Background: an optimization exercise with open tools, aiming at small area and a short achievable clock period. Do not read the settings as production practice. At most, simulation tests tie the RTL to the original design; equivalence was not proved. Some runs may be left out. An edit can pass the tests and still lose a function that they never use. Function not checked in runs 2 to 7: the RTL went through the layout flow alone.

Run 1, layout detail:
Window x 155 to 185, y 42 to 72 um. Cells in gray, sequential cells in the stronger gray; small squares are vias.
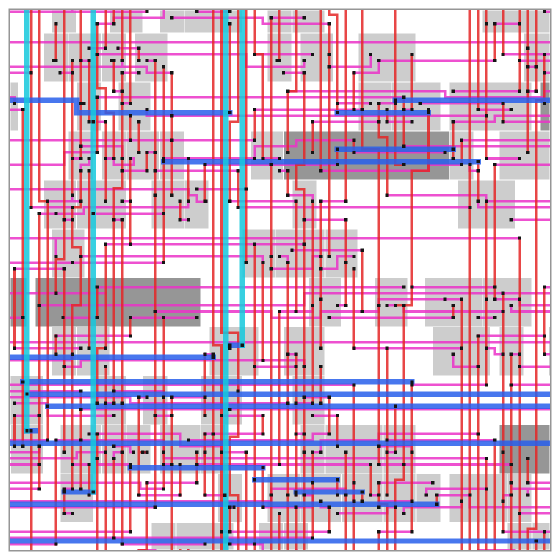
Run 1, sequential cells grouped by signal name:
Other sequential cells in the stronger gray, the rest of the logic in the fainter gray.
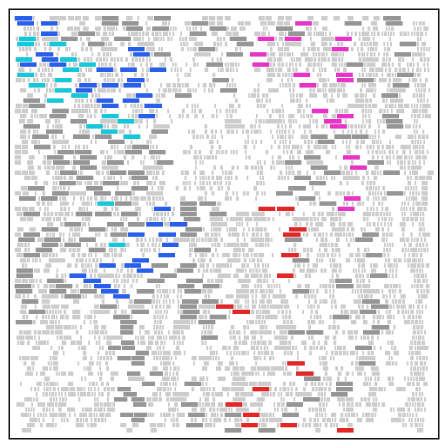
Run 1, met2 routing:
Scale bar: 50 um.
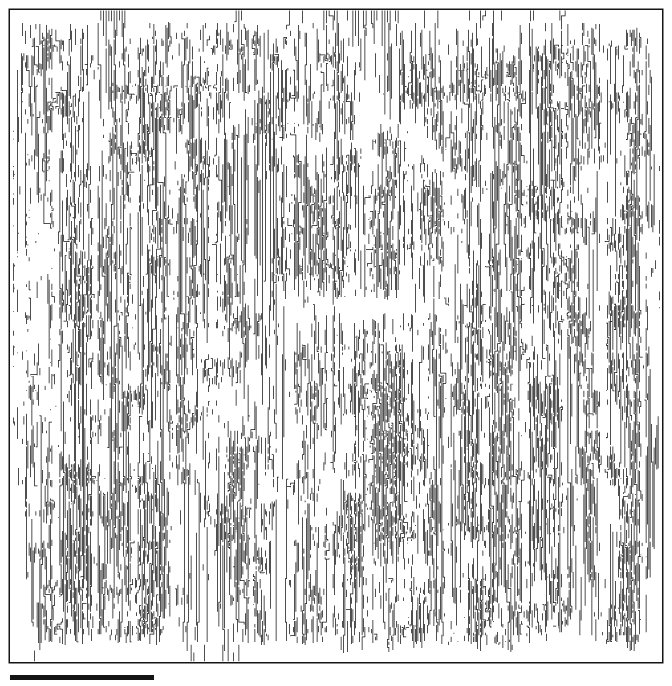
===== config.mk =====
export PLATFORM = sky130hd
export DESIGN_NAME = g_poker_core
export DESIGN_NICKNAME = g_poker_core
export VERILOG_FILES = /design/flow/design.v
export SDC_FILE = /design/flow/constraint.sdc
export NUM_CORES = 8
export LEC_CHECK = 0
export ABC_AREA = 1
export CAP_MARGIN = 20
export CORE_MARGIN = 2
export CORE_UTILIZATION = 50
export SLEW_MARGIN = 20

===== constraint.sdc =====
create_clock -name core_clock -period 14.0 [get_ports {clock}]
set_input_delay 2.8000 -clock core_clock [delete_from_list [all_inputs] [get_ports {clock}]]
set_output_delay 2.8000 -clock core_clock [all_outputs]
set_load 0.01 [all_outputs]

===== design.v =====
module g_poker_core (
	clock,
	reset_c,
	bet_c,
	betup_c,
	betdw_c,
	start_c,
	hold_c0,
	hold_c1,
	hold_c2,
	hold_c3,
	hold_c4,
	draw_c,
	double_c,
	high_c,
	low_c,
	suit_c,
	hand_c,
	select,
	hold_o0,
	hold_o1,
	hold_o2,
	hold_o3,
	hold_o4,
	Pnum0,
	Pnum1,
	Pnum2,
	Pnum3,
	Pnum4,
	suit0,
	suit1,
	suit2,
	suit3,
	suit4,
	nnum0,
	nnum1,
	nnum2,
	nnum3,
	nnum4,
	nsuit0,
	nsuit1,
	nsuit2,
	nsuit3,
	nsuit4,
	hand_r,
	Dnum0,
	Dnum1,
	highlow,
	highlow_ro,
	wager_b,
	mih_b
);
input wire clock;
input wire reset_c;
input wire bet_c;
input wire betup_c;
input wire betdw_c;
input wire start_c;
input wire hold_c0;
input wire hold_c1;
input wire hold_c2;
input wire hold_c3;
input wire hold_c4;
input wire draw_c;
input wire double_c;
input wire high_c;
input wire low_c;
input wire suit_c;
input wire hand_c;
output wire [3:0] select;
output wire  hold_o0;
output wire  hold_o1;
output wire  hold_o2;
output wire  hold_o3;
output wire  hold_o4;
output wire [3:0] Pnum0;
output wire [3:0] Pnum1;
output wire [3:0] Pnum2;
output wire [3:0] Pnum3;
output wire [3:0] Pnum4;
output wire [2:0] suit0;
output wire [2:0] suit1;
output wire [2:0] suit2;
output wire [2:0] suit3;
output wire [2:0] suit4;
output wire [3:0] nnum0;
output wire [3:0] nnum1;
output wire [3:0] nnum2;
output wire [3:0] nnum3;
output wire [3:0] nnum4;
output wire [2:0] nsuit0;
output wire [2:0] nsuit1;
output wire [2:0] nsuit2;
output wire [2:0] nsuit3;
output wire [2:0] nsuit4;
output wire [3:0] hand_r;
output wire [3:0] Dnum0;
output wire [3:0] Dnum1;
output wire [1:0] highlow;
output wire [1:0] highlow_ro;
output wire [15:0] wager_b;
output wire [15:0] mih_b;
localparam [2:0] S0 = 3'b000, S1 = 3'b100, S2 = 3'b001,
                 S3 = 3'b101, S4 = 3'b010, S5 = 3'b011;
reg [2:0] cur, cur_n;
reg [3:0] sel_r, sel_n;
reg [4:0] hold_r, hold_n;
reg [1:0] hl_r, hl_n;
reg [1:0] updown, updown_n;
wire [1:0] game_s = cur[1:0];
wire bet_s  = (cur == S1);
wire draw_s = (cur == S3);
reg dchance1;
reg dchance2;
always @* begin
	cur_n = cur;
	sel_n = sel_r;
	hold_n = hold_r;
	hl_n = hl_r;
	updown_n = 2'b00;
	case (cur)
		S0: begin
			if (~bet_c) begin cur_n = S1; sel_n = 4'b0001; end
			else sel_n = 4'b0000;
		end
		S1: begin
			sel_n = 4'b0001;
			if (~betup_c) updown_n = 2'b01;
			else if (~betdw_c) updown_n = 2'b10;
			else if (~start_c) begin cur_n = S2; sel_n = 4'b0010; end
		end
		S2: begin
			sel_n = 4'b0010;
			if (~hold_c0) hold_n[0] = ~hold_r[0];
			else if (~hold_c1) hold_n[1] = ~hold_r[1];
			else if (~hold_c2) hold_n[2] = ~hold_r[2];
			else if (~hold_c3) hold_n[3] = ~hold_r[3];
			else if (~hold_c4) hold_n[4] = ~hold_r[4];
			else if (~suit_c) sel_n = 4'b0011;
			else if (~draw_c) begin cur_n = S3; sel_n = 4'b0100; end
		end
		S3: begin
			if (dchance1 & ~double_c) begin cur_n = S4; sel_n = 4'b0101; end
			else if (~suit_c) sel_n = 4'b1011;
			else if (~hand_c) sel_n = 4'b0110;
			else if (~bet_c) begin cur_n = S1; hold_n = 5'b0; sel_n = 4'b0001; end
			else sel_n = 4'b0100;
		end
		S4: begin
			if (~high_c) begin cur_n = S5; hl_n = 2'b01; sel_n = 4'b1101; end
			else if (~low_c) begin cur_n = S5; hl_n = 2'b10; sel_n = 4'b1101; end
			else begin hl_n = 2'b00; sel_n = 4'b0101; end
		end
		S5: begin
			if (~double_c & dchance2) begin cur_n = S4; hl_n = 2'b00; sel_n = 4'b0101; end
			else if (~double_c | ~bet_c) begin cur_n = S1; hold_n = 5'b0; hl_n = 2'b00; sel_n = 4'b0001; end
			else if (~hand_c) sel_n = 4'b0111;
			else begin hl_n = 2'b00; sel_n = 4'b1101; end
		end
		default: ;
	endcase
end
always @(posedge clock or negedge reset_c) begin
	if (~reset_c) begin
		cur <= S0;
		sel_r <= 4'b0;
		hold_r <= 5'b0;
		hl_r <= 2'b0;
		updown <= 2'b0;
	end
	else begin
		cur <= cur_n;
		sel_r <= sel_n;
		hold_r <= hold_n;
		hl_r <= hl_n;
		updown <= updown_n;
	end
end
assign select = sel_r;
assign {hold_o4, hold_o3, hold_o2, hold_o1, hold_o0} = hold_r;
assign highlow = hl_r;
reg [15:0] wager_o;
reg [15:0] mih_d;
reg [15:0] money_r;
reg [15:0] wager1;
wire        w_ge   = (wager_o >= money_r);
wire        w_gt10 = (wager_o > 16'd10);
wire        m_gt10 = (money_r > 16'd10);
wire [16:0] w_up   = {1'b0, wager_o} + 17'd10;
wire [15:0] w_m10  = wager_o - 16'd10;
wire [15:0] m_m10  = money_r - 16'd10;
wire [15:0] x0     = money_r - wager_o;
wire [15:0] x_m10  = money_r - wager_o - 16'd10;
wire [15:0] x_p10  = money_r - wager_o + 16'd10;
reg  [15:0] wager_n, mih_d_n;
wire up = (updown == 2'b01);
wire dn = (updown == 2'b10);
wire [15:0] wager_ge = (dn & m_gt10) ? m_m10 : money_r;
wire [15:0] mih_d_ge = (dn & m_gt10) ? 16'd10 : 16'd0;
wire [15:0] wager_lt = up ? w_up[15:0] : (dn & w_gt10) ? w_m10 : wager_o;
wire [15:0] mih_d_lt = up ? x_m10 : (dn & w_gt10) ? x_p10 : x0;
always @* begin
	wager_n = w_ge ? wager_ge : wager_lt;
	mih_d_n = w_ge ? mih_d_ge : mih_d_lt;
end
always @(posedge clock or negedge reset_c) begin
	if (~reset_c) begin
		wager_o <= 16'd10;
		mih_d <= 16'd990;
	end
	else if (bet_s) begin
		wager_o <= wager_n;
		mih_d <= mih_d_n;
	end
end
reg  [3:0] hand_q;
reg  [7:0] ps;
reg  [2:0] dbl;
wire [15:0] w = wager_o;
wire [15:0] t1 = ({16{ps[0]}} & w) |
                 ({16{ps[1]}} & {w[14:0], 1'b0}) |
                 ({16{ps[2] | ps[3]}} & {w[13:0], 2'b0}) |
                 ({16{ps[4]}} & {w[12:0], 3'b0}) |
                 ({16{ps[5]}} & {w[11:0], 4'b0}) |
                 ({16{ps[6]}} & {w[9:0], 6'b0}) |
                 ({16{dbl[2]}} & {wager1[14:0], 1'b0}) |
                 ({16{dbl[1]}} & wager1);
wire [15:0] t2 = ({16{ps[3]}} & w) |
                 ({16{ps[4]}} & {w[14:0], 1'b0}) |
                 ({16{ps[5]}} & ~w) |
                 ({16{ps[6]}} & {w[10:0], 5'b0});
wire [15:0] t3 = {16{ps[6]}} & {w[13:0], 2'b0};
wire        cin = ps[5];
wire [15:0] ks = t1 ^ t2 ^ t3;
wire [15:0] kc = (t1 & t2) | (t1 & t3) | (t2 & t3);
wire [15:0] kc1 = {kc[14:0], cin};
wire [15:0] ms = mih_d ^ ks ^ kc1;
wire [15:0] mc = (mih_d & ks) | (mih_d & kc1) | (ks & kc1);
wire [15:0] kw = ks + kc1;
wire [15:0] msum = ms + {mc[14:0], 1'b0};
wire m_en = (ps != 8'd0) | (dbl != 3'd0);
wire w1_en = (ps[6:0] != 7'd0) | dbl[2];
always @(posedge clock or negedge reset_c) begin
	if (~reset_c) begin
		money_r <= 16'd1000;
		wager1 <= 16'd0;
	end
	else begin
		if (m_en) money_r <= msum;
		if (w1_en) wager1 <= kw;
	end
end
function [3:0] add3;
	input [3:0] x;
	case (x)
		4'd5: add3 = 4'd8;
		4'd6: add3 = 4'd9;
		4'd7: add3 = 4'd10;
		4'd8: add3 = 4'd11;
		4'd9: add3 = 4'd12;
		default: add3 = x;
	endcase
endfunction
function [18:0] dec5;
	input [15:0] v;
	reg [34:0] s;
	integer k;
	begin
		s = {19'd0, v};
		for (k = 0; k < 16; k = k + 1) begin
			s[19:16] = add3(s[19:16]);
			s[23:20] = add3(s[23:20]);
			s[27:24] = add3(s[27:24]);
			s[31:28] = add3(s[31:28]);
			s = s << 1;
		end
		dec5 = s[34:16];
	end
endfunction
function [18:0] inc10;
	input [18:0] d;
	reg c1, c2, c3;
	begin
		c1 = (d[7:4] == 4'd9);
		c2 = c1 & (d[11:8] == 4'd9);
		c3 = c2 & (d[15:12] == 4'd9);
		inc10[3:0] = d[3:0];
		inc10[7:4] = c1 ? 4'd0 : d[7:4] + 4'd1;
		inc10[11:8] = c2 ? 4'd0 : (c1 ? d[11:8] + 4'd1 : d[11:8]);
		inc10[15:12] = c3 ? 4'd0 : (c2 ? d[15:12] + 4'd1 : d[15:12]);
		inc10[18:16] = d[18:16] + {2'd0, c3};
	end
endfunction
function [18:0] dec10;
	input [18:0] d;
	reg b1, b2, b3;
	begin
		b1 = (d[7:4] == 4'd0);
		b2 = b1 & (d[11:8] == 4'd0);
		b3 = b2 & (d[15:12] == 4'd0);
		dec10[3:0] = d[3:0];
		dec10[7:4] = b1 ? 4'd9 : d[7:4] - 4'd1;
		dec10[11:8] = b2 ? 4'd9 : (b1 ? d[11:8] - 4'd1 : d[11:8]);
		dec10[15:12] = b3 ? 4'd9 : (b2 ? d[15:12] - 4'd1 : d[15:12]);
		dec10[18:16] = d[18:16] - {2'd0, b3};
	end
endfunction
function [15:0] display;
	input [18:0] d;
	display = {({d[18:16], 1'b0} ^ {d[16], 3'b000}) + d[15:12], d[11:0]};
endfunction
reg [18:0] wd_r, hd_r, wd_n;
wire [18:0] money_d = dec5(money_r);
wire [18:0] wd_ge = up ? hd_r : dn ? (m_gt10 ? dec10(hd_r) : hd_r) : money_d;
wire [18:0] wd_lt = up ? (w_up[16] ? {15'd0, w_up[3:0]} : inc10(wd_r)) :
                    (dn & w_gt10) ? dec10(wd_r) : wd_r;
always @* wd_n = w_ge ? wd_ge : wd_lt;
always @(posedge clock or negedge reset_c) begin
	if (~reset_c) begin
		wd_r <= 19'h00010;
		hd_r <= 19'h01000;
	end
	else if (bet_s) begin
		wd_r <= wd_n;
		hd_r <= money_d;
	end
end
assign wager_b = display(wd_r);
assign mih_b = display(hd_r);
localparam [255:0] DIV2 = 256'h2aaaaaaaaaaaaaaaaaaaaaaaaaaaaaaaaaaaaaaaaaaaaaaaaaaaaaaaaaaaaaaa;
localparam [255:0] DIV3 = 256'h4924924924924924924924924924924924924924924924924924924924924924;
localparam [255:0] DIV5 = 256'h4210842108421084210842108421084210842108421084210842108421084210;
localparam [255:0] DIV7 = 256'h0810204081020408102040810204081020408102040810204081020408102040;
localparam [255:0] DIV11 = 256'h1002004008010020040080100200400801002004008010020040080100200400;
localparam [255:0] DIV13 = 256'h0040020010008004002001000800400200100080040020010008004002001000;
localparam [255:0] DIV17 = 256'h4000200010000800040002000100008000400020001000080004000200010000;
localparam [255:0] DIV19 = 256'h0040000800010000200004000080001000020000400008000100002000040000;
localparam [255:0] DIV23 = 256'h1000002000004000008000010000020000040000080000100000200000400000;
reg [7:0] count;
reg [39:0] rn;           
reg [19:0] rs;           
reg [19:0] Pn;           
reg [14:0] Ps;           
reg [3:0] Dn0, Dn1;
reg [1:0] d_count;
wire [9:0] adv = {DIV23[count], DIV19[count], DIV17[count], DIV13[count], DIV11[count],
                  DIV7[count], DIV5[count], DIV3[count], DIV2[count], 1'b1};
wire ld_d0 = (game_s == 2'b10) & (d_count == 2'd0) & dchance1;
wire ld_d1 = (game_s == 2'b10) & (d_count == 2'd1) & dchance2;
wire ld_d2 = (game_s == 2'b10) & (d_count == 2'd2) & dchance2;
wire tick  = (game_s != 2'b01) & ~ld_d0 & ~ld_d1 & ~ld_d2;
function [2:0] suitv;
	input [1:0] s;
	suitv = {1'b0, s} + 3'd1;
endfunction
function [3:0] inc13;
	input [3:0] n;
	inc13 = (n == 4'd13) ? 4'd1 : n + 4'd1;
endfunction
reg [39:0] rn_n;
reg [19:0] rs_n;
reg [19:0] Pn_n;
reg [14:0] Ps_n;
integer i;
always @* begin
	rn_n = rn;
	rs_n = rs;
	for (i = 0; i < 10; i = i + 1)
		if (adv[i]) begin
			rn_n[4*i +: 4] = inc13(rn[4*i +: 4]);
			rs_n[2*i +: 2] = rs[2*i +: 2] + 2'd1;
		end
	for (i = 0; i < 5; i = i + 1) begin
		Pn_n[4*i +: 4] = rn[4*i +: 4];
		Ps_n[3*i +: 3] = suitv(rs[2*i +: 2]);
	end
end
always @(posedge clock or negedge reset_c) begin
	if (~reset_c) begin
		count <= 8'd0;
		rn <= {10{4'd1}};
		rs <= 20'd0;
		Pn <= 20'd0;
		Ps <= 15'd0;
		Dn0 <= 4'd0;
		Dn1 <= 4'd0;
	end
	else begin
		if (game_s == 2'b01) begin
			Pn <= Pn_n;
			Ps <= Ps_n;
		end
		if (ld_d0) begin Dn0 <= rn[3:0]; Dn1 <= rn[7:4]; end
		if (ld_d1) begin Dn0 <= rn[11:8]; Dn1 <= rn[15:12]; end
		if (ld_d2) begin Dn0 <= rn[19:16]; Dn1 <= rn[23:20]; end
		if (tick) begin
			count <= (count == 8'd255) ? 8'd1 : count + 8'd1;
			rn <= rn_n;
			rs <= rs_n;
		end
	end
end
assign {Pnum4, Pnum3, Pnum2, Pnum1, Pnum0} = Pn;
assign {suit4, suit3, suit2, suit1, suit0} = Ps;
assign Dnum0 = Dn0;
assign Dnum1 = Dn1;
reg [19:0] nn;
reg [14:0] ns;
reg [19:0] nn_n;
reg [14:0] ns_n;
reg pjudge;
always @* begin
	for (i = 0; i < 5; i = i + 1) begin
		nn_n[4*i +: 4] = hold_r[i] ? Pn[4*i +: 4] : rn[4*(i+5) +: 4];
		ns_n[3*i +: 3] = hold_r[i] ? Ps[3*i +: 3] : suitv(rs[2*(i+5) +: 2]);
	end
end
always @(posedge clock or negedge reset_c) begin
	if (~reset_c) begin
		nn <= 20'd0;
		ns <= 15'd0;
		pjudge <= 1'b0;
	end
	else begin
		pjudge <= draw_s;
		if (draw_s) begin
			nn <= nn_n;
			ns <= ns_n;
		end
	end
end
assign {nnum4, nnum3, nnum2, nnum1, nnum0} = nn;
assign {nsuit4, nsuit3, nsuit2, nsuit1, nsuit0} = ns;
function lt4;
	input [3:0] x;
	input [3:0] y;
	lt4 = (~x[3] & y[3]) |
	      (~(x[3] ^ y[3]) & ((~x[2] & y[2]) |
	       (~(x[2] ^ y[2]) & ((~x[1] & y[1]) |
	        (~(x[1] ^ y[1]) & ~x[0] & y[0])))));
endfunction
function [4:0] place;
	input [3:0] x;
	case (x)
		4'b0000: place = 5'b00001;
		4'b0001, 4'b0010, 4'b0100, 4'b1000: place = 5'b00010;
		4'b0011, 4'b0101, 4'b0110, 4'b1001, 4'b1010, 4'b1100: place = 5'b00100;
		4'b0111, 4'b1011, 4'b1101, 4'b1110: place = 5'b01000;
		default: place = 5'b10000;
	endcase
endfunction
wire [3:0] c0 = nn_n[3:0], c1 = nn_n[7:4], c2 = nn_n[11:8], c3 = nn_n[15:12], c4 = nn_n[19:16];
wire b10 = ~lt4(c1, c0), b20 = ~lt4(c2, c0), b30 = ~lt4(c3, c0), b40 = ~lt4(c4, c0);
wire b21 = ~lt4(c2, c1), b31 = ~lt4(c3, c1), b41 = ~lt4(c4, c1);
wire b32 = ~lt4(c3, c2), b42 = ~lt4(c4, c2);
wire b43 = ~lt4(c4, c3);
wire [4:0] r0 = place({~b40, ~b30, ~b20, ~b10});
wire [4:0] r1 = place({~b41, ~b31, ~b21, b10});
wire [4:0] r2 = place({~b42, ~b32, b21, b20});
wire [4:0] r3 = place({~b43, b32, b31, b30});
wire [4:0] r4 = place({b43, b42, b41, b40});
reg [19:0] srt_n;
reg [19:0] srt;
integer k;
always @* begin
	for (k = 0; k < 5; k = k + 1)
		srt_n[4*k +: 4] = ({4{r0[k]}} & c0) | ({4{r1[k]}} & c1) | ({4{r2[k]}} & c2) |
		                  ({4{r3[k]}} & c3) | ({4{r4[k]}} & c4);
end
always @(posedge clock)
	srt <= srt_n;
wire [3:0] a0 = srt[3:0], a1 = srt[7:4], a2 = srt[11:8], a3 = srt[15:12], a4 = srt[19:16];
wire e01 = (a0 == a1);
wire e12 = (a1 == a2);
wire e23 = (a2 == a3);
wire e34 = (a3 == a4);
wire flush = (ns[2:0] == ns[5:3]) & (ns[2:0] == ns[8:6]) & (ns[2:0] == ns[11:9]) &
             (ns[2:0] == ns[14:12]);
wire [3:0] d20 = a2 - a0;
wire [3:0] d42 = a4 - a2;
wire [3:0] d40 = a4 - a0;
wire [3:0] d31 = a3 - a1;
wire straight = ((d20 == 4'd2) | (d42 == 4'd2)) & ((d40 == 4'd4) | (d40 == 4'd12)) &
                ((d31 == 4'd2) | (d31 == 4'd10));
wire royal = ((a0 == 4'd1) & (a1 == 4'd10)) | ((a0 == 4'd7) & (a1 == 4'd9));
reg [3:0] hand_n;
always @* begin
	if (flush) begin
		if ((e01 & e12 & e23) | (e12 & e23 & e34)) hand_n = 4'b0111;
		else if (straight) hand_n = royal ? 4'b1010 : 4'b1000;
		else hand_n = 4'b0101;
	end
	else begin
		case ({e01, e12, e23, e34})
			4'b0000: hand_n = straight ? 4'b0100 : 4'b0000;
			4'b0001, 4'b0010, 4'b0100, 4'b1000: hand_n = 4'b0001;
			4'b0101, 4'b1001, 4'b1010: hand_n = 4'b0010;
			4'b0011, 4'b0110, 4'b1100: hand_n = 4'b0011;
			4'b1011, 4'b1101: hand_n = 4'b0110;
			default: hand_n = 4'b0111;
		endcase
	end
end
function [7:0] factor;
	input [3:0] h;
	case (h)
		4'b0000, 4'b0001: factor = 8'b10000000;
		4'b0010, 4'b0011: factor = 8'b00000001;
		4'b0100: factor = 8'b00000010;
		4'b0101: factor = 8'b00000100;
		4'b0110: factor = 8'b00001000;
		4'b0111: factor = 8'b00010000;
		4'b1000: factor = 8'b00100000;
		4'b1010: factor = 8'b01000000;
		default: factor = 8'b00000000;
	endcase
endfunction
always @(posedge clock or negedge reset_c) begin
	if (~reset_c) begin
		hand_q <= 4'b1111;
		ps <= 8'd0;
		dchance1 <= 1'b0;
	end
	else if (pjudge) begin
		hand_q <= hand_n;
		ps <= (cur_n[1:0] == 2'b01) ? factor(hand_n) : 8'd0;
		dchance1 <= (hand_n[3:1] != 3'b000);
	end
	else begin
		hand_q <= 4'b1111;
		ps <= 8'd0;
	end
end
assign hand_r = hand_q;
reg [1:0] hl_ro;
wire hl_act  = (hl_r == 2'b01) | (hl_r == 2'b10);
wire hl_lose = (hl_r == 2'b01) ? (Dn0 > Dn1) : (Dn0 < Dn1);
wire hl_eq   = (Dn0 == Dn1);
wire [1:0] dc_inc = d_count + 2'd1;
always @(posedge clock or negedge reset_c) begin
	if (~reset_c) begin
		hl_ro <= 2'b00;
		dchance2 <= 1'b0;
		d_count <= 2'b00;
	end
	else if (~bet_c) begin
		hl_ro <= 2'b00;
		dchance2 <= 1'b0;
		d_count <= 2'b00;
	end
	else begin
		if (hl_act) begin
			if (hl_lose) begin
				hl_ro <= 2'b11;
				dchance2 <= 1'b0;
				d_count <= 2'b00;
			end
			else begin
				hl_ro <= hl_eq ? 2'b10 : 2'b01;
				dchance2 <= (dc_inc != 2'b11);
				d_count <= (dc_inc == 2'b11) ? 2'b00 : dc_inc;
			end
		end
		else if (d_count == 2'b11) begin
			d_count <= 2'b00;
			dchance2 <= 1'b0;
		end
	end
end
wire [1:0] hlr_n = (bet_c & hl_act) ? (hl_lose ? 2'b11 : hl_eq ? 2'b10 : 2'b01) : 2'b00;
always @(posedge clock or negedge reset_c) begin
	if (~reset_c) dbl <= 3'd0;
	else if (cur_n == S5) dbl <= {hlr_n == 2'b01, hlr_n == 2'b10, hlr_n == 2'b11};
	else dbl <= 3'd0;
end
assign highlow_ro = hl_ro;
endmodule

===== run.sh =====
#!/bin/bash
# synth_recipe.tcl (not shown) runs the flow's synth.tcl, then flattens the netlist and writes it again
# the make line also repeats each setting of config.mk as NAME=value (left out here)
make -C /OpenROAD-flow-scripts/flow DESIGN_CONFIG=/design/flow/config.mk WORK_HOME=/design/flow/orfs CLKGATE_MAP_FILE= SYNTH_SCRIPT=/design/flow/synth_recipe.tcl finish

==> results.txt, run 1 <==
max incr delay on CP=between 0.5 and 0.6 ns; dpl hpwl=around 62000 um; total global routing overflow=0; Hold Path Origin=hl_ro[1]$_DFFE_PN0P_; Core ar.=about 49000 um^2; Yosys top cell area share=between 20% and 30%; register area share after synthesis=30.8%; initial antenna violation count=6; Avg Cell Area, Syn=7.14 um^2; Reg2Reg Depth=23; area taken by multi-input logic gates=14600 um^2; Synth warnings=1; most common cell in the netlist=nand2_1; MaxCap Viol Count=0; critical path peak fanout=16; post-route ant nets=0; fin nets=approximately 3.7k; Non-clock buffers, area share=under 10%; Sink Count=a little over 300; GRT busiest layer=met2; CP bufs+invs=3; Hold EP=hl_ro[1]$_DFFE_PN0P_; max reg flops=40; metal1 wirelength=34100 um; Mapped Area=24700 um^2; htree depth=2; register-to-register setup slack=8.52 ns; crit path from=ps[3]$_DFF_PN0_; Port Buffers=~140; multi-input combinational area share=a little over half; crit path DAT=about 6 ns; Netlist cell types=73; Reg-to-Reg Start=ps[3]$_DFF_PN0_; cell depth of the worst setup path=23; Final Non-Filler Cells=approximately 4.2k; most instantiated cells after synthesis=nand2_1, inv_1, o21ai_0, nor2_1, dfrtp_1; hold buffer count at CTS=0; Seq/total area=a little over a quarter; largest area contributor in the netlist=dfrtp_1; tap cell count=664; drt first pass iters=7; DR iter-0 viols=approximately 2.4k; Fin. Hold Viols=0; Post-Synth XOR/XNOR Area=under 10%; Final WS setup=8.52 ns; top sig layer=met5; drt via density=5.78; Clock Tree Buf Depth=3; syn nets=3644; IO Pins=~140; Hold Path Depth=2; seq_cells=between 300 and 400; Final setup violation count=0; RSZ-0062 raised after global routing=no; Global Route Usage Sum=a little under a third; CP endpoint kind=register; Post-route DRC=0; FMAX=0.182 GHz; Max-Slew Margin vs Limit=between 30 and 40%; Min-Delay Path Class=register to register; Crit path top cell by count=nand2_1; Post-DP Area=about 27000 um^2; Clock buf/inv share=around 4.8%; fin area=27900 um^2; first-pass GRT wire length=around 130000 um; #FFs+latches synth=306; Final Wtd Congestion=0.968; Adder-Cell Fraction of Synth Area=under 10%; worst skew pair latency=about 0.58 ns; Post-synth ARST share=roughly 93%; worst path cell trace=nor2_1 -> clkinv_1 -> a221oi_1 -> fa_1 -> inv_1 -> fa_1 -> ha_1 -> nand3_1 -> and2_1 -> o21ai_0 -> inv_1 -> nor2_1 -> o21ai_0 -> nand2_1 -> nand3_1 -> nand2_1 -> a21oi_1 -> o21bai_1 -> nand2_1 -> nand2_1 -> a21oi_1 -> or2_2 -> a31oi_1; Required @ worst endpoint=between 10 and 15 ns; Final Skew=~0.03 ns; Synth Area in Compound Gates=between 20% and 30%; status=no timing/DRC/antenna violations; antenna cells=0; clock transition at the registers of the reported paths=roughly 0.06 ns; fin crit share=approximately 39%; layout cells sized above 1=about 7.5%; Worst setup SP type=register; Buffers excl. clock=169; Layout Area Growth over Synthesis=13.0%; Synth Area in Simple Gates=23.2%; Post-synth EDFFs=0; RR Endpoint=money_r[14]$_DFFE_PN0P_; Die Span Y=about 230 um; Starting Density=approximately half; Crit Path Class=register to register; top cell category=multi-input combinational cells; post-route minimum period=5.48 ns; most frequent cells in the layout=nand2_1, inv_1, o21ai_0; crit-path leading delay family=simple AND/OR/NAND/NOR gates; Non-CTS inverters=between 400 and 500; M1 GR Usage=41.1%; largest family of logic cells by synthesized area=simple AND/OR/NAND/NOR gates; number of post-CTS setup repair buffers=0; Biggest register=rn; Placed Cells=between 4k and 5k; clock buffers=58; CTS Buf Count=38; slowest cell on the critical path=dfrtp_1; worst hold margin=0.480 ns; Worst Setup EP=money_r[14]$_DFFE_PN0P_; Met2 Routed Length=between 30000 and 40000 um; largest net degree at the start of global routing=85; PostCTS Resize Cnt=0; Setup TNS Final=0 ns; post-synthesis mux area share=less than 1%; TritonCTS clock tree=yes; FP Rows=approximately 80; Fill cells=around 4.6k; Gate Count Post-Synth=between 3k and 4k; clock root buffer=clkbuf_16; wire length on met3=about 6500 um; Setup WS pre-CTS=around 8.5 ns; GR Layer Usage met3=~5.7%; die width=226 um; ys flop type=dfrtp_1; commonest non-fill, non-tap cell in the layout=nand2_1; Worst Tran Pin Value=~0.98 ns; wire length per cell=~19 um; number of global-route vias before repair=between 20k and 25k; full die area=slightly above 50000 um^2; multi-input gates=2531; top cells by area, synth=dfrtp_1, nand2_1, o21ai_0; Final Max Tran Viols=0
Notes on 'layout detail' above:
Key: blue = met3; magenta = met1; red = met2; cyan = met4
Most frequent: nand2_1 (10), o21ai_0 (10). 70 logic cells have their middle in the window. Netlist names of flops here include wager_o (2). Sequential cells in the window: 2.

Notes on 'sequential cells grouped by signal name' above:
Key: magenta = wd_r [placed flops 19, where top right]; cyan = Pn [placed flops 20, where top left]; blue = rn [placed flops 40]; red = mih_d [placed flops 16]
Another 211 sequential cells are not colored.
final design utilization: 57.0%
Reg area: 7600 um^2

Notes on 'met2 routing' above:
The layer carries 37.8 mm of wire. The wires run mostly vertical. 3072 nets have wire on it. The longest straight run is 110 um. The layer holds 47% of the routed length.
met2 GRT Util: 52.5%
routed wire length: 81200 um
routed via count: 24.4k

## Run 2: what changed since run 1
--- a/design.v
+++ b/design.v
@@ -193,15 +193,25 @@
 wire [15:0] x_m10  = money_r - wager_o - 16'd10;
 wire [15:0] x_p10  = money_r - wager_o + 16'd10;
 reg  [15:0] wager_n, mih_d_n;
-wire up = (updown == 2'b01);
-wire dn = (updown == 2'b10);
-wire [15:0] wager_ge = (dn & m_gt10) ? m_m10 : money_r;
-wire [15:0] mih_d_ge = (dn & m_gt10) ? 16'd10 : 16'd0;
-wire [15:0] wager_lt = up ? w_up[15:0] : (dn & w_gt10) ? w_m10 : wager_o;
-wire [15:0] mih_d_lt = up ? x_m10 : (dn & w_gt10) ? x_p10 : x0;
 always @* begin
-	wager_n = w_ge ? wager_ge : wager_lt;
-	mih_d_n = w_ge ? mih_d_ge : mih_d_lt;
+	if (updown == 2'b01) begin
+		wager_n = w_ge ? money_r : w_up[15:0];
+		mih_d_n = w_ge ? 16'd0 : x_m10;
+	end
+	else if (updown == 2'b10) begin
+		if (w_ge) begin
+			wager_n = m_gt10 ? m_m10 : money_r;
+			mih_d_n = m_gt10 ? 16'd10 : 16'd0;
+		end
+		else begin
+			wager_n = w_gt10 ? w_m10 : wager_o;
+			mih_d_n = w_gt10 ? x_p10 : x0;
+		end
+	end
+	else begin
+		wager_n = w_ge ? money_r : wager_o;
+		mih_d_n = w_ge ? 16'd0 : x0;
+	end
 end
 always @(posedge clock or negedge reset_c) begin
 	if (~reset_c) begin
@@ -214,23 +224,25 @@
 	end
 end
 reg  [3:0] hand_q;
-reg  [7:0] ps;
-reg  [2:0] dbl;
+reg  [7:0] hs;
+reg  [1:0] hlr_v;        
 wire [15:0] w = wager_o;
-wire [15:0] t1 = ({16{ps[0]}} & w) |
-                 ({16{ps[1]}} & {w[14:0], 1'b0}) |
-                 ({16{ps[2] | ps[3]}} & {w[13:0], 2'b0}) |
-                 ({16{ps[4]}} & {w[12:0], 3'b0}) |
-                 ({16{ps[5]}} & {w[11:0], 4'b0}) |
-                 ({16{ps[6]}} & {w[9:0], 6'b0}) |
-                 ({16{dbl[2]}} & {wager1[14:0], 1'b0}) |
-                 ({16{dbl[1]}} & wager1);
-wire [15:0] t2 = ({16{ps[3]}} & w) |
-                 ({16{ps[4]}} & {w[14:0], 1'b0}) |
-                 ({16{ps[5]}} & ~w) |
-                 ({16{ps[6]}} & {w[10:0], 5'b0});
-wire [15:0] t3 = {16{ps[6]}} & {w[13:0], 2'b0};
-wire        cin = ps[5];
+wire g01 = (game_s == 2'b01);
+wire g11 = (game_s == 2'b11);
+wire [15:0] t1 = ({16{g01 & hs[0]}} & w) |
+                 ({16{g01 & hs[1]}} & {w[14:0], 1'b0}) |
+                 ({16{g01 & (hs[2] | hs[3])}} & {w[13:0], 2'b0}) |
+                 ({16{g01 & hs[4]}} & {w[12:0], 3'b0}) |
+                 ({16{g01 & hs[5]}} & {w[11:0], 4'b0}) |
+                 ({16{g01 & hs[6]}} & {w[9:0], 6'b0}) |
+                 ({16{g11 & (hlr_v == 2'b01)}} & {wager1[14:0], 1'b0}) |
+                 ({16{g11 & (hlr_v == 2'b10)}} & wager1);
+wire [15:0] t2 = ({16{g01 & hs[3]}} & w) |
+                 ({16{g01 & hs[4]}} & {w[14:0], 1'b0}) |
+                 ({16{g01 & hs[5]}} & ~w) |
+                 ({16{g01 & hs[6]}} & {w[10:0], 5'b0});
+wire [15:0] t3 = {16{g01 & hs[6]}} & {w[13:0], 2'b0};
+wire        cin = g01 & hs[5];
 wire [15:0] ks = t1 ^ t2 ^ t3;
 wire [15:0] kc = (t1 & t2) | (t1 & t3) | (t2 & t3);
 wire [15:0] kc1 = {kc[14:0], cin};
@@ -238,8 +250,8 @@
 wire [15:0] mc = (mih_d & ks) | (mih_d & kc1) | (ks & kc1);
 wire [15:0] kw = ks + kc1;
 wire [15:0] msum = ms + {mc[14:0], 1'b0};
-wire m_en = (ps != 8'd0) | (dbl != 3'd0);
-wire w1_en = (ps[6:0] != 7'd0) | dbl[2];
+wire m_en = (g01 & (hs != 8'd0)) | (g11 & (hlr_v != 2'b00));
+wire w1_en = (g01 & (hs[6:0] != 7'd0)) | (g11 & (hlr_v == 2'b01));
 always @(posedge clock or negedge reset_c) begin
 	if (~reset_c) begin
 		money_r <= 16'd1000;
@@ -311,10 +323,12 @@
 endfunction
 reg [18:0] wd_r, hd_r, wd_n;
 wire [18:0] money_d = dec5(money_r);
-wire [18:0] wd_ge = up ? hd_r : dn ? (m_gt10 ? dec10(hd_r) : hd_r) : money_d;
-wire [18:0] wd_lt = up ? (w_up[16] ? {15'd0, w_up[3:0]} : inc10(wd_r)) :
-                    (dn & w_gt10) ? dec10(wd_r) : wd_r;
-always @* wd_n = w_ge ? wd_ge : wd_lt;
+wire [18:0] w_cd = w_ge ? hd_r : wd_r;
+always @* begin
+	if (updown == 2'b01) wd_n = w_ge ? hd_r : (w_up[16] ? {15'd0, w_up[3:0]} : inc10(wd_r));
+	else if (updown == 2'b10) wd_n = (w_ge ? m_gt10 : w_gt10) ? dec10(w_cd) : w_cd;
+	else wd_n = w_ge ? money_d : wd_r;
+end
 always @(posedge clock or negedge reset_c) begin
 	if (~reset_c) begin
 		wd_r <= 19'h00010;
@@ -468,7 +482,7 @@
 		                  ({4{r3[k]}} & c3) | ({4{r4[k]}} & c4);
 end
 always @(posedge clock)
-	srt <= srt_n;
+	if (draw_s) srt <= srt_n;
 wire [3:0] a0 = srt[3:0], a1 = srt[7:4], a2 = srt[11:8], a3 = srt[15:12], a4 = srt[19:16];
 wire e01 = (a0 == a1);
 wire e12 = (a1 == a2);
@@ -518,21 +532,22 @@
 always @(posedge clock or negedge reset_c) begin
 	if (~reset_c) begin
 		hand_q <= 4'b1111;
-		ps <= 8'd0;
+		hs <= 8'd0;
 		dchance1 <= 1'b0;
 	end
 	else if (pjudge) begin
 		hand_q <= hand_n;
-		ps <= (cur_n[1:0] == 2'b01) ? factor(hand_n) : 8'd0;
+		hs <= factor(hand_n);
 		dchance1 <= (hand_n[3:1] != 3'b000);
 	end
 	else begin
 		hand_q <= 4'b1111;
-		ps <= 8'd0;
+		hs <= 8'd0;
 	end
 end
 assign hand_r = hand_q;
 reg [1:0] hl_ro;
+reg hl_v;
 wire hl_act  = (hl_r == 2'b01) | (hl_r == 2'b10);
 wire hl_lose = (hl_r == 2'b01) ? (Dn0 > Dn1) : (Dn0 < Dn1);
 wire hl_eq   = (Dn0 == Dn1);
@@ -540,15 +555,18 @@
 always @(posedge clock or negedge reset_c) begin
 	if (~reset_c) begin
 		hl_ro <= 2'b00;
+		hl_v <= 1'b0;
 		dchance2 <= 1'b0;
 		d_count <= 2'b00;
 	end
 	else if (~bet_c) begin
 		hl_ro <= 2'b00;
+		hl_v <= 1'b0;
 		dchance2 <= 1'b0;
 		d_count <= 2'b00;
 	end
 	else begin
+		hl_v <= hl_act;
 		if (hl_act) begin
 			if (hl_lose) begin
 				hl_ro <= 2'b11;
@@ -567,11 +585,6 @@
 		end
 	end
 end
-wire [1:0] hlr_n = (bet_c & hl_act) ? (hl_lose ? 2'b11 : hl_eq ? 2'b10 : 2'b01) : 2'b00;
-always @(posedge clock or negedge reset_c) begin
-	if (~reset_c) dbl <= 3'd0;
-	else if (cur_n == S5) dbl <= {hlr_n == 2'b01, hlr_n == 2'b10, hlr_n == 2'b11};
-	else dbl <= 3'd0;
-end
+always @* hlr_v = hl_v ? hl_ro : 2'b00;
 assign highlow_ro = hl_ro;
 endmodule
Run 2, met2 routing:
Scale bar: 50 um.
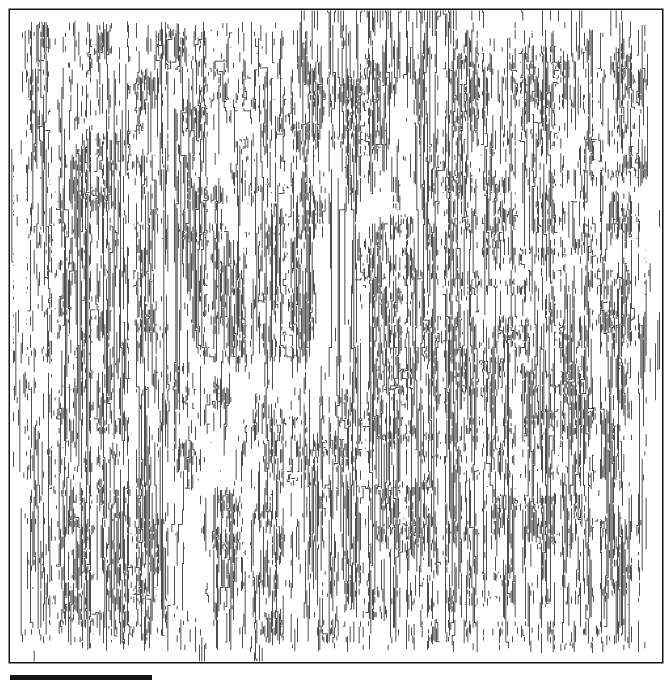
The layer holds 47% of the routed length. The longest straight run is 129 um. 3154 nets have wire on it. The layer carries 39.7 mm of wire. The wires run mostly vertical.
met2 GRT Util: 54.4%
routed via count: 25.4k
routed wire length: 85200 um

Run 2, pin map:
Pins as bars across the die edge, other pins in gray.
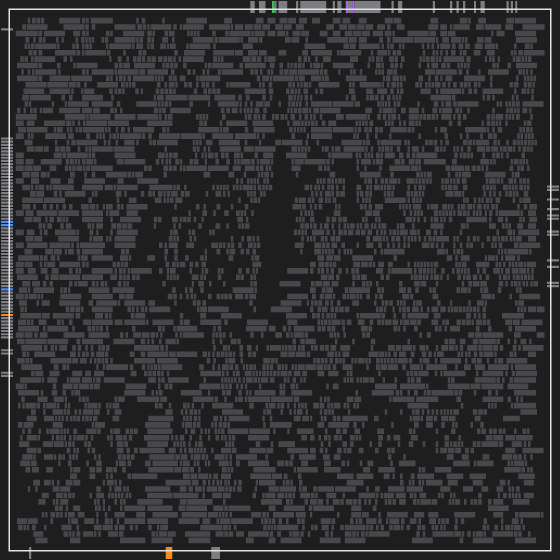
Key: green = hold_c0 [pins 1, direction input, edge top]; blue = nsuit2 [pins 3, direction output, edge left]; purple = highlow [pins 2, direction output, edge top]; orange = nnum4 [pins 4, direction output, edge 3 bottom, 1 left]
All pins by edge: 68 left, 56 top, 12 right, 8 bottom.
die width: 229 um
Die Span Y: 229 um
Port Buffers: 143

Run 2, sequential cells grouped by signal name:
Other sequential cells in the stronger gray, the rest of the logic in the fainter gray.
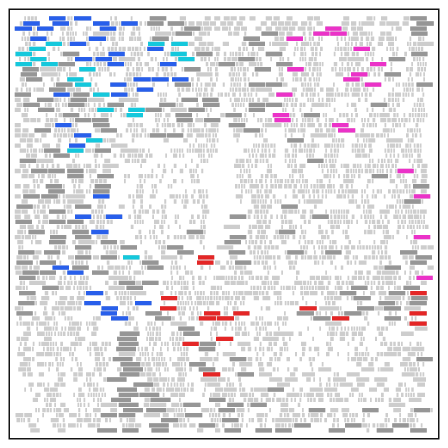
Key: blue = rn [placed flops 40, where a vertical strip on the left]; red = mih_d [placed flops 16]; cyan = Pn [placed flops 20, where top left]; magenta = wd_r [placed flops 19, where top right]
final design utilization: 56.9%

==> run 2 against run 1 <==
Non-clock buffer count is 1 lower; critical endpoint is now wd_r[15]$_DFFE_PN0P_; final cell count is 3.3% higher; fmax is 11% lower; setup slack worse by 0.70 ns; still clean on timing, DRC and antenna; first-iteration DRC count is 3.0% lower; global-route usage is 0.78 points higher; sequential share of layout area is 0.083 points lower.
==> results.txt, run 2 <==
status=no timing/DRC/antenna violations (unchanged); crit path from=wager_o[1]$_DFFE_PN1P_ (was ps[3]$_DFF_PN0_); Setup WS pre-CTS=8.14 ns (was 8.54 ns); Core ar.=50100 um^2 (was 48800 um^2); Non-clock buffers, area share=5.77% (was 5.86%); TritonCTS clock tree=yes (unchanged); htree depth=2 (unchanged); critical path peak fanout=72 (was 16); tap cell count=672 (was 664); slowest cell on the critical path=dfstp_2 (was dfrtp_1); Worst Setup EP=wd_r[15]$_DFFE_PN0P_ (was money_r[14]$_DFFE_PN0P_); Non-CTS inverters=498 (was 488); FMAX=0.162 GHz (was 0.182 GHz); RR Endpoint=wd_r[15]$_DFFE_PN0P_ (was money_r[14]$_DFFE_PN0P_); Max-Slew Margin vs Limit=26.8% (was 34.6%); fin crit share=44.2% (was 39.2%); Clock buf/inv share=4.51% (was 4.78%); total global routing overflow=0 (unchanged); Adder-Cell Fraction of Synth Area=9.49% (was 9.94%); Layout Area Growth over Synthesis=12.7% (was 13.0%); CP bufs+invs=6 (was 3); Required @ worst endpoint=14.49 ns (about the same); number of post-CTS setup repair buffers=0 (unchanged); Synth warnings=1 (unchanged); crit-path leading delay family=simple AND/OR/NAND/NOR gates (unchanged); crit path DAT=6.67 ns (was 5.97 ns); CP endpoint kind=register (unchanged); Setup TNS Final=0 ns (unchanged); Post-Synth XOR/XNOR Area=3.74% (was 4.23%); Final setup violation count=0 (unchanged); Gate Count Post-Synth=3586 (was 3451); most instantiated cells after synthesis=nand2_1, inv_1, o21ai_0, nor2_1, dfrtp_1 (unchanged); Post-synth EDFFs=20 (was 0); layout cells sized above 1=7.47% (was 7.52%); area taken by multi-input logic gates=15100 um^2 (was 14600 um^2); top cell category=multi-input combinational cells (unchanged); Hold EP=nn[17]$_DFFE_PN0P_ (was hl_ro[1]$_DFFE_PN0P_); worst skew pair latency=0.58 ns (about the same); multi-input combinational area share=53.0% (was 52.5%); Fill cells=4854 (was 4635); Reg2Reg Depth=29 (was 23); largest area contributor in the netlist=dfrtp_1 (unchanged); Clock Tree Buf Depth=3 (unchanged); Post-synth ARST share=93.4% (was 93.5%); Final Non-Filler Cells=4368 (was 4228); Crit Path Class=register to register (unchanged); drt first pass iters=6 (was 7); Yosys top cell area share=24.9% (was 25.8%); commonest non-fill, non-tap cell in the layout=nand2_1 (unchanged); wire length per cell=19.5 um (was 19.2 um); GRT busiest layer=met2 (unchanged); Reg area=7750 um^2 (was 7600 um^2); Sink Count=304 (was 306); Buffers excl. clock=168 (was 169); Final Wtd Congestion=0.956 (was 0.968); #FFs+latches synth=304 (was 306); seq_cells=304 (was 306); most common cell in the netlist=nand2_1 (unchanged); first-pass GRT wire length=136000 um (was 127000 um); initial antenna violation count=1 (was 6); Reg-to-Reg Start=wager_o[1]$_DFFE_PN1P_ (was ps[3]$_DFF_PN0_); Worst Tran Pin Value=1.09 ns (was 0.977 ns); ys flop type=dfrtp_1 (unchanged); register area share after synthesis=30.6% (was 30.8%); Post-route DRC=0 (unchanged); Hold Path Origin=nn[17]$_DFFE_PN0P_ (was hl_ro[1]$_DFFE_PN0P_); register-to-register setup slack=7.82 ns (was 8.52 ns); DR iter-0 viols=2348 (was 2421); top sig layer=met4 (was met5); PostCTS Resize Cnt=0 (unchanged); Seq/total area=27.2% (was 27.3%); Netlist cell types=77 (was 73); cell depth of the worst setup path=29 (was 23); clock root buffer=clkbuf_16 (unchanged); post-synthesis mux area share=0.242% (was 0.294%); Placed Cells=4298 (was 4158); fin nets=3856 (was 3727); Post-DP Area=27200 um^2 (was 26500 um^2); RSZ-0062 raised after global routing=no (unchanged); hold buffer count at CTS=0 (unchanged); Final Max Tran Viols=0 (unchanged); Global Route Usage Sum=32.3% (was 31.5%); Final WS setup=7.82 ns (was 8.52 ns); Final Skew=0.0219 ns (was 0.0303 ns); Biggest register=rn (unchanged); largest net degree at the start of global routing=80 (was 85); max reg flops=40 (unchanged); post-route ant nets=0 (unchanged)
## Run 3: what changed since run 2
--- a/design.v
+++ b/design.v
@@ -183,19 +183,19 @@
 reg [15:0] mih_d;
 reg [15:0] money_r;
 reg [15:0] wager1;
-wire        w_ge   = (wager_o >= money_r);
+wire        w_ge  = (wager_o >= money_r);
 wire        w_gt10 = (wager_o > 16'd10);
 wire        m_gt10 = (money_r > 16'd10);
-wire [16:0] w_up   = {1'b0, wager_o} + 17'd10;
-wire [15:0] w_m10  = wager_o - 16'd10;
-wire [15:0] m_m10  = money_r - 16'd10;
-wire [15:0] x0     = money_r - wager_o;
-wire [15:0] x_m10  = money_r - wager_o - 16'd10;
-wire [15:0] x_p10  = money_r - wager_o + 16'd10;
+wire [15:0] w_p10 = wager_o + 16'd10;
+wire [15:0] w_m10 = wager_o - 16'd10;
+wire [15:0] m_m10 = money_r - 16'd10;
+wire [15:0] x0    = money_r - wager_o;
+wire [15:0] x_m10 = money_r - wager_o - 16'd10;
+wire [15:0] x_p10 = money_r - wager_o + 16'd10;
 reg  [15:0] wager_n, mih_d_n;
 always @* begin
 	if (updown == 2'b01) begin
-		wager_n = w_ge ? money_r : w_up[15:0];
+		wager_n = w_ge ? money_r : w_p10;
 		mih_d_n = w_ge ? 16'd0 : x_m10;
 	end
 	else if (updown == 2'b10) begin
@@ -224,34 +224,42 @@
 	end
 end
 reg  [3:0] hand_q;
-reg  [7:0] hs;
 reg  [1:0] hlr_v;        
+reg  [15:0] t1, t2, t3;
+reg         cin, pay, nopay;
 wire [15:0] w = wager_o;
-wire g01 = (game_s == 2'b01);
-wire g11 = (game_s == 2'b11);
-wire [15:0] t1 = ({16{g01 & hs[0]}} & w) |
-                 ({16{g01 & hs[1]}} & {w[14:0], 1'b0}) |
-                 ({16{g01 & (hs[2] | hs[3])}} & {w[13:0], 2'b0}) |
-                 ({16{g01 & hs[4]}} & {w[12:0], 3'b0}) |
-                 ({16{g01 & hs[5]}} & {w[11:0], 4'b0}) |
-                 ({16{g01 & hs[6]}} & {w[9:0], 6'b0}) |
-                 ({16{g11 & (hlr_v == 2'b01)}} & {wager1[14:0], 1'b0}) |
-                 ({16{g11 & (hlr_v == 2'b10)}} & wager1);
-wire [15:0] t2 = ({16{g01 & hs[3]}} & w) |
-                 ({16{g01 & hs[4]}} & {w[14:0], 1'b0}) |
-                 ({16{g01 & hs[5]}} & ~w) |
-                 ({16{g01 & hs[6]}} & {w[10:0], 5'b0});
-wire [15:0] t3 = {16{g01 & hs[6]}} & {w[13:0], 2'b0};
-wire        cin = g01 & hs[5];
+always @* begin
+	t1 = 16'd0;
+	t2 = 16'd0;
+	t3 = 16'd0;
+	cin = 1'b0;
+	pay = 1'b1;
+	nopay = 1'b0;
+	case (hand_q)
+		4'b0010, 4'b0011: t1 = w;
+		4'b0100: t1 = {w[14:0], 1'b0};
+		4'b0101: t1 = {w[13:0], 2'b0};
+		4'b0110: begin t1 = {w[13:0], 2'b0}; t2 = w; end
+		4'b0111: begin t1 = {w[12:0], 3'b0}; t2 = {w[14:0], 1'b0}; end
+		4'b1000: begin t1 = {w[11:0], 4'b0}; t2 = ~w; cin = 1'b1; end
+		4'b1010: begin t1 = {w[9:0], 6'b0}; t2 = {w[10:0], 5'b0}; t3 = {w[13:0], 2'b0}; end
+		default: begin pay = 1'b0; nopay = (hand_q[3:1] == 3'b000); end
+	endcase
+	if (game_s == 2'b11) begin
+		t1 = (hlr_v == 2'b01) ? {wager1[14:0], 1'b0} : (hlr_v == 2'b10) ? wager1 : 16'd0;
+		t2 = 16'd0;
+		t3 = 16'd0;
+		cin = 1'b0;
+	end
+end
 wire [15:0] ks = t1 ^ t2 ^ t3;
 wire [15:0] kc = (t1 & t2) | (t1 & t3) | (t2 & t3);
-wire [15:0] kc1 = {kc[14:0], cin};
-wire [15:0] ms = mih_d ^ ks ^ kc1;
-wire [15:0] mc = (mih_d & ks) | (mih_d & kc1) | (ks & kc1);
-wire [15:0] kw = ks + kc1;
+wire [15:0] ms = mih_d ^ ks ^ {kc[14:0], cin};
+wire [15:0] mc = (mih_d & ks) | (mih_d & {kc[14:0], cin}) | (ks & {kc[14:0], cin});
+wire [15:0] kw = ks + {kc[14:0], cin};
 wire [15:0] msum = ms + {mc[14:0], 1'b0};
-wire m_en = (g01 & (hs != 8'd0)) | (g11 & (hlr_v != 2'b00));
-wire w1_en = (g01 & (hs[6:0] != 7'd0)) | (g11 & (hlr_v == 2'b01));
+wire m_en = ((game_s == 2'b01) & (pay | nopay)) | ((game_s == 2'b11) & (hlr_v != 2'b00));
+wire w1_en = ((game_s == 2'b01) & pay) | ((game_s == 2'b11) & (hlr_v == 2'b01));
 always @(posedge clock or negedge reset_c) begin
 	if (~reset_c) begin
 		money_r <= 16'd1000;
@@ -273,12 +281,12 @@
 		default: add3 = x;
 	endcase
 endfunction
-function [18:0] dec5;
+function [15:0] bcd;
 	input [15:0] v;
-	reg [34:0] s;
+	reg [35:0] s;
 	integer k;
 	begin
-		s = {19'd0, v};
+		s = {20'd0, v};
 		for (k = 0; k < 16; k = k + 1) begin
 			s[19:16] = add3(s[19:16]);
 			s[23:20] = add3(s[23:20]);
@@ -286,61 +294,55 @@
 			s[31:28] = add3(s[31:28]);
 			s = s << 1;
 		end
-		dec5 = s[34:16];
+		bcd[11:0] = s[27:16];
+		bcd[15:12] = ({s[34:32], 1'b0} ^ {s[32], 3'b000}) + s[31:28];
 	end
 endfunction
-function [18:0] inc10;
-	input [18:0] d;
-	reg c1, c2, c3;
+function [15:0] inc10;
+	input [15:0] d;
+	reg c1, c2;
 	begin
 		c1 = (d[7:4] == 4'd9);
 		c2 = c1 & (d[11:8] == 4'd9);
-		c3 = c2 & (d[15:12] == 4'd9);
 		inc10[3:0] = d[3:0];
 		inc10[7:4] = c1 ? 4'd0 : d[7:4] + 4'd1;
 		inc10[11:8] = c2 ? 4'd0 : (c1 ? d[11:8] + 4'd1 : d[11:8]);
-		inc10[15:12] = c3 ? 4'd0 : (c2 ? d[15:12] + 4'd1 : d[15:12]);
-		inc10[18:16] = d[18:16] + {2'd0, c3};
+		inc10[15:12] = d[15:12] + {3'd0, c2};
 	end
 endfunction
-function [18:0] dec10;
-	input [18:0] d;
-	reg b1, b2, b3;
+function [15:0] dec10;
+	input [15:0] d;
+	reg b1, b2;
 	begin
 		b1 = (d[7:4] == 4'd0);
 		b2 = b1 & (d[11:8] == 4'd0);
-		b3 = b2 & (d[15:12] == 4'd0);
 		dec10[3:0] = d[3:0];
 		dec10[7:4] = b1 ? 4'd9 : d[7:4] - 4'd1;
 		dec10[11:8] = b2 ? 4'd9 : (b1 ? d[11:8] - 4'd1 : d[11:8]);
-		dec10[15:12] = b3 ? 4'd9 : (b2 ? d[15:12] - 4'd1 : d[15:12]);
-		dec10[18:16] = d[18:16] - {2'd0, b3};
+		dec10[15:12] = d[15:12] - {3'd0, b2};
 	end
 endfunction
-function [15:0] display;
-	input [18:0] d;
-	display = {({d[18:16], 1'b0} ^ {d[16], 3'b000}) + d[15:12], d[11:0]};
-endfunction
-reg [18:0] wd_r, hd_r, wd_n;
-wire [18:0] money_d = dec5(money_r);
-wire [18:0] w_cd = w_ge ? hd_r : wd_r;
+reg [15:0] wb_r, hb_r, wb_n;
+wire [15:0] money_b = bcd(money_r);
+wire [16:0] w_up = {1'b0, wager_o} + 17'd10;
+wire [15:0] w_cb = w_ge ? hb_r : wb_r;
 always @* begin
-	if (updown == 2'b01) wd_n = w_ge ? hd_r : (w_up[16] ? {15'd0, w_up[3:0]} : inc10(wd_r));
-	else if (updown == 2'b10) wd_n = (w_ge ? m_gt10 : w_gt10) ? dec10(w_cd) : w_cd;
-	else wd_n = w_ge ? money_d : wd_r;
+	if (updown == 2'b01) wb_n = w_ge ? hb_r : (w_up[16] ? {12'd0, w_up[3:0]} : inc10(wb_r));
+	else if (updown == 2'b10) wb_n = (w_ge ? m_gt10 : w_gt10) ? dec10(w_cb) : w_cb;
+	else wb_n = w_ge ? money_b : wb_r;
 end
 always @(posedge clock or negedge reset_c) begin
 	if (~reset_c) begin
-		wd_r <= 19'h00010;
-		hd_r <= 19'h01000;
+		wb_r <= 16'h0010;
+		hb_r <= 16'h1000;
 	end
 	else if (bet_s) begin
-		wd_r <= wd_n;
-		hd_r <= money_d;
+		wb_r <= wb_n;
+		hb_r <= money_b;
 	end
 end
-assign wager_b = display(wd_r);
-assign mih_b = display(hd_r);
+assign wager_b = wb_r;
+assign mih_b = hb_r;
 localparam [255:0] DIV2 = 256'h2aaaaaaaaaaaaaaaaaaaaaaaaaaaaaaaaaaaaaaaaaaaaaaaaaaaaaaaaaaaaaaa;
 localparam [255:0] DIV3 = 256'h4924924924924924924924924924924924924924924924924924924924924924;
 localparam [255:0] DIV5 = 256'h4210842108421084210842108421084210842108421084210842108421084210;
@@ -453,36 +455,33 @@
 	       (~(x[2] ^ y[2]) & ((~x[1] & y[1]) |
 	        (~(x[1] ^ y[1]) & ~x[0] & y[0])))));
 endfunction
-function [4:0] place;
-	input [3:0] x;
-	case (x)
-		4'b0000: place = 5'b00001;
-		4'b0001, 4'b0010, 4'b0100, 4'b1000: place = 5'b00010;
-		4'b0011, 4'b0101, 4'b0110, 4'b1001, 4'b1010, 4'b1100: place = 5'b00100;
-		4'b0111, 4'b1011, 4'b1101, 4'b1110: place = 5'b01000;
-		default: place = 5'b10000;
-	endcase
-endfunction
-wire [3:0] c0 = nn_n[3:0], c1 = nn_n[7:4], c2 = nn_n[11:8], c3 = nn_n[15:12], c4 = nn_n[19:16];
+wire [3:0] c0 = nn[3:0], c1 = nn[7:4], c2 = nn[11:8], c3 = nn[15:12], c4 = nn[19:16];
 wire b10 = ~lt4(c1, c0), b20 = ~lt4(c2, c0), b30 = ~lt4(c3, c0), b40 = ~lt4(c4, c0);
 wire b21 = ~lt4(c2, c1), b31 = ~lt4(c3, c1), b41 = ~lt4(c4, c1);
 wire b32 = ~lt4(c3, c2), b42 = ~lt4(c4, c2);
 wire b43 = ~lt4(c4, c3);
-wire [4:0] r0 = place({~b40, ~b30, ~b20, ~b10});
-wire [4:0] r1 = place({~b41, ~b31, ~b21, b10});
-wire [4:0] r2 = place({~b42, ~b32, b21, b20});
-wire [4:0] r3 = place({~b43, b32, b31, b30});
-wire [4:0] r4 = place({b43, b42, b41, b40});
-reg [19:0] srt_n;
+wire [3:0] bf0 = {~b40, ~b30, ~b20, ~b10};
+wire [3:0] bf1 = {~b41, ~b31, ~b21, b10};
+wire [3:0] bf2 = {~b42, ~b32, b21, b20};
+wire [3:0] bf3 = {~b43, b32, b31, b30};
+wire [3:0] bf4 = {b43, b42, b41, b40};
+function [4:0] onehot_count;
+	input [3:0] x;
+	reg [2:0] n;
+	begin
+		n = x[0] + x[1] + x[2] + x[3];
+		onehot_count = 5'd1 << n;
+	end
+endfunction
+wire [4:0] r0 = onehot_count(bf0), r1 = onehot_count(bf1), r2 = onehot_count(bf2),
+           r3 = onehot_count(bf3), r4 = onehot_count(bf4);
 reg [19:0] srt;
 integer k;
 always @* begin
 	for (k = 0; k < 5; k = k + 1)
-		srt_n[4*k +: 4] = ({4{r0[k]}} & c0) | ({4{r1[k]}} & c1) | ({4{r2[k]}} & c2) |
-		                  ({4{r3[k]}} & c3) | ({4{r4[k]}} & c4);
+		srt[4*k +: 4] = ({4{r0[k]}} & c0) | ({4{r1[k]}} & c1) | ({4{r2[k]}} & c2) |
+		                ({4{r3[k]}} & c3) | ({4{r4[k]}} & c4);
 end
-always @(posedge clock)
-	if (draw_s) srt <= srt_n;
 wire [3:0] a0 = srt[3:0], a1 = srt[7:4], a2 = srt[11:8], a3 = srt[15:12], a4 = srt[19:16];
 wire e01 = (a0 == a1);
 wire e12 = (a1 == a2);
@@ -515,35 +514,16 @@
 		endcase
 	end
 end
-function [7:0] factor;
-	input [3:0] h;
-	case (h)
-		4'b0000, 4'b0001: factor = 8'b10000000;
-		4'b0010, 4'b0011: factor = 8'b00000001;
-		4'b0100: factor = 8'b00000010;
-		4'b0101: factor = 8'b00000100;
-		4'b0110: factor = 8'b00001000;
-		4'b0111: factor = 8'b00010000;
-		4'b1000: factor = 8'b00100000;
-		4'b1010: factor = 8'b01000000;
-		default: factor = 8'b00000000;
-	endcase
-endfunction
 always @(posedge clock or negedge reset_c) begin
 	if (~reset_c) begin
 		hand_q <= 4'b1111;
-		hs <= 8'd0;
 		dchance1 <= 1'b0;
 	end
 	else if (pjudge) begin
 		hand_q <= hand_n;
-		hs <= factor(hand_n);
 		dchance1 <= (hand_n[3:1] != 3'b000);
 	end
-	else begin
-		hand_q <= 4'b1111;
-		hs <= 8'd0;
-	end
+	else hand_q <= 4'b1111;
 end
 assign hand_r = hand_q;
 reg [1:0] hl_ro;
--- a/config.mk
+++ b/config.mk
@@ -5,7 +5,8 @@
 export SDC_FILE = /design/flow/constraint.sdc
 export NUM_CORES = 8
 export LEC_CHECK = 0
-export ABC_AREA = 1
+export ABC_AREA = 0
+export ABC_CLOCK_PERIOD_IN_PS = 4000
 export CAP_MARGIN = 20
 export CORE_MARGIN = 2
 export CORE_UTILIZATION = 50
Run 3, layout detail:
Window x 159 to 189, y 43 to 73 um. Cells in gray, sequential cells in the stronger gray; small squares are vias.
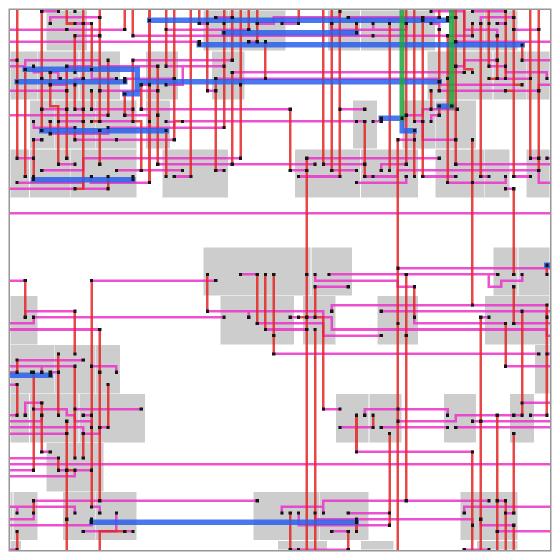
Key: red = met2; green = met4; blue = met3; magenta = met1
Sequential cells in the window: 0. Most frequent: nand2_1 (8), nor3_1 (4), nand3_1 (4). 54 logic cells have their middle in the window.

Run 3, clock routing:
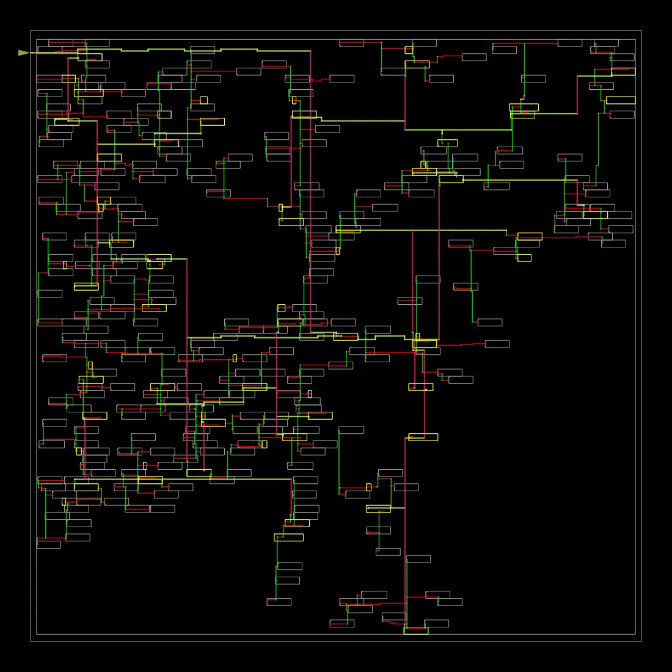
Final Skew: 0.0308 ns
CTS Buf Count: 36
clock buffers: 51
Sink Count: 270

Run 3, sequential cells grouped by signal name:
Other sequential cells in the stronger gray, the rest of the logic in the fainter gray.
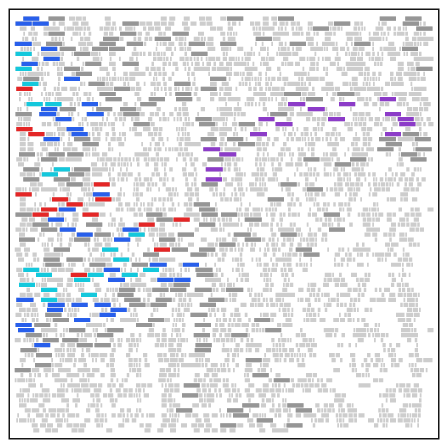
Key: red = Ps [placed flops 15, where left middle]; blue = rn [placed flops 40]; purple = mih_d [placed flops 16]; cyan = Pn [placed flops 20]
Another 179 sequential cells are not colored.
Seq/total area: 23.5%
final design utilization: 56.3%
Reg area: 6800 um^2

==> run 3 against run 2 <==
Register-to-register slack got worse by 1.7 ns; first-iteration DRC count increased by 19%; sequential share of layout area fell by 3.7 points; non-clock buffer count grew 12; area after synthesis up 2.6%; clock skew rose by 0.0089 ns; utilization is 0.62 points lower; still clean.
==> results.txt, run 3 <==
status=no timing/DRC/antenna violations (unchanged); crit path from=money_r[14]$_DFFE_PN0P_ (was wager_o[1]$_DFFE_PN1P_); Post-synth ARST share=100% (was 93.4%); clock root buffer=clkbuf_16 (unchanged); Die Span Y=232 um (was 229 um); worst skew pair latency=0.58 ns (about the same); Setup TNS Final=0 ns (unchanged); cell depth of the worst setup path=23 (was 29); Buffers excl. clock=180 (was 168); clock transition at the registers of the reported paths=0.05 ns (was 0.06 ns); Layout Area Growth over Synthesis=11.3% (was 12.7%); largest family of logic cells by synthesized area=compound AO/OA/AOI/OAI gates (was simple AND/OR/NAND/NOR gates); tap cell count=680 (was 672); Hold EP=hand_q[1]$_DFF_PN1_ (was nn[17]$_DFFE_PN0P_); full die area=53700 um^2 (was 52400 um^2); Non-CTS inverters=170 (was 498); most instantiated cells after synthesis=nand2_1, o21ai_0, dfrtp_1, nor2_1, a21oi_1 (was nand2_1, inv_1, o21ai_0, nor2_1, dfrtp_1); GRT busiest layer=met2 (unchanged); Crit Path Class=register to register (unchanged); Worst setup SP type=register (unchanged); post-route minimum period=7.88 ns (was 6.18 ns); DR iter-0 viols=2800 (was 2348); MaxCap Viol Count=0 (unchanged); met2 GRT Util=51.2% (was 54.4%); M1 GR Usage=40.6% (was 42.0%); Yosys top cell area share=22.9% (was 24.9%); multi-input gates=2676 (was 2657); GR Layer Usage met3=4.70% (was 4.38%); Adder-Cell Fraction of Synth Area=9.60% (was 9.49%); Avg Cell Area, Syn=7.77 um^2 (was 7.05 um^2); Final WS setup=6.12 ns (was 7.82 ns); FP Rows=83 (was 82); Post-Synth XOR/XNOR Area=4.86% (was 3.74%); Reg-to-Reg Start=money_r[14]$_DFFE_PN0P_ (was wager_o[1]$_DFFE_PN1P_); Global Route Usage Sum=30.8% (was 32.3%); area taken by multi-input logic gates=17600 um^2 (was 15100 um^2); number of post-CTS setup repair buffers=0 (unchanged); die width=232 um (was 229 um); wire length on met3=5470 um (was 5920 um); largest area contributor in the netlist=dfrtp_1 (unchanged); Non-clock buffers, area share=5.94% (was 5.77%); slowest cell on the critical path=dfrtp_1 (was dfstp_2); max incr delay on CP=0.91 ns (was 0.59 ns); syn nets=3526 (was 3775); top sig layer=met4 (unchanged); Setup WS pre-CTS=6.26 ns (was 8.14 ns); worst hold margin=0.481 ns (was 0.478 ns); worst path cell trace=clkinv_1 -> nor4b_1 -> a311oi_1 -> a31oi_2 -> a2111oi_4 -> nor2_1 -> a21boi_1 -> nor2_1 -> o21ai_0 -> a41oi_1 -> nand4_1 -> o21ai_0 -> and2_1 -> nand3_2 -> a21oi_4 -> xnor2_1 -> nor2_1 -> o31a_1 -> ha_1 -> fa_1 -> xnor2_1 -> o31ai_1 -> a311oi_1; TritonCTS clock tree=yes (unchanged); metal1 wirelength=36100 um (was 36400 um); Reg2Reg Depth=23 (was 29); first-pass GRT wire length=134000 um (was 136000 um); seq_cells=270 (was 304); #FFs+latches synth=270 (was 304); antenna cells=0 (unchanged); CP bufs+invs=1 (was 6); Biggest register=rn (unchanged); Crit path top cell by count=nor2_1; Fill cells=4779 (was 4854); Worst Setup EP=wb_r[15]$_DFFE_PN0P_ (was wd_r[15]$_DFFE_PN0P_); most common cell in the netlist=nand2_1 (unchanged); Final Wtd Congestion=0.927 (was 0.956); routed wire length=84300 um (was 85200 um); Starting Density=50.6% (was 50.5%); Hold Path Depth=1 (was 2); Worst Tran Pin Value=1.12 ns (was 1.09 ns); post-route ant nets=0 (unchanged); largest net degree at the start of global routing=110 (was 80); Min-Delay Path Class=register to register (unchanged); max reg flops=40 (unchanged); Post-route DRC=0 (unchanged); fin crit share=56.3% (was 44.2%); critical path peak fanout=29 (was 72); routed via count=25.8k (was 25.4k); Max-Slew Margin vs Limit=25.2% (was 26.8%); crit path DAT=8.34 ns (was 6.67 ns); CP endpoint kind=register (unchanged); Final Max Tran Viols=0 (unchanged); Post-DP Area=27600 um^2 (was 27200 um^2); ys flop type=dfrtp_1 (unchanged); total global routing overflow=0 (unchanged); top cell category=multi-input combinational cells (unchanged); Post-synth EDFFs=0 (was 20); post-synthesis mux area share=4.57% (was 0.242%); dpl hpwl=61200 um (was 64100 um); drt first pass iters=13 (was 6); PostCTS Resize Cnt=0 (unchanged); Netlist cell types=121 (was 77); FMAX=0.127 GHz (was 0.162 GHz); Core ar.=51300 um^2 (was 50100 um^2); Placed Cells=3976 (was 4298); Fin. Hold Viols=0 (unchanged); Synth Area in Simple Gates=21.5% (was 25.1%); Hold Path Origin=pjudge$_DFF_PN0_ (was nn[17]$_DFFE_PN0P_); crit-path leading delay family=compound AO/OA/AOI/OAI gates (was simple AND/OR/NAND/NOR gates); initial antenna violation count=0 (was 1); register-to-register setup slack=6.12 ns (was 7.82 ns); commonest non-fill, non-tap cell in the layout=nand2_1 (unchanged); drt via density=6.38 (was 5.82); top cells by area, synth=dfrtp_1, nand2_1, ha_1 (unchanged); Gate Count Post-Synth=3338 (was 3586); Clock buf/inv share=4.26% (was 4.51%); Final Non-Filler Cells=4042 (was 4368); wire length per cell=20.9 um (was 19.5 um); multi-input combinational area share=61.1% (was 53.0%); RR Endpoint=wb_r[15]$_DFFE_PN0P_ (was wd_r[15]$_DFFE_PN0P_); number of global-route vias before repair=24.1k (was 24.7k); fin area=28900 um^2 (was 28500 um^2); IO Pins=144 (unchanged); most frequent cells in the layout=nand2_1, o21ai_0, dfrtp_1 (was nand2_1, inv_1, o21ai_0); Clock Tree Buf Depth=3 (unchanged); register area share after synthesis=26.2% (was 30.6%); Required @ worst endpoint=14.46 ns (was 14.49 ns); Met2 Routed Length=40200 um (was 39700 um); Synth Area in Compound Gates=27.3% (was 21.0%); fin nets=3522 (was 3856); htree depth=2 (unchanged); Mapped Area=26000 um^2 (was 25300 um^2); layout cells sized above 1=6.96% (was 7.47%); hold buffer count at CTS=0 (unchanged); Port Buffers=143 (unchanged); RSZ-0062 raised after global routing=no (unchanged); Final setup violation count=0 (unchanged); Synth warnings=1 (unchanged)
## Run 4: what changed since run 3
--- a/config.mk
+++ b/config.mk
@@ -5,8 +5,7 @@
 export SDC_FILE = /design/flow/constraint.sdc
 export NUM_CORES = 8
 export LEC_CHECK = 0
-export ABC_AREA = 0
-export ABC_CLOCK_PERIOD_IN_PS = 4000
+export ABC_AREA = 1
 export CAP_MARGIN = 20
 export CORE_MARGIN = 2
 export CORE_UTILIZATION = 50
Run 4, layout detail:
Window x 152 to 182, y 41 to 71 um. Cells in gray, sequential cells in the stronger gray; small squares are vias.
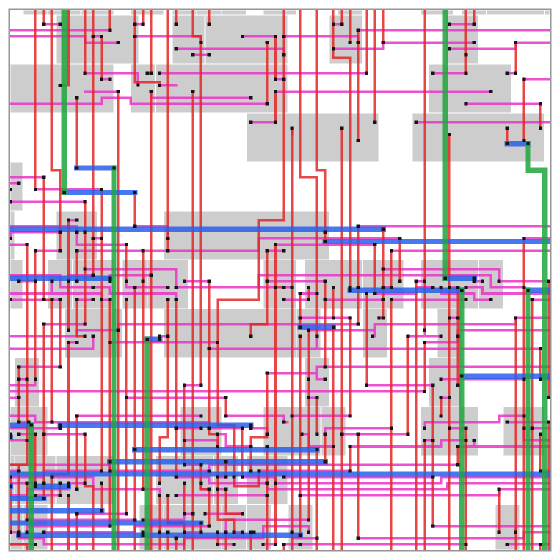
Key: green = met4; magenta = met1; blue = met3; red = met2
Sequential cells in the window: 0. Most frequent: nor2_1 (13), o22ai_1 (8), a2111oi_0 (5). 49 logic cells have their middle in the window.

Run 4, met2 routing:
Scale bar: 50 um.
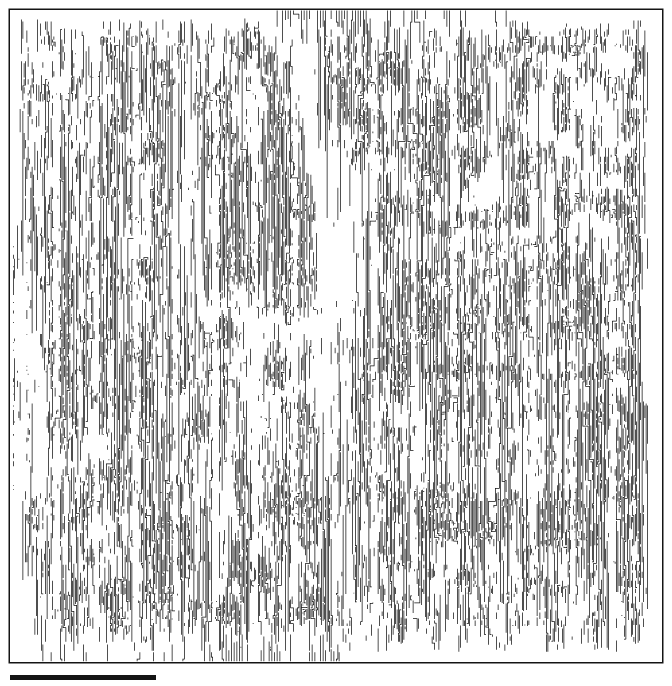
The layer holds 48% of the routed length. 3069 nets have wire on it. The layer carries 39.0 mm of wire.
routed via count: 24.9k
met2 GRT Util: 55.2%
routed wire length: 81500 um

Run 4, sequential cells grouped by signal name:
Other sequential cells in the stronger gray, the rest of the logic in the fainter gray.
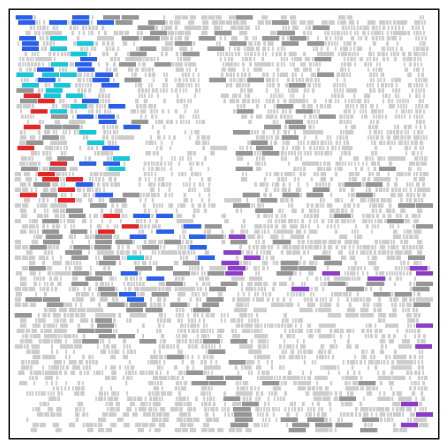
final design utilization: 56.9%
Seq/total area: 25.2%

==> run 4 against run 3 <==
Wire length fell by 3.4%; critical path depth rose by 1; fmax rose by 24%; sequential share of layout area rose by 1.6 points; area after synthesis fell by 7.8%; clock skew fell by 0.0083 ns; critical path type unchanged; highest routed layer unchanged.
==> results.txt, run 4 <==
Starting Density=50.4% (was 50.6%); FP Rows=80 (was 83); full die area=49600 um^2 (was 53700 um^2); Hold EP=hand_q[1]$_DFF_PN1_ (unchanged); critical path peak fanout=35 (was 29); max reg flops=40 (unchanged); Reg2Reg Depth=24 (was 23); commonest non-fill, non-tap cell in the layout=nand2_1 (unchanged); Mapped Area=23900 um^2 (was 26000 um^2); layout cells sized above 1=6.91% (was 6.96%); DR iter-0 viols=2434 (was 2800); most instantiated cells after synthesis=nand2_1, inv_1, nor2_1, o21ai_0, dfrtp_1 (was nand2_1, o21ai_0, dfrtp_1, nor2_1, a21oi_1); RR Endpoint=money_r[15]$_DFFE_PN0P_ (was wb_r[15]$_DFFE_PN0P_); Post-DP Area=25900 um^2 (was 27600 um^2); max incr delay on CP=1.04 ns (was 0.91 ns); Avg Cell Area, Syn=6.89 um^2 (was 7.77 um^2); post-route minimum period=6.36 ns (was 7.88 ns); first-pass GRT wire length=129000 um (was 134000 um); Max-Slew Margin vs Limit=34.2% (was 25.2%); Global Route Usage Sum=32.5% (was 30.8%); top sig layer=met4 (unchanged); MaxCap Viol Count=0 (unchanged); Core ar.=47400 um^2 (was 51300 um^2); Hold Path Depth=1 (unchanged); largest family of logic cells by synthesized area=simple AND/OR/NAND/NOR gates (was compound AO/OA/AOI/OAI gates); Synth Area in Simple Gates=25.7% (was 21.5%); Synth Area in Compound Gates=21.8% (was 27.3%); FMAX=0.157 GHz (was 0.127 GHz); Placed Cells=4140 (was 3976); Setup TNS Final=0 ns (unchanged); Post-synth EDFFs=0 (unchanged); Clock buf/inv share=4.15% (was 4.26%); Worst Setup EP=money_r[15]$_DFFE_PN0P_ (was wb_r[15]$_DFFE_PN0P_); worst hold margin=0.483 ns (was 0.481 ns); clock buffers=48 (was 51); #FFs+latches synth=270 (unchanged); register-to-register setup slack=7.64 ns (was 6.12 ns); cell depth of the worst setup path=24 (was 23); Crit path top cell by count=nand2_1 (was nor2_1); worst skew pair latency=0.57 ns (was 0.58 ns); Post-synth ARST share=100% (unchanged); most frequent cells in the layout=nand2_1, inv_1, nor2_1 (was nand2_1, o21ai_0, dfrtp_1); fin nets=3749 (was 3522); largest net degree at the start of global routing=165 (was 110); Fill cells=4533 (was 4779); die width=223 um (was 232 um); area taken by multi-input logic gates=14800 um^2 (was 17600 um^2); Non-clock buffers, area share=5.90% (was 5.94%); htree depth=2 (unchanged); Setup WS pre-CTS=7.67 ns (was 6.26 ns); metal1 wirelength=33400 um (was 36100 um); RSZ-0062 raised after global routing=no (unchanged); Hold Path Origin=pjudge$_DFF_PN0_ (unchanged); M1 GR Usage=40.6% (about the same); seq_cells=270 (unchanged); number of post-CTS setup repair buffers=0 (unchanged); antenna cells=1 (was 0); drt via density=5.91 (was 6.38); slowest cell on the critical path=clkinv_1 (was dfrtp_1); Post-Synth XOR/XNOR Area=4.25% (was 4.86%); wire length per cell=19.4 um (was 20.9 um); Final setup violation count=0 (unchanged); total global routing overflow=0 (unchanged); Die Span Y=223 um (was 232 um); Yosys top cell area share=24.9% (was 22.9%); Required @ worst endpoint=14.48 ns (was 14.46 ns); top cell category=multi-input combinational cells (unchanged); Layout Area Growth over Synthesis=12.8% (was 11.3%); Clock Tree Buf Depth=3 (unchanged); CP bufs+invs=5 (was 1); Biggest register=rn (unchanged); number of global-route vias before repair=24.0k (was 24.1k); multi-input combinational area share=54.9% (was 61.1%); TritonCTS clock tree=yes (unchanged); crit-path leading delay family=compound AO/OA/AOI/OAI gates (unchanged); Fin. Hold Viols=0 (unchanged); Worst Tran Pin Value=0.984 ns (was 1.12 ns); PostCTS Resize Cnt=0 (unchanged); most common cell in the netlist=nand2_1 (unchanged); clock transition at the registers of the reported paths=0.06 ns (was 0.05 ns); crit path from=cur[0]$_DFFE_PN0P_ (was money_r[14]$_DFFE_PN0P_); Gate Count Post-Synth=3473 (was 3338); GRT busiest layer=met2 (unchanged); post-synthesis mux area share=0% (was 4.57%); Post-route DRC=0 (unchanged); register area share after synthesis=28.4% (was 26.2%); multi-input gates=2586 (was 2676); Reg area=6800 um^2 (unchanged); drt first pass iters=8 (was 13); Worst setup SP type=register (unchanged); Synth warnings=1 (unchanged); Sink Count=270 (unchanged); Min-Delay Path Class=register to register (unchanged); ys flop type=dfrtp_1 (unchanged); Final Wtd Congestion=0.936 (was 0.927); wire length on met3=4990 um (was 5470 um); Buffers excl. clock=162 (was 180); Port Buffers=143 (unchanged); Final WS setup=7.64 ns (was 6.12 ns); fin crit share=45.4% (was 56.3%); Final Skew=0.0225 ns (was 0.0308 ns); initial antenna violation count=1 (was 0); tap cell count=615 (was 680); status=no timing/DRC/antenna violations (unchanged); dpl hpwl=62200 um (was 61200 um); clock root buffer=clkbuf_16 (unchanged); Crit Path Class=register to register (unchanged); crit path DAT=6.84 ns (was 8.34 ns); Met2 Routed Length=39000 um (was 40200 um); hold buffer count at CTS=0 (unchanged); IO Pins=144 (unchanged); fin area=27000 um^2 (was 28900 um^2); Adder-Cell Fraction of Synth Area=10.1% (was 9.60%); top cells by area, synth=dfrtp_1, nand2_1, ha_1 (unchanged); post-route ant nets=0 (unchanged); CP endpoint kind=register (unchanged); CTS Buf Count=34 (was 36); syn nets=3661 (was 3526); Final Max Tran Viols=0 (unchanged); GR Layer Usage met3=4.42% (was 4.70%); Non-CTS inverters=507 (was 170); Reg-to-Reg Start=cur[0]$_DFFE_PN0P_ (was money_r[14]$_DFFE_PN0P_); largest area contributor in the netlist=dfrtp_1 (unchanged); Netlist cell types=72 (was 121); Final Non-Filler Cells=4203 (was 4042)
## Run 5: what changed since run 4
--- a/design.v
+++ b/design.v
@@ -179,123 +179,79 @@
 assign select = sel_r;
 assign {hold_o4, hold_o3, hold_o2, hold_o1, hold_o0} = hold_r;
 assign highlow = hl_r;
-reg [15:0] wager_o;
-reg [15:0] mih_d;
+reg [15:0] wager_o, mih_o;
 reg [15:0] money_r;
 reg [15:0] wager1;
-wire        w_ge  = (wager_o >= money_r);
-wire        w_gt10 = (wager_o > 16'd10);
-wire        m_gt10 = (money_r > 16'd10);
-wire [15:0] w_p10 = wager_o + 16'd10;
-wire [15:0] w_m10 = wager_o - 16'd10;
-wire [15:0] m_m10 = money_r - 16'd10;
-wire [15:0] x0    = money_r - wager_o;
-wire [15:0] x_m10 = money_r - wager_o - 16'd10;
-wire [15:0] x_p10 = money_r - wager_o + 16'd10;
-reg  [15:0] wager_n, mih_d_n;
-always @* begin
-	if (updown == 2'b01) begin
-		wager_n = w_ge ? money_r : w_p10;
-		mih_d_n = w_ge ? 16'd0 : x_m10;
-	end
-	else if (updown == 2'b10) begin
-		if (w_ge) begin
-			wager_n = m_gt10 ? m_m10 : money_r;
-			mih_d_n = m_gt10 ? 16'd10 : 16'd0;
-		end
-		else begin
-			wager_n = w_gt10 ? w_m10 : wager_o;
-			mih_d_n = w_gt10 ? x_p10 : x0;
-		end
-	end
-	else begin
-		wager_n = w_ge ? money_r : wager_o;
-		mih_d_n = w_ge ? 16'd0 : x0;
-	end
+wire        w_ge = (wager_o >= money_r);
+wire [15:0] w_c  = w_ge ? money_r : wager_o;
+reg  [15:0] wager_n;
+always @* begin
+	if (updown == 2'b01) wager_n = w_ge ? money_r : wager_o + 16'd10;
+	else if (updown == 2'b10) wager_n = (w_c > 16'd10) ? w_c - 16'd10 : w_c;
+	else wager_n = w_c;
 end
 always @(posedge clock or negedge reset_c) begin
 	if (~reset_c) begin
 		wager_o <= 16'd10;
-		mih_d <= 16'd990;
+		mih_o <= 16'd1000;
 	end
 	else if (bet_s) begin
 		wager_o <= wager_n;
-		mih_d <= mih_d_n;
+		mih_o <= money_r;
 	end
 end
 reg  [3:0] hand_q;
 reg  [1:0] hlr_v;        
-reg  [15:0] t1, t2, t3;
-reg         cin, pay, nopay;
-wire [15:0] w = wager_o;
+wire [15:0] diff = mih_o - wager_o;
+reg  [15:0] kw;
+reg         pay, nopay;
 always @* begin
-	t1 = 16'd0;
-	t2 = 16'd0;
-	t3 = 16'd0;
-	cin = 1'b0;
 	pay = 1'b1;
 	nopay = 1'b0;
 	case (hand_q)
-		4'b0010, 4'b0011: t1 = w;
-		4'b0100: t1 = {w[14:0], 1'b0};
-		4'b0101: t1 = {w[13:0], 2'b0};
-		4'b0110: begin t1 = {w[13:0], 2'b0}; t2 = w; end
-		4'b0111: begin t1 = {w[12:0], 3'b0}; t2 = {w[14:0], 1'b0}; end
-		4'b1000: begin t1 = {w[11:0], 4'b0}; t2 = ~w; cin = 1'b1; end
-		4'b1010: begin t1 = {w[9:0], 6'b0}; t2 = {w[10:0], 5'b0}; t3 = {w[13:0], 2'b0}; end
-		default: begin pay = 1'b0; nopay = (hand_q[3:1] == 3'b000); end
+		4'b0010, 4'b0011: kw = wager_o;
+		4'b0100: kw = {wager_o[14:0], 1'b0};
+		4'b0101: kw = {wager_o[13:0], 2'b0};
+		4'b0110: kw = wager_o * 16'd5;
+		4'b0111: kw = wager_o * 16'd10;
+		4'b1000: kw = wager_o * 16'd15;
+		4'b1010: kw = wager_o * 16'd100;
+		default: begin kw = 16'd0; pay = 1'b0; nopay = (hand_q[3:1] == 3'b000); end
 	endcase
-	if (game_s == 2'b11) begin
-		t1 = (hlr_v == 2'b01) ? {wager1[14:0], 1'b0} : (hlr_v == 2'b10) ? wager1 : 16'd0;
-		t2 = 16'd0;
-		t3 = 16'd0;
-		cin = 1'b0;
+end
+reg [15:0] money_n, wager1_n;
+always @* begin
+	money_n = money_r;
+	wager1_n = wager1;
+	if (game_s == 2'b01) begin
+		if (pay) begin wager1_n = kw; money_n = diff + kw; end
+		else if (nopay) money_n = diff;
+	end
+	else if (game_s == 2'b11) begin
+		if (hlr_v == 2'b01) begin wager1_n = {wager1[14:0], 1'b0}; money_n = diff + {wager1[14:0], 1'b0}; end
+		else if (hlr_v == 2'b10) money_n = diff + wager1;
+		else if (hlr_v == 2'b11) money_n = diff;
 	end
 end
-wire [15:0] ks = t1 ^ t2 ^ t3;
-wire [15:0] kc = (t1 & t2) | (t1 & t3) | (t2 & t3);
-wire [15:0] ms = mih_d ^ ks ^ {kc[14:0], cin};
-wire [15:0] mc = (mih_d & ks) | (mih_d & {kc[14:0], cin}) | (ks & {kc[14:0], cin});
-wire [15:0] kw = ks + {kc[14:0], cin};
-wire [15:0] msum = ms + {mc[14:0], 1'b0};
-wire m_en = ((game_s == 2'b01) & (pay | nopay)) | ((game_s == 2'b11) & (hlr_v != 2'b00));
-wire w1_en = ((game_s == 2'b01) & pay) | ((game_s == 2'b11) & (hlr_v == 2'b01));
 always @(posedge clock or negedge reset_c) begin
 	if (~reset_c) begin
 		money_r <= 16'd1000;
 		wager1 <= 16'd0;
 	end
 	else begin
-		if (m_en) money_r <= msum;
-		if (w1_en) wager1 <= kw;
+		money_r <= money_n;
+		wager1 <= wager1_n;
 	end
 end
-function [3:0] add3;
-	input [3:0] x;
-	case (x)
-		4'd5: add3 = 4'd8;
-		4'd6: add3 = 4'd9;
-		4'd7: add3 = 4'd10;
-		4'd8: add3 = 4'd11;
-		4'd9: add3 = 4'd12;
-		default: add3 = x;
-	endcase
-endfunction
 function [15:0] bcd;
 	input [15:0] v;
-	reg [35:0] s;
-	integer k;
+	reg [15:0] b1000, b100, b10, b1;
 	begin
-		s = {20'd0, v};
-		for (k = 0; k < 16; k = k + 1) begin
-			s[19:16] = add3(s[19:16]);
-			s[23:20] = add3(s[23:20]);
-			s[27:24] = add3(s[27:24]);
-			s[31:28] = add3(s[31:28]);
-			s = s << 1;
-		end
-		bcd[11:0] = s[27:16];
-		bcd[15:12] = ({s[34:32], 1'b0} ^ {s[32], 3'b000}) + s[31:28];
+		b1000 = v / 16'd1000;
+		b100 = v % 16'd1000 / 16'd100;
+		b10 = v % 16'd100 / 16'd10;
+		b1 = v % 16'd10;
+		bcd = {b1000[3:0], b100[3:0], b10[3:0], b1[3:0]};
 	end
 endfunction
 function [15:0] inc10;
@@ -328,7 +284,7 @@
 wire [15:0] w_cb = w_ge ? hb_r : wb_r;
 always @* begin
 	if (updown == 2'b01) wb_n = w_ge ? hb_r : (w_up[16] ? {12'd0, w_up[3:0]} : inc10(wb_r));
-	else if (updown == 2'b10) wb_n = (w_ge ? m_gt10 : w_gt10) ? dec10(w_cb) : w_cb;
+	else if (updown == 2'b10) wb_n = (w_c > 16'd10) ? dec10(w_cb) : w_cb;
 	else wb_n = w_ge ? money_b : wb_r;
 end
 always @(posedge clock or negedge reset_c) begin
@@ -447,41 +403,24 @@
 end
 assign {nnum4, nnum3, nnum2, nnum1, nnum0} = nn;
 assign {nsuit4, nsuit3, nsuit2, nsuit1, nsuit0} = ns;
-function lt4;
-	input [3:0] x;
-	input [3:0] y;
-	lt4 = (~x[3] & y[3]) |
-	      (~(x[3] ^ y[3]) & ((~x[2] & y[2]) |
-	       (~(x[2] ^ y[2]) & ((~x[1] & y[1]) |
-	        (~(x[1] ^ y[1]) & ~x[0] & y[0])))));
-endfunction
-wire [3:0] c0 = nn[3:0], c1 = nn[7:4], c2 = nn[11:8], c3 = nn[15:12], c4 = nn[19:16];
-wire b10 = ~lt4(c1, c0), b20 = ~lt4(c2, c0), b30 = ~lt4(c3, c0), b40 = ~lt4(c4, c0);
-wire b21 = ~lt4(c2, c1), b31 = ~lt4(c3, c1), b41 = ~lt4(c4, c1);
-wire b32 = ~lt4(c3, c2), b42 = ~lt4(c4, c2);
-wire b43 = ~lt4(c4, c3);
-wire [3:0] bf0 = {~b40, ~b30, ~b20, ~b10};
-wire [3:0] bf1 = {~b41, ~b31, ~b21, b10};
-wire [3:0] bf2 = {~b42, ~b32, b21, b20};
-wire [3:0] bf3 = {~b43, b32, b31, b30};
-wire [3:0] bf4 = {b43, b42, b41, b40};
-function [4:0] onehot_count;
-	input [3:0] x;
-	reg [2:0] n;
+function [19:0] sort5;
+	input [19:0] v;
+	reg [3:0] x0, x1, x2, x3, x4, t;
 	begin
-		n = x[0] + x[1] + x[2] + x[3];
-		onehot_count = 5'd1 << n;
+		{x4, x3, x2, x1, x0} = v;
+		if (x0 > x1) begin t = x0; x0 = x1; x1 = t; end
+		if (x3 > x4) begin t = x3; x3 = x4; x4 = t; end
+		if (x2 > x4) begin t = x2; x2 = x4; x4 = t; end
+		if (x2 > x3) begin t = x2; x2 = x3; x3 = t; end
+		if (x0 > x3) begin t = x0; x0 = x3; x3 = t; end
+		if (x0 > x2) begin t = x0; x0 = x2; x2 = t; end
+		if (x1 > x4) begin t = x1; x1 = x4; x4 = t; end
+		if (x1 > x3) begin t = x1; x1 = x3; x3 = t; end
+		if (x1 > x2) begin t = x1; x1 = x2; x2 = t; end
+		sort5 = {x4, x3, x2, x1, x0};
 	end
 endfunction
-wire [4:0] r0 = onehot_count(bf0), r1 = onehot_count(bf1), r2 = onehot_count(bf2),
-           r3 = onehot_count(bf3), r4 = onehot_count(bf4);
-reg [19:0] srt;
-integer k;
-always @* begin
-	for (k = 0; k < 5; k = k + 1)
-		srt[4*k +: 4] = ({4{r0[k]}} & c0) | ({4{r1[k]}} & c1) | ({4{r2[k]}} & c2) |
-		                ({4{r3[k]}} & c3) | ({4{r4[k]}} & c4);
-end
+wire [19:0] srt = sort5(nn);
 wire [3:0] a0 = srt[3:0], a1 = srt[7:4], a2 = srt[11:8], a3 = srt[15:12], a4 = srt[19:16];
 wire e01 = (a0 == a1);
 wire e12 = (a1 == a2);
Run 5, sequential cells grouped by signal name:
Other sequential cells in the stronger gray, the rest of the logic in the fainter gray.
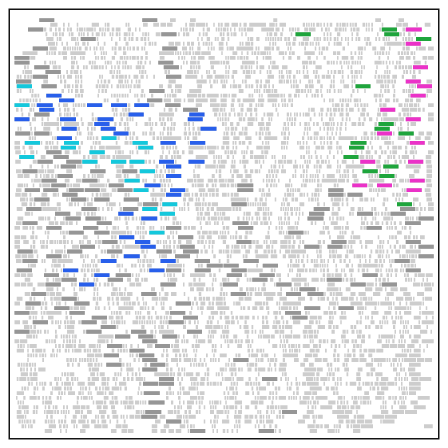
Key: blue = rn [placed flops 40]; cyan = Pn [placed flops 20]; green = hb_r [placed flops 15]; magenta = wb_r [placed flops 16]
final design utilization: 56.2%
Reg area: 6770 um^2
Seq/total area: 20.8%

Run 5, layout detail:
Window x 170 to 200, y 47 to 77 um. Cells in gray, sequential cells in the stronger gray; small squares are vias.
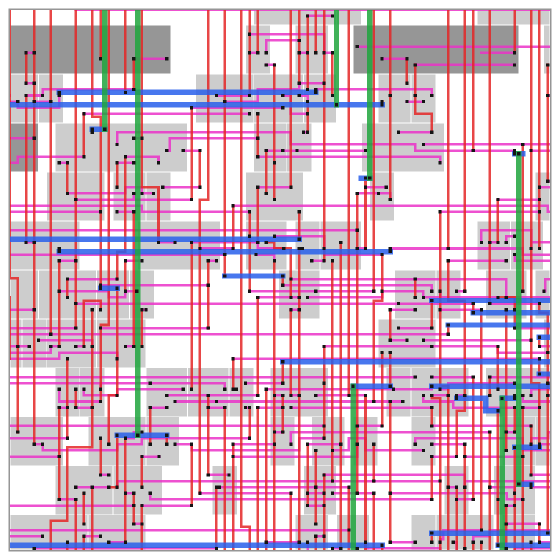
Key: green = met4; red = met2; blue = met3; magenta = met1
71 logic cells have their middle in the window. Netlist names of flops here include mih_o (2). Sequential cells in the window: 2. Most frequent: inv_1 (10), a21oi_1 (9).

Run 5, clock routing:
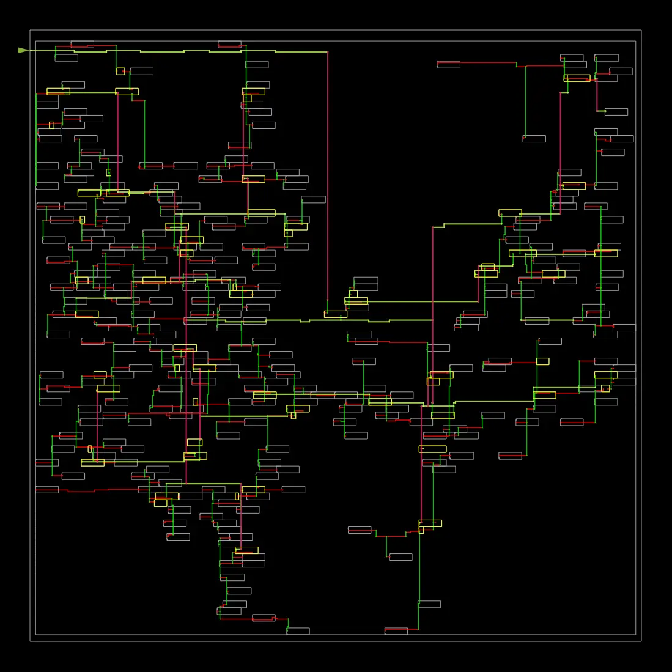
clock buffers: 47
Sink Count: 269
seq_cells: 269

==> run 5 against run 4 <==
Still clean; hold slack improved by 0.0028 ns; flip-flop and latch count is 1 lower.
==> results.txt, run 5 <==
metal1 wirelength=41200 um (was 33400 um); clock root buffer=clkbuf_16 (unchanged); Post-synth EDFFs=0 (unchanged); most frequent cells in the layout=nand2_1, inv_1, o21ai_0 (was nand2_1, inv_1, nor2_1); slowest cell on the critical path=dfrtp_1 (was clkinv_1); top sig layer=met4 (unchanged); Final Wtd Congestion=0.930 (was 0.936); fin nets=4718 (was 3749); Met2 Routed Length=40000 um (was 39000 um); Final setup violation count=0 (unchanged); Starting Density=50.8% (was 50.4%); Setup WS pre-CTS=3.11 ns (was 7.67 ns); Netlist cell types=91 (was 72); worst skew pair latency=0.59 ns (was 0.57 ns); MaxCap Viol Count=0 (unchanged); total global routing overflow=0 (unchanged); Required @ worst endpoint=14.46 ns (was 14.48 ns); most instantiated cells after synthesis=nand2_1, inv_1, o21ai_0, nor2_1, dfrtp_1 (was nand2_1, inv_1, nor2_1, o21ai_0, dfrtp_1); Non-CTS inverters=655 (was 507); first-pass GRT wire length=143000 um (was 129000 um); initial antenna violation count=0 (was 1); CP endpoint kind=register (unchanged); Synth Area in Simple Gates=29.5% (was 25.7%); number of post-CTS setup repair buffers=0 (unchanged); Clock buf/inv share=3.68% (was 4.15%); Port Buffers=143 (unchanged); htree depth=2 (unchanged); Yosys top cell area share=20.3% (was 24.9%); RSZ-0062 raised after global routing=no (unchanged); most common cell in the netlist=nand2_1 (unchanged); multi-input gates=3312 (was 2586); RR Endpoint=hb_r[4]$_DFFE_PN0P_ (was money_r[15]$_DFFE_PN0P_); Crit path top cell by count=nand2_1 (unchanged); post-route minimum period=10.91 ns (was 6.36 ns); multi-input combinational area share=60.1% (was 54.9%); Reg2Reg Depth=80 (was 24); largest area contributor in the netlist=dfrtp_1 (unchanged); Global Route Usage Sum=29.2% (was 32.5%); M1 GR Usage=40.4% (was 40.6%); worst hold margin=0.486 ns (was 0.483 ns); commonest non-fill, non-tap cell in the layout=nand2_1 (unchanged); syn nets=4632 (was 3661); fin crit share=77.9% (was 45.4%); Worst Tran Pin Value=1.23 ns (was 0.984 ns); met2 GRT Util=47.7% (was 55.2%); Layout Area Growth over Synthesis=10.6% (was 12.8%); Clock Tree Buf Depth=3 (unchanged); die width=247 um (was 223 um); GRT busiest layer=met2 (unchanged); critical path peak fanout=22 (was 35); Min-Delay Path Class=register to register (unchanged); TritonCTS clock tree=yes (unchanged); routed wire length=88500 um (was 81500 um); clock transition at the registers of the reported paths=0.06 ns (about the same); routed via count=28.7k (was 24.9k); CTS Buf Count=36 (was 34); status=no timing/DRC/antenna violations (unchanged)
## Run 6: what changed since run 5
--- a/config.mk
+++ b/config.mk
@@ -5,7 +5,6 @@
 export SDC_FILE = /design/flow/constraint.sdc
 export NUM_CORES = 8
 export LEC_CHECK = 0
-export ABC_AREA = 1
 export CAP_MARGIN = 20
 export CORE_MARGIN = 2
 export CORE_UTILIZATION = 50
Run 6, layout detail:
Window x 171 to 201, y 47 to 77 um. Cells in gray, sequential cells in the stronger gray; small squares are vias.
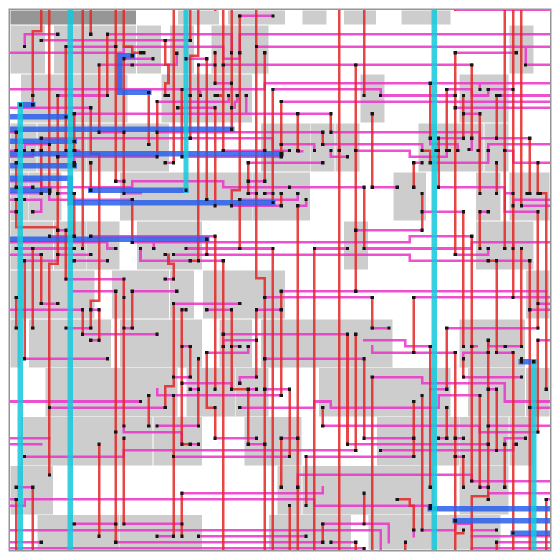

Run 6, clock routing:
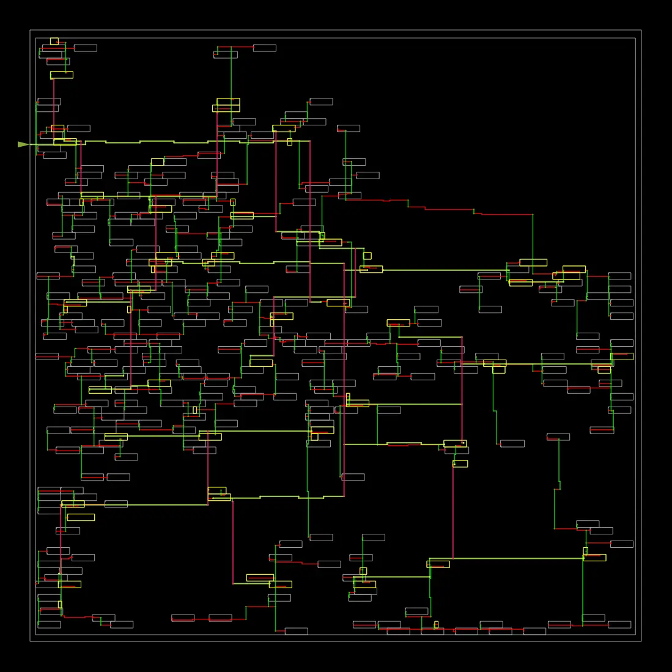
clock buffers: 50
Final Skew: 0.0234 ns
worst skew pair latency: 0.58 ns

Run 6, sequential cells grouped by signal name:
Other sequential cells in the stronger gray, the rest of the logic in the fainter gray.
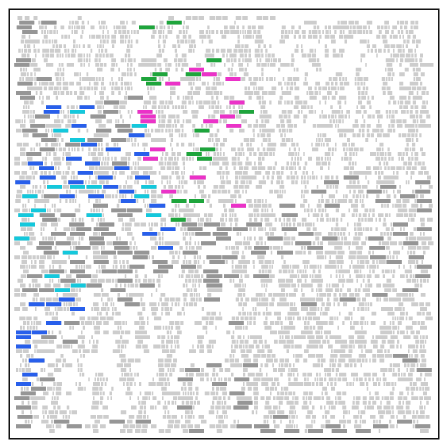
Key: green = hb_r [placed flops 15]; cyan = Pn [placed flops 20, where left middle]; magenta = wb_r [placed flops 16, where top middle]; blue = rn [placed flops 40]
Another 178 sequential cells are not colored.
final design utilization: 55.8%

==> run 6 against run 5 <==
Still clean on timing, DRC and antenna; hold slack worse by 0.0099 ns; synthesized cell count shrank 12%; sequential share of layout area is 0.20 points lower; first-iteration DRC count rose by 24%; flip-flop and latch count unchanged; via count increased by 1.2%; area after synthesis grew 1.3%; setup slack got worse by 1.2 ns.
==> results.txt, run 6 <==
Post-synth EDFFs=0 (unchanged); Biggest register=rn (unchanged); Worst Setup EP=hand_q[0]$_DFF_PN1_ (was hb_r[4]$_DFFE_PN0P_); layout cells sized above 1=7.22% (was 8.25%); FMAX=0.0827 GHz (was 0.0917 GHz); CP endpoint kind=register (unchanged); GRT busiest layer=met2 (unchanged); Global Route Usage Sum=30.9% (was 29.2%); wire length per cell=20.9 um (was 16.9 um); Met2 Routed Length=45800 um (was 40000 um); Yosys top cell area share=20.1% (was 20.3%); IO Pins=144 (unchanged); Post-route DRC=0 (unchanged); top sig layer=met5 (was met4); number of post-CTS setup repair buffers=0 (unchanged); Layout Area Growth over Synthesis=10.3% (was 10.6%); Worst Tran Pin Value=1.09 ns (was 1.23 ns); #FFs+latches synth=269 (unchanged); hold buffer count at CTS=0 (unchanged); Adder-Cell Fraction of Synth Area=12.3% (about the same); CTS Buf Count=36 (unchanged); Seq/total area=20.6% (was 20.8%); Netlist cell types=132 (was 91); worst hold margin=0.476 ns (was 0.486 ns); register-to-register setup slack=1.91 ns (was 3.09 ns); GR Layer Usage met3=5.05% (was 4.42%); largest area contributor in the netlist=dfrtp_1 (unchanged); fin crit share=86.3% (was 77.9%); Synth warnings=1 (unchanged); ys flop type=dfrtp_1 (unchanged); drt via density=6.28 (was 5.49); slowest cell on the critical path=o21ai_1 (was dfrtp_1); post-route ant nets=0 (unchanged); fin nets=4106 (was 4718); clock root buffer=clkbuf_16 (unchanged); wire length on met3=5470 um (was 5400 um); Mapped Area=29800 um^2 (was 29400 um^2); Post-Synth XOR/XNOR Area=5.50% (was 4.84%); total global routing overflow=0 (unchanged); DR iter-0 viols=2535 (was 2041); Gate Count Post-Synth=3824 (was 4349); Setup WS pre-CTS=1.96 ns (was 3.11 ns); status=no timing/DRC/antenna violations (unchanged); max reg flops=40 (unchanged); htree depth=2 (unchanged); RSZ-0062 raised after global routing=no (unchanged); max incr delay on CP=0.64 ns (was 0.65 ns); Starting Density=50.6% (was 50.8%); Reg-to-Reg Start=nn[13]$_DFFE_PN0P_ (was money_r[12]$_DFFE_PN0P_); dpl hpwl=71700 um (was 68800 um); Post-synth ARST share=100% (unchanged); Post-DP Area=31600 um^2 (was 31300 um^2); initial antenna violation count=1 (was 0); seq_cells=269 (unchanged); Die Span Y=248 um (was 247 um); Fin. Hold Viols=0 (unchanged); Reg2Reg Depth=54 (was 80); Final Wtd Congestion=0.894 (was 0.930); Core ar.=58900 um^2 (was 57900 um^2); critical path peak fanout=14 (was 22); PostCTS Resize Cnt=0 (unchanged); Max-Slew Margin vs Limit=27.1% (was 17.0%); first-pass GRT wire length=153000 um (was 143000 um); most common cell in the netlist=nand2_1 (unchanged); Setup TNS Final=0 ns (unchanged); TritonCTS clock tree=yes (unchanged); Non-clock buffers, area share=5.50% (was 4.83%); Final Max Tran Viols=0 (unchanged); Clock Tree Buf Depth=3 (unchanged); drt first pass iters=6 (was 8); largest net degree at the start of global routing=187 (was 73); multi-input gates=3123 (was 3312); Placed Cells=4557 (was 5162); largest family of logic cells by synthesized area=compound AO/OA/AOI/OAI gates (was simple AND/OR/NAND/NOR gates); RR Endpoint=hand_q[0]$_DFF_PN1_ (was hb_r[4]$_DFFE_PN0P_); routed wire length=96500 um (was 88500 um); Crit Path Class=register to register (unchanged); Non-CTS inverters=205 (was 655); Final setup violation count=0 (unchanged); M1 GR Usage=39.6% (was 40.4%); area taken by multi-input logic gates=21300 um^2 (was 19600 um^2); full die area=61500 um^2 (was 60800 um^2); Port Buffers=143 (unchanged); routed via count=29.0k (was 28.7k); Hold Path Origin=wb_r[1]$_DFFE_PN0P_ (was rs[1]$_DFFE_PN0P_); Buffers excl. clock=188 (was 161); fin area=32900 um^2 (was 32500 um^2); most frequent cells in the layout=nand2_1, o21ai_0, a21oi_1 (was nand2_1, inv_1, o21ai_0); metal1 wirelength=41600 um (was 41200 um); Final Non-Filler Cells=4623 (was 5225); Synth Area in Simple Gates=18.9% (was 29.5%); Clock buf/inv share=3.78% (was 3.68%); met2 GRT Util=52.3% (was 47.7%); Min-Delay Path Class=register to register (unchanged); multi-input combinational area share=64.8% (was 60.1%); syn nets=4107 (was 4632); number of global-route vias before repair=27.9k (was 26.8k); Fill cells=5534 (was 5762); post-synthesis mux area share=5.78% (was 0.0681%); Hold EP=wb_r[1]$_DFFE_PN0P_ (was rs[1]$_DFFE_PN0P_); Final WS setup=1.91 ns (was 3.09 ns); crit path DAT=12.56 ns (was 11.37 ns); post-route minimum period=12.09 ns (was 10.91 ns); MaxCap Viol Count=0 (unchanged); Crit path top cell by count=o21ai_0 (was nand2_1); FP Rows=89 (was 88); top cell category=multi-input combinational cells (unchanged); clock transition at the registers of the reported paths=0.06 ns (about the same); most instantiated cells after synthesis=nand2_1, o21ai_0, a21oi_1, nor2_1, dfrtp_1 (was nand2_1, inv_1, o21ai_0, nor2_1, dfrtp_1); Required @ worst endpoint=14.47 ns (was 14.46 ns); commonest non-fill, non-tap cell in the layout=nand2_1 (unchanged); crit path from=nn[13]$_DFFE_PN0P_ (was money_r[12]$_DFFE_PN0P_); Worst setup SP type=register (unchanged); Hold Path Depth=1 (was 2); crit-path leading delay family=compound AO/OA/AOI/OAI gates (was simple AND/OR/NAND/NOR gates); cell depth of the worst setup path=54 (was 80); Synth Area in Compound Gates=28.9% (was 19.8%); die width=248 um (was 247 um); register area share after synthesis=22.7% (was 23.0%); CP bufs+invs=2 (was 8); Sink Count=269 (unchanged); Avg Cell Area, Syn=7.79 um^2 (was 6.76 um^2); antenna cells=0 (unchanged); tap cell count=773 (was 765); top cells by area, synth=dfrtp_1, ha_1, nand2_1 (was dfrtp_1, nand2_1, ha_1); Reg area=6770 um^2 (unchanged)
## Run 7: what changed since run 6
--- a/design.v
+++ b/design.v
@@ -243,15 +243,32 @@
 		wager1 <= wager1_n;
 	end
 end
+function [3:0] add3;
+	input [3:0] x;
+	case (x)
+		4'd5: add3 = 4'd8;
+		4'd6: add3 = 4'd9;
+		4'd7: add3 = 4'd10;
+		4'd8: add3 = 4'd11;
+		4'd9: add3 = 4'd12;
+		default: add3 = x;
+	endcase
+endfunction
 function [15:0] bcd;
 	input [15:0] v;
-	reg [15:0] b1000, b100, b10, b1;
+	reg [35:0] s;
+	integer k;
 	begin
-		b1000 = v / 16'd1000;
-		b100 = v % 16'd1000 / 16'd100;
-		b10 = v % 16'd100 / 16'd10;
-		b1 = v % 16'd10;
-		bcd = {b1000[3:0], b100[3:0], b10[3:0], b1[3:0]};
+		s = {20'd0, v};
+		for (k = 0; k < 16; k = k + 1) begin
+			s[19:16] = add3(s[19:16]);
+			s[23:20] = add3(s[23:20]);
+			s[27:24] = add3(s[27:24]);
+			s[31:28] = add3(s[31:28]);
+			s = s << 1;
+		end
+		bcd[11:0] = s[27:16];
+		bcd[15:12] = ({s[34:32], 1'b0} ^ {s[32], 3'b000}) + s[31:28];
 	end
 endfunction
 function [15:0] inc10;
--- a/config.mk
+++ b/config.mk
@@ -5,6 +5,7 @@
 export SDC_FILE = /design/flow/constraint.sdc
 export NUM_CORES = 8
 export LEC_CHECK = 0
+export ABC_AREA = 1
 export CAP_MARGIN = 20
 export CORE_MARGIN = 2
 export CORE_UTILIZATION = 50
Run 7, met2 routing:
Scale bar: 50 um.
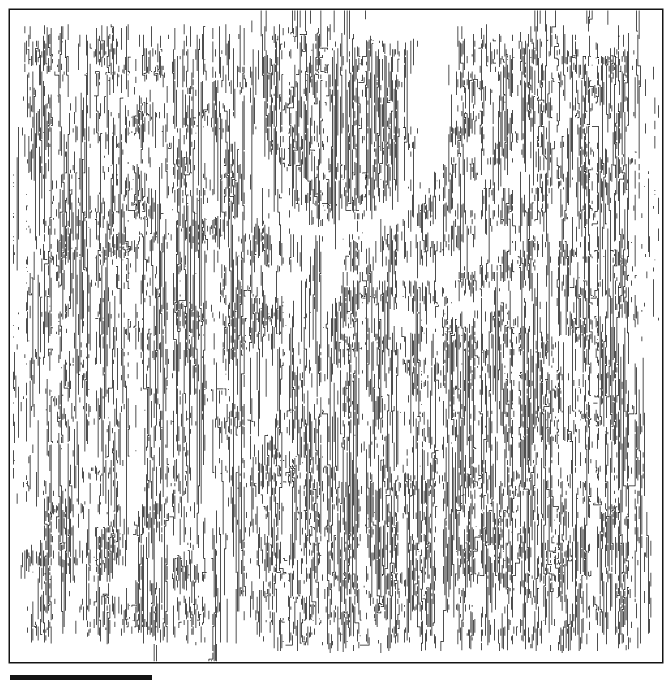
The layer holds 46% of the routed length. The longest straight run is 79.9 um. The layer carries 38.3 mm of wire. 3382 nets have wire on it.
met2 GRT Util: 51.3%
routed wire length: 83000 um
routed via count: 26.0k

Run 7, pin map:
Pins as bars across the die edge, other pins in gray.
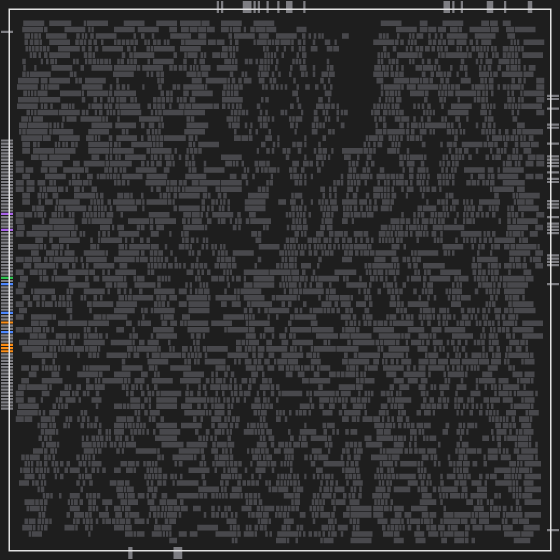
Key: orange = nnum4 [pins 4, direction output, edge left]; blue = nsuit2 [pins 3, direction output, edge left]; green = hold_c0 [pins 1, direction input, edge left]; purple = highlow [pins 2, direction output, edge left]
All pins by edge: 86 left, 27 right, 25 top, 6 bottom.
Die Span Y: 230 um
die width: 230 um

Run 7, sequential cells grouped by signal name:
Other sequential cells in the stronger gray, the rest of the logic in the fainter gray.
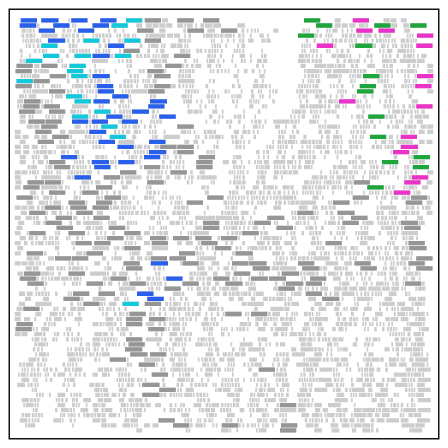
Key: green = hb_r [placed flops 15, where top right]; magenta = wb_r [placed flops 16, where top right]; blue = rn [placed flops 40]; cyan = Pn [placed flops 20, where top left]
Another 178 sequential cells are not colored.
Seq/total area: 23.5%
final design utilization: 57.4%

==> run 7 against run 6 <==
Wire length shrank 14%; clock skew increased by 0.010 ns; hold slack gained 0.0051 ns; first-iteration DRC count shrank 20%; flip-flop and latch count did not move; sequential share of layout area rose by 2.9 points.
==> results.txt, run 7 <==
htree depth=2 (unchanged); crit path DAT=12.11 ns (was 12.56 ns); Starting Density=50.8% (was 50.6%); Clock buf/inv share=4.07% (was 3.78%); Netlist cell types=70 (was 132); commonest non-fill, non-tap cell in the layout=nand2_1 (unchanged); Min-Delay Path Class=register to register (unchanged); GRT busiest layer=met2 (unchanged); Non-CTS inverters=555 (was 205); Final Non-Filler Cells=4501 (was 4623); drt via density=5.78 (was 6.28); Post-DP Area=27600 um^2 (was 31600 um^2); Avg Cell Area, Syn=6.92 um^2 (was 7.79 um^2); wire length on met3=6100 um (was 5470 um); post-route ant nets=0 (unchanged); initial antenna violation count=7 (was 1); drt first pass iters=6 (unchanged); MaxCap Viol Count=0 (unchanged); most common cell in the netlist=nand2_1 (unchanged); Reg area=6770 um^2 (unchanged); Met2 Routed Length=38300 um (was 45800 um); Fin. Hold Viols=0 (unchanged); Layout Area Growth over Synthesis=12.9% (was 10.3%); multi-input combinational area share=56.8% (was 64.8%); Crit Path Class=register to register (unchanged); FMAX=0.0858 GHz (was 0.0827 GHz); register-to-register setup slack=2.34 ns (was 1.91 ns); clock transition at the registers of the reported paths=0.06 ns (about the same); Sink Count=269 (unchanged); register area share after synthesis=26.5% (was 22.7%); TritonCTS clock tree=yes (unchanged); cell depth of the worst setup path=61 (was 54); Synth Area in Compound Gates=22.7% (was 28.9%); M1 GR Usage=40.6% (was 39.6%); max reg flops=40 (unchanged); Synth warnings=1 (unchanged); first-pass GRT wire length=132000 um (was 153000 um); worst skew pair latency=0.56 ns (was 0.58 ns); Reg-to-Reg Start=nn[19]$_DFFE_PN0P_ (was nn[13]$_DFFE_PN0P_); DR iter-0 viols=2040 (was 2535); FP Rows=82 (was 89); slowest cell on the critical path=a32oi_1 (was o21ai_1); Final Max Tran Viols=0 (unchanged); Hold Path Depth=2 (was 1); multi-input gates=2780 (was 3123); Clock Tree Buf Depth=3 (unchanged); Buffers excl. clock=161 (was 188); Required @ worst endpoint=14.46 ns (was 14.47 ns); antenna cells=0 (unchanged); most instantiated cells after synthesis=nand2_1, inv_1, o21ai_0, nor2_1, dfrtp_1 (was nand2_1, o21ai_0, a21oi_1, nor2_1, dfrtp_1); area taken by multi-input logic gates=16400 um^2 (was 21300 um^2); CTS Buf Count=35 (was 36); Final setup violation count=0 (unchanged); Worst setup SP type=register (unchanged); Post-synth EDFFs=0 (unchanged); crit path from=nn[19]$_DFFE_PN0P_ (was nn[13]$_DFFE_PN0P_); top sig layer=met5 (unchanged); number of global-route vias before repair=25.1k (was 27.9k); critical path peak fanout=16 (was 14); Post-route DRC=0 (unchanged); RR Endpoint=dchance1$_DFFE_PN0P_ (was hand_q[0]$_DFF_PN1_); clock buffers=51 (was 50); post-synthesis mux area share=0.0784% (was 5.78%); metal1 wirelength=35900 um (was 41600 um); Final Skew=0.0334 ns (was 0.0234 ns); Non-clock buffers, area share=5.49% (was 5.50%); Worst Tran Pin Value=1.07 ns (was 1.09 ns); largest area contributor in the netlist=dfrtp_1 (unchanged); Core ar.=50300 um^2 (was 58900 um^2); RSZ-0062 raised after global routing=no (unchanged); max incr delay on CP=0.79 ns (was 0.64 ns); GR Layer Usage met3=5.54% (was 5.05%); crit-path leading delay family=compound AO/OA/AOI/OAI gates (unchanged); Setup TNS Final=0 ns (unchanged); Global Route Usage Sum=30.9% (about the same); hold buffer count at CTS=0 (unchanged); post-route minimum period=11.66 ns (was 12.09 ns); top cell category=multi-input combinational cells (unchanged); fin crit share=83.3% (was 86.3%); most frequent cells in the layout=nand2_1, inv_1, o21ai_0 (was nand2_1, o21ai_0, a21oi_1); Max-Slew Margin vs Limit=27.9% (was 27.1%); layout cells sized above 1=6.40% (was 7.22%); wire length per cell=18.4 um (was 20.9 um); Gate Count Post-Synth=3691 (was 3824); Synth Area in Simple Gates=23.7% (was 18.9%); top cells by area, synth=dfrtp_1, nand2_1, ha_1 (was dfrtp_1, ha_1, nand2_1); largest net degree at the start of global routing=96 (was 187); fin nets=4086 (was 4106); CP endpoint kind=register (unchanged); Placed Cells=4436 (was 4557); CP bufs+invs=14 (was 2); fin area=28800 um^2 (was 32900 um^2); Setup WS pre-CTS=2.66 ns (was 1.96 ns); Port Buffers=143 (unchanged); #FFs+latches synth=269 (unchanged); seq_cells=269 (unchanged); Adder-Cell Fraction of Synth Area=14.2% (was 12.3%); total global routing overflow=0 (unchanged); Fill cells=4799 (was 5534); Post-Synth XOR/XNOR Area=3.39% (was 5.50%); Mapped Area=25500 um^2 (was 29800 um^2); largest family of logic cells by synthesized area=simple AND/OR/NAND/NOR gates (was compound AO/OA/AOI/OAI gates); status=no timing/DRC/antenna violations (unchanged); tap cell count=672 (was 773); clock root buffer=clkbuf_16 (unchanged); Reg2Reg Depth=61 (was 54); number of post-CTS setup repair buffers=0 (unchanged); PostCTS Resize Cnt=0 (unchanged); Biggest register=rn (unchanged); IO Pins=144 (unchanged); ys flop type=dfrtp_1 (unchanged); Final WS setup=2.34 ns (was 1.91 ns); dpl hpwl=64000 um (was 71700 um); full die area=52900 um^2 (was 61500 um^2); syn nets=3975 (was 4107); Post-synth ARST share=100% (unchanged); worst hold margin=0.481 ns (was 0.476 ns); Hold Path Origin=wb_r[0]$_DFFE_PN0P_ (was wb_r[1]$_DFFE_PN0P_); Crit path top cell by count=inv_1 (was o21ai_0); Hold EP=wb_r[0]$_DFFE_PN0P_ (was wb_r[1]$_DFFE_PN0P_); Worst Setup EP=dchance1$_DFFE_PN0P_ (was hand_q[0]$_DFF_PN1_); Yosys top cell area share=23.4% (was 20.1%)

==> screenshots <==
Met2 routing.
Scale bar: 50 um.
Plate I
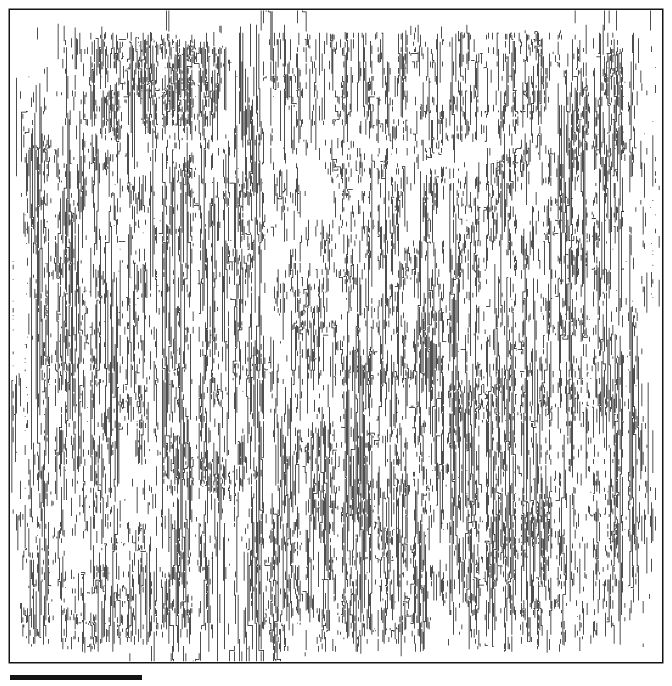
Plate II
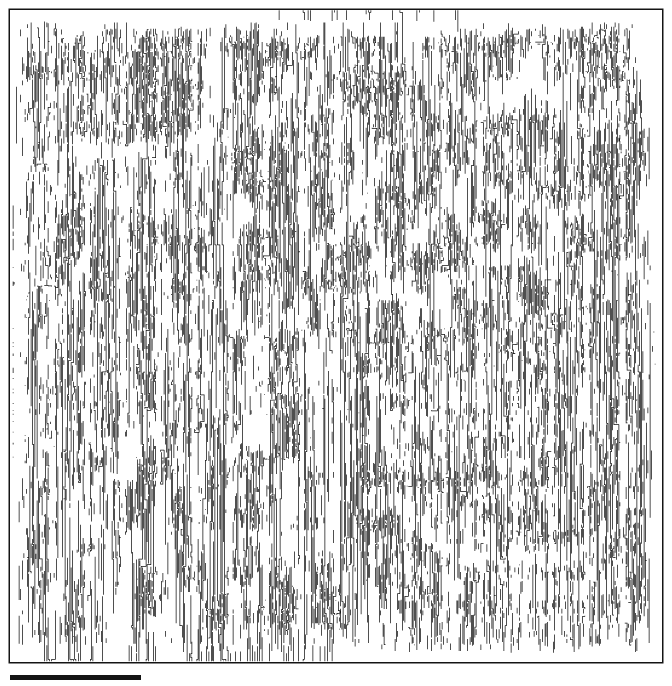
Plate II -> run 6
Plate I -> run 5


==> screenshots <==
Pin map.
Pins as bars across the die edge, other pins in gray.
image #1
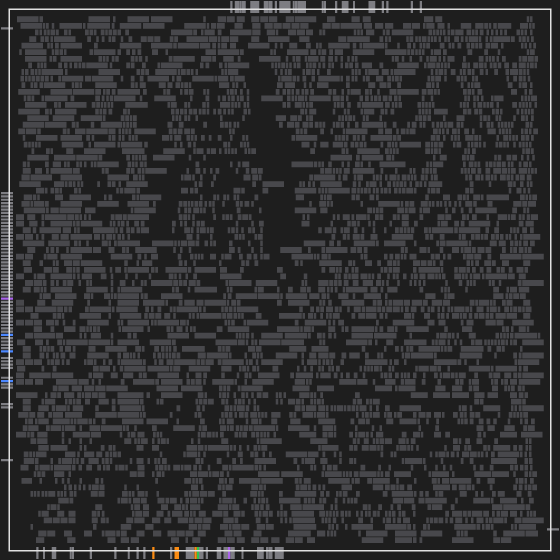
image #2
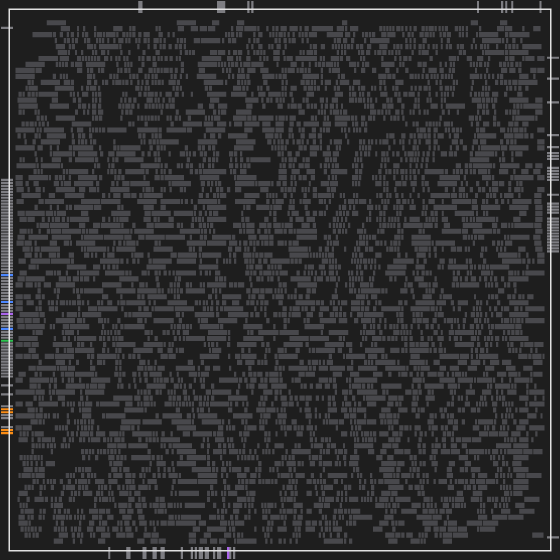
image #3
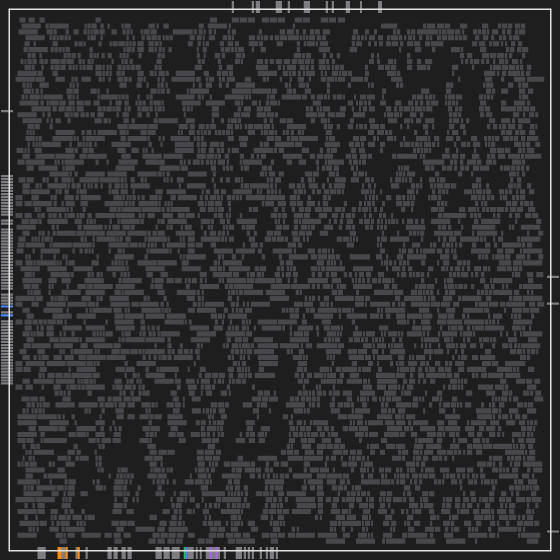
image #4
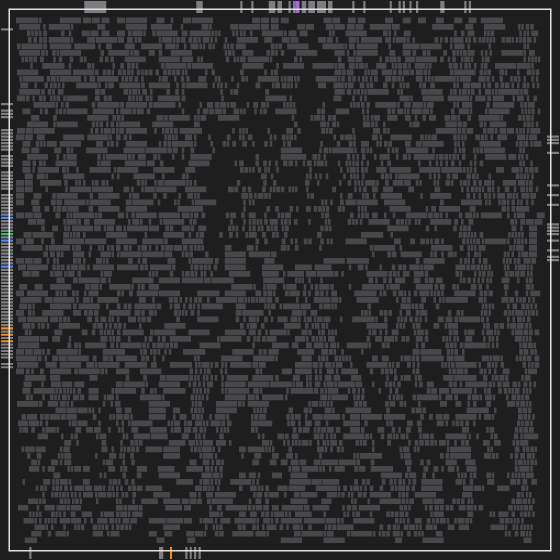
image #2: run 5
image #4: run 1
image #1: run 4
image #3: run 6

Key to image #4:
Key: green = hold_c0 [pins 1, direction input, edge left]; orange = nnum4 [pins 4, direction output, edge 3 left, 1 bottom]; purple = highlow [pins 2, direction output, edge top]; blue = nsuit2 [pins 3, direction output, edge left]

static timing again, ports no longer ideal:
How much do the figures lean on ideal ports? The routed layouts below were timed once more, with nothing changed but the port constraints.
Step 1 assumes that a clkbuf_16 drives the clock port and a buf_2 every other input.
Step 2, shift: input delay + t, output delay - t, t = (earliest + latest rising clock arrival at the registers) / 2. This alone moves slack from input paths to output paths.
Three values: ideal ports, drivers, drivers and shift; two values: the first two.
run | shift t [ns] | slack for setup (ns) | hold WS [ns] | worst setup path at the end | cell pins on the clock port's net
run 1 | 0.624 | 8.517 / 8.517 / 8.517 | 0.480 / 0.480 / 0.480 | register to register | 1
run 2 | 0.635 | 7.819 / 7.819 / 7.819 | 0.478 / 0.478 / 0.478 | register to register | 1
run 3 | 0.629 | 6.118 / 6.118 / 6.118 | 0.481 / 0.481 / 0.481 | register to register | 1
run 4 | 0.613 | 7.640 / 7.640 / 7.640 | 0.483 / 0.483 / 0.483 | register to register | 1
run 5 | 0.625 | 3.091 / 3.091 / 3.091 | 0.486 / 0.486 / 0.486 | register to register | 1
run 6 | 0.622 | 1.914 / 1.914 / 1.914 | 0.476 / 0.476 / 0.476 | register to register | 1
run 7 | 0.609 | 2.343 / 2.343 / 2.343 | 0.481 / 0.481 / 0.481 | register to register | 1
After both steps setup and hold are still met in every run listed.
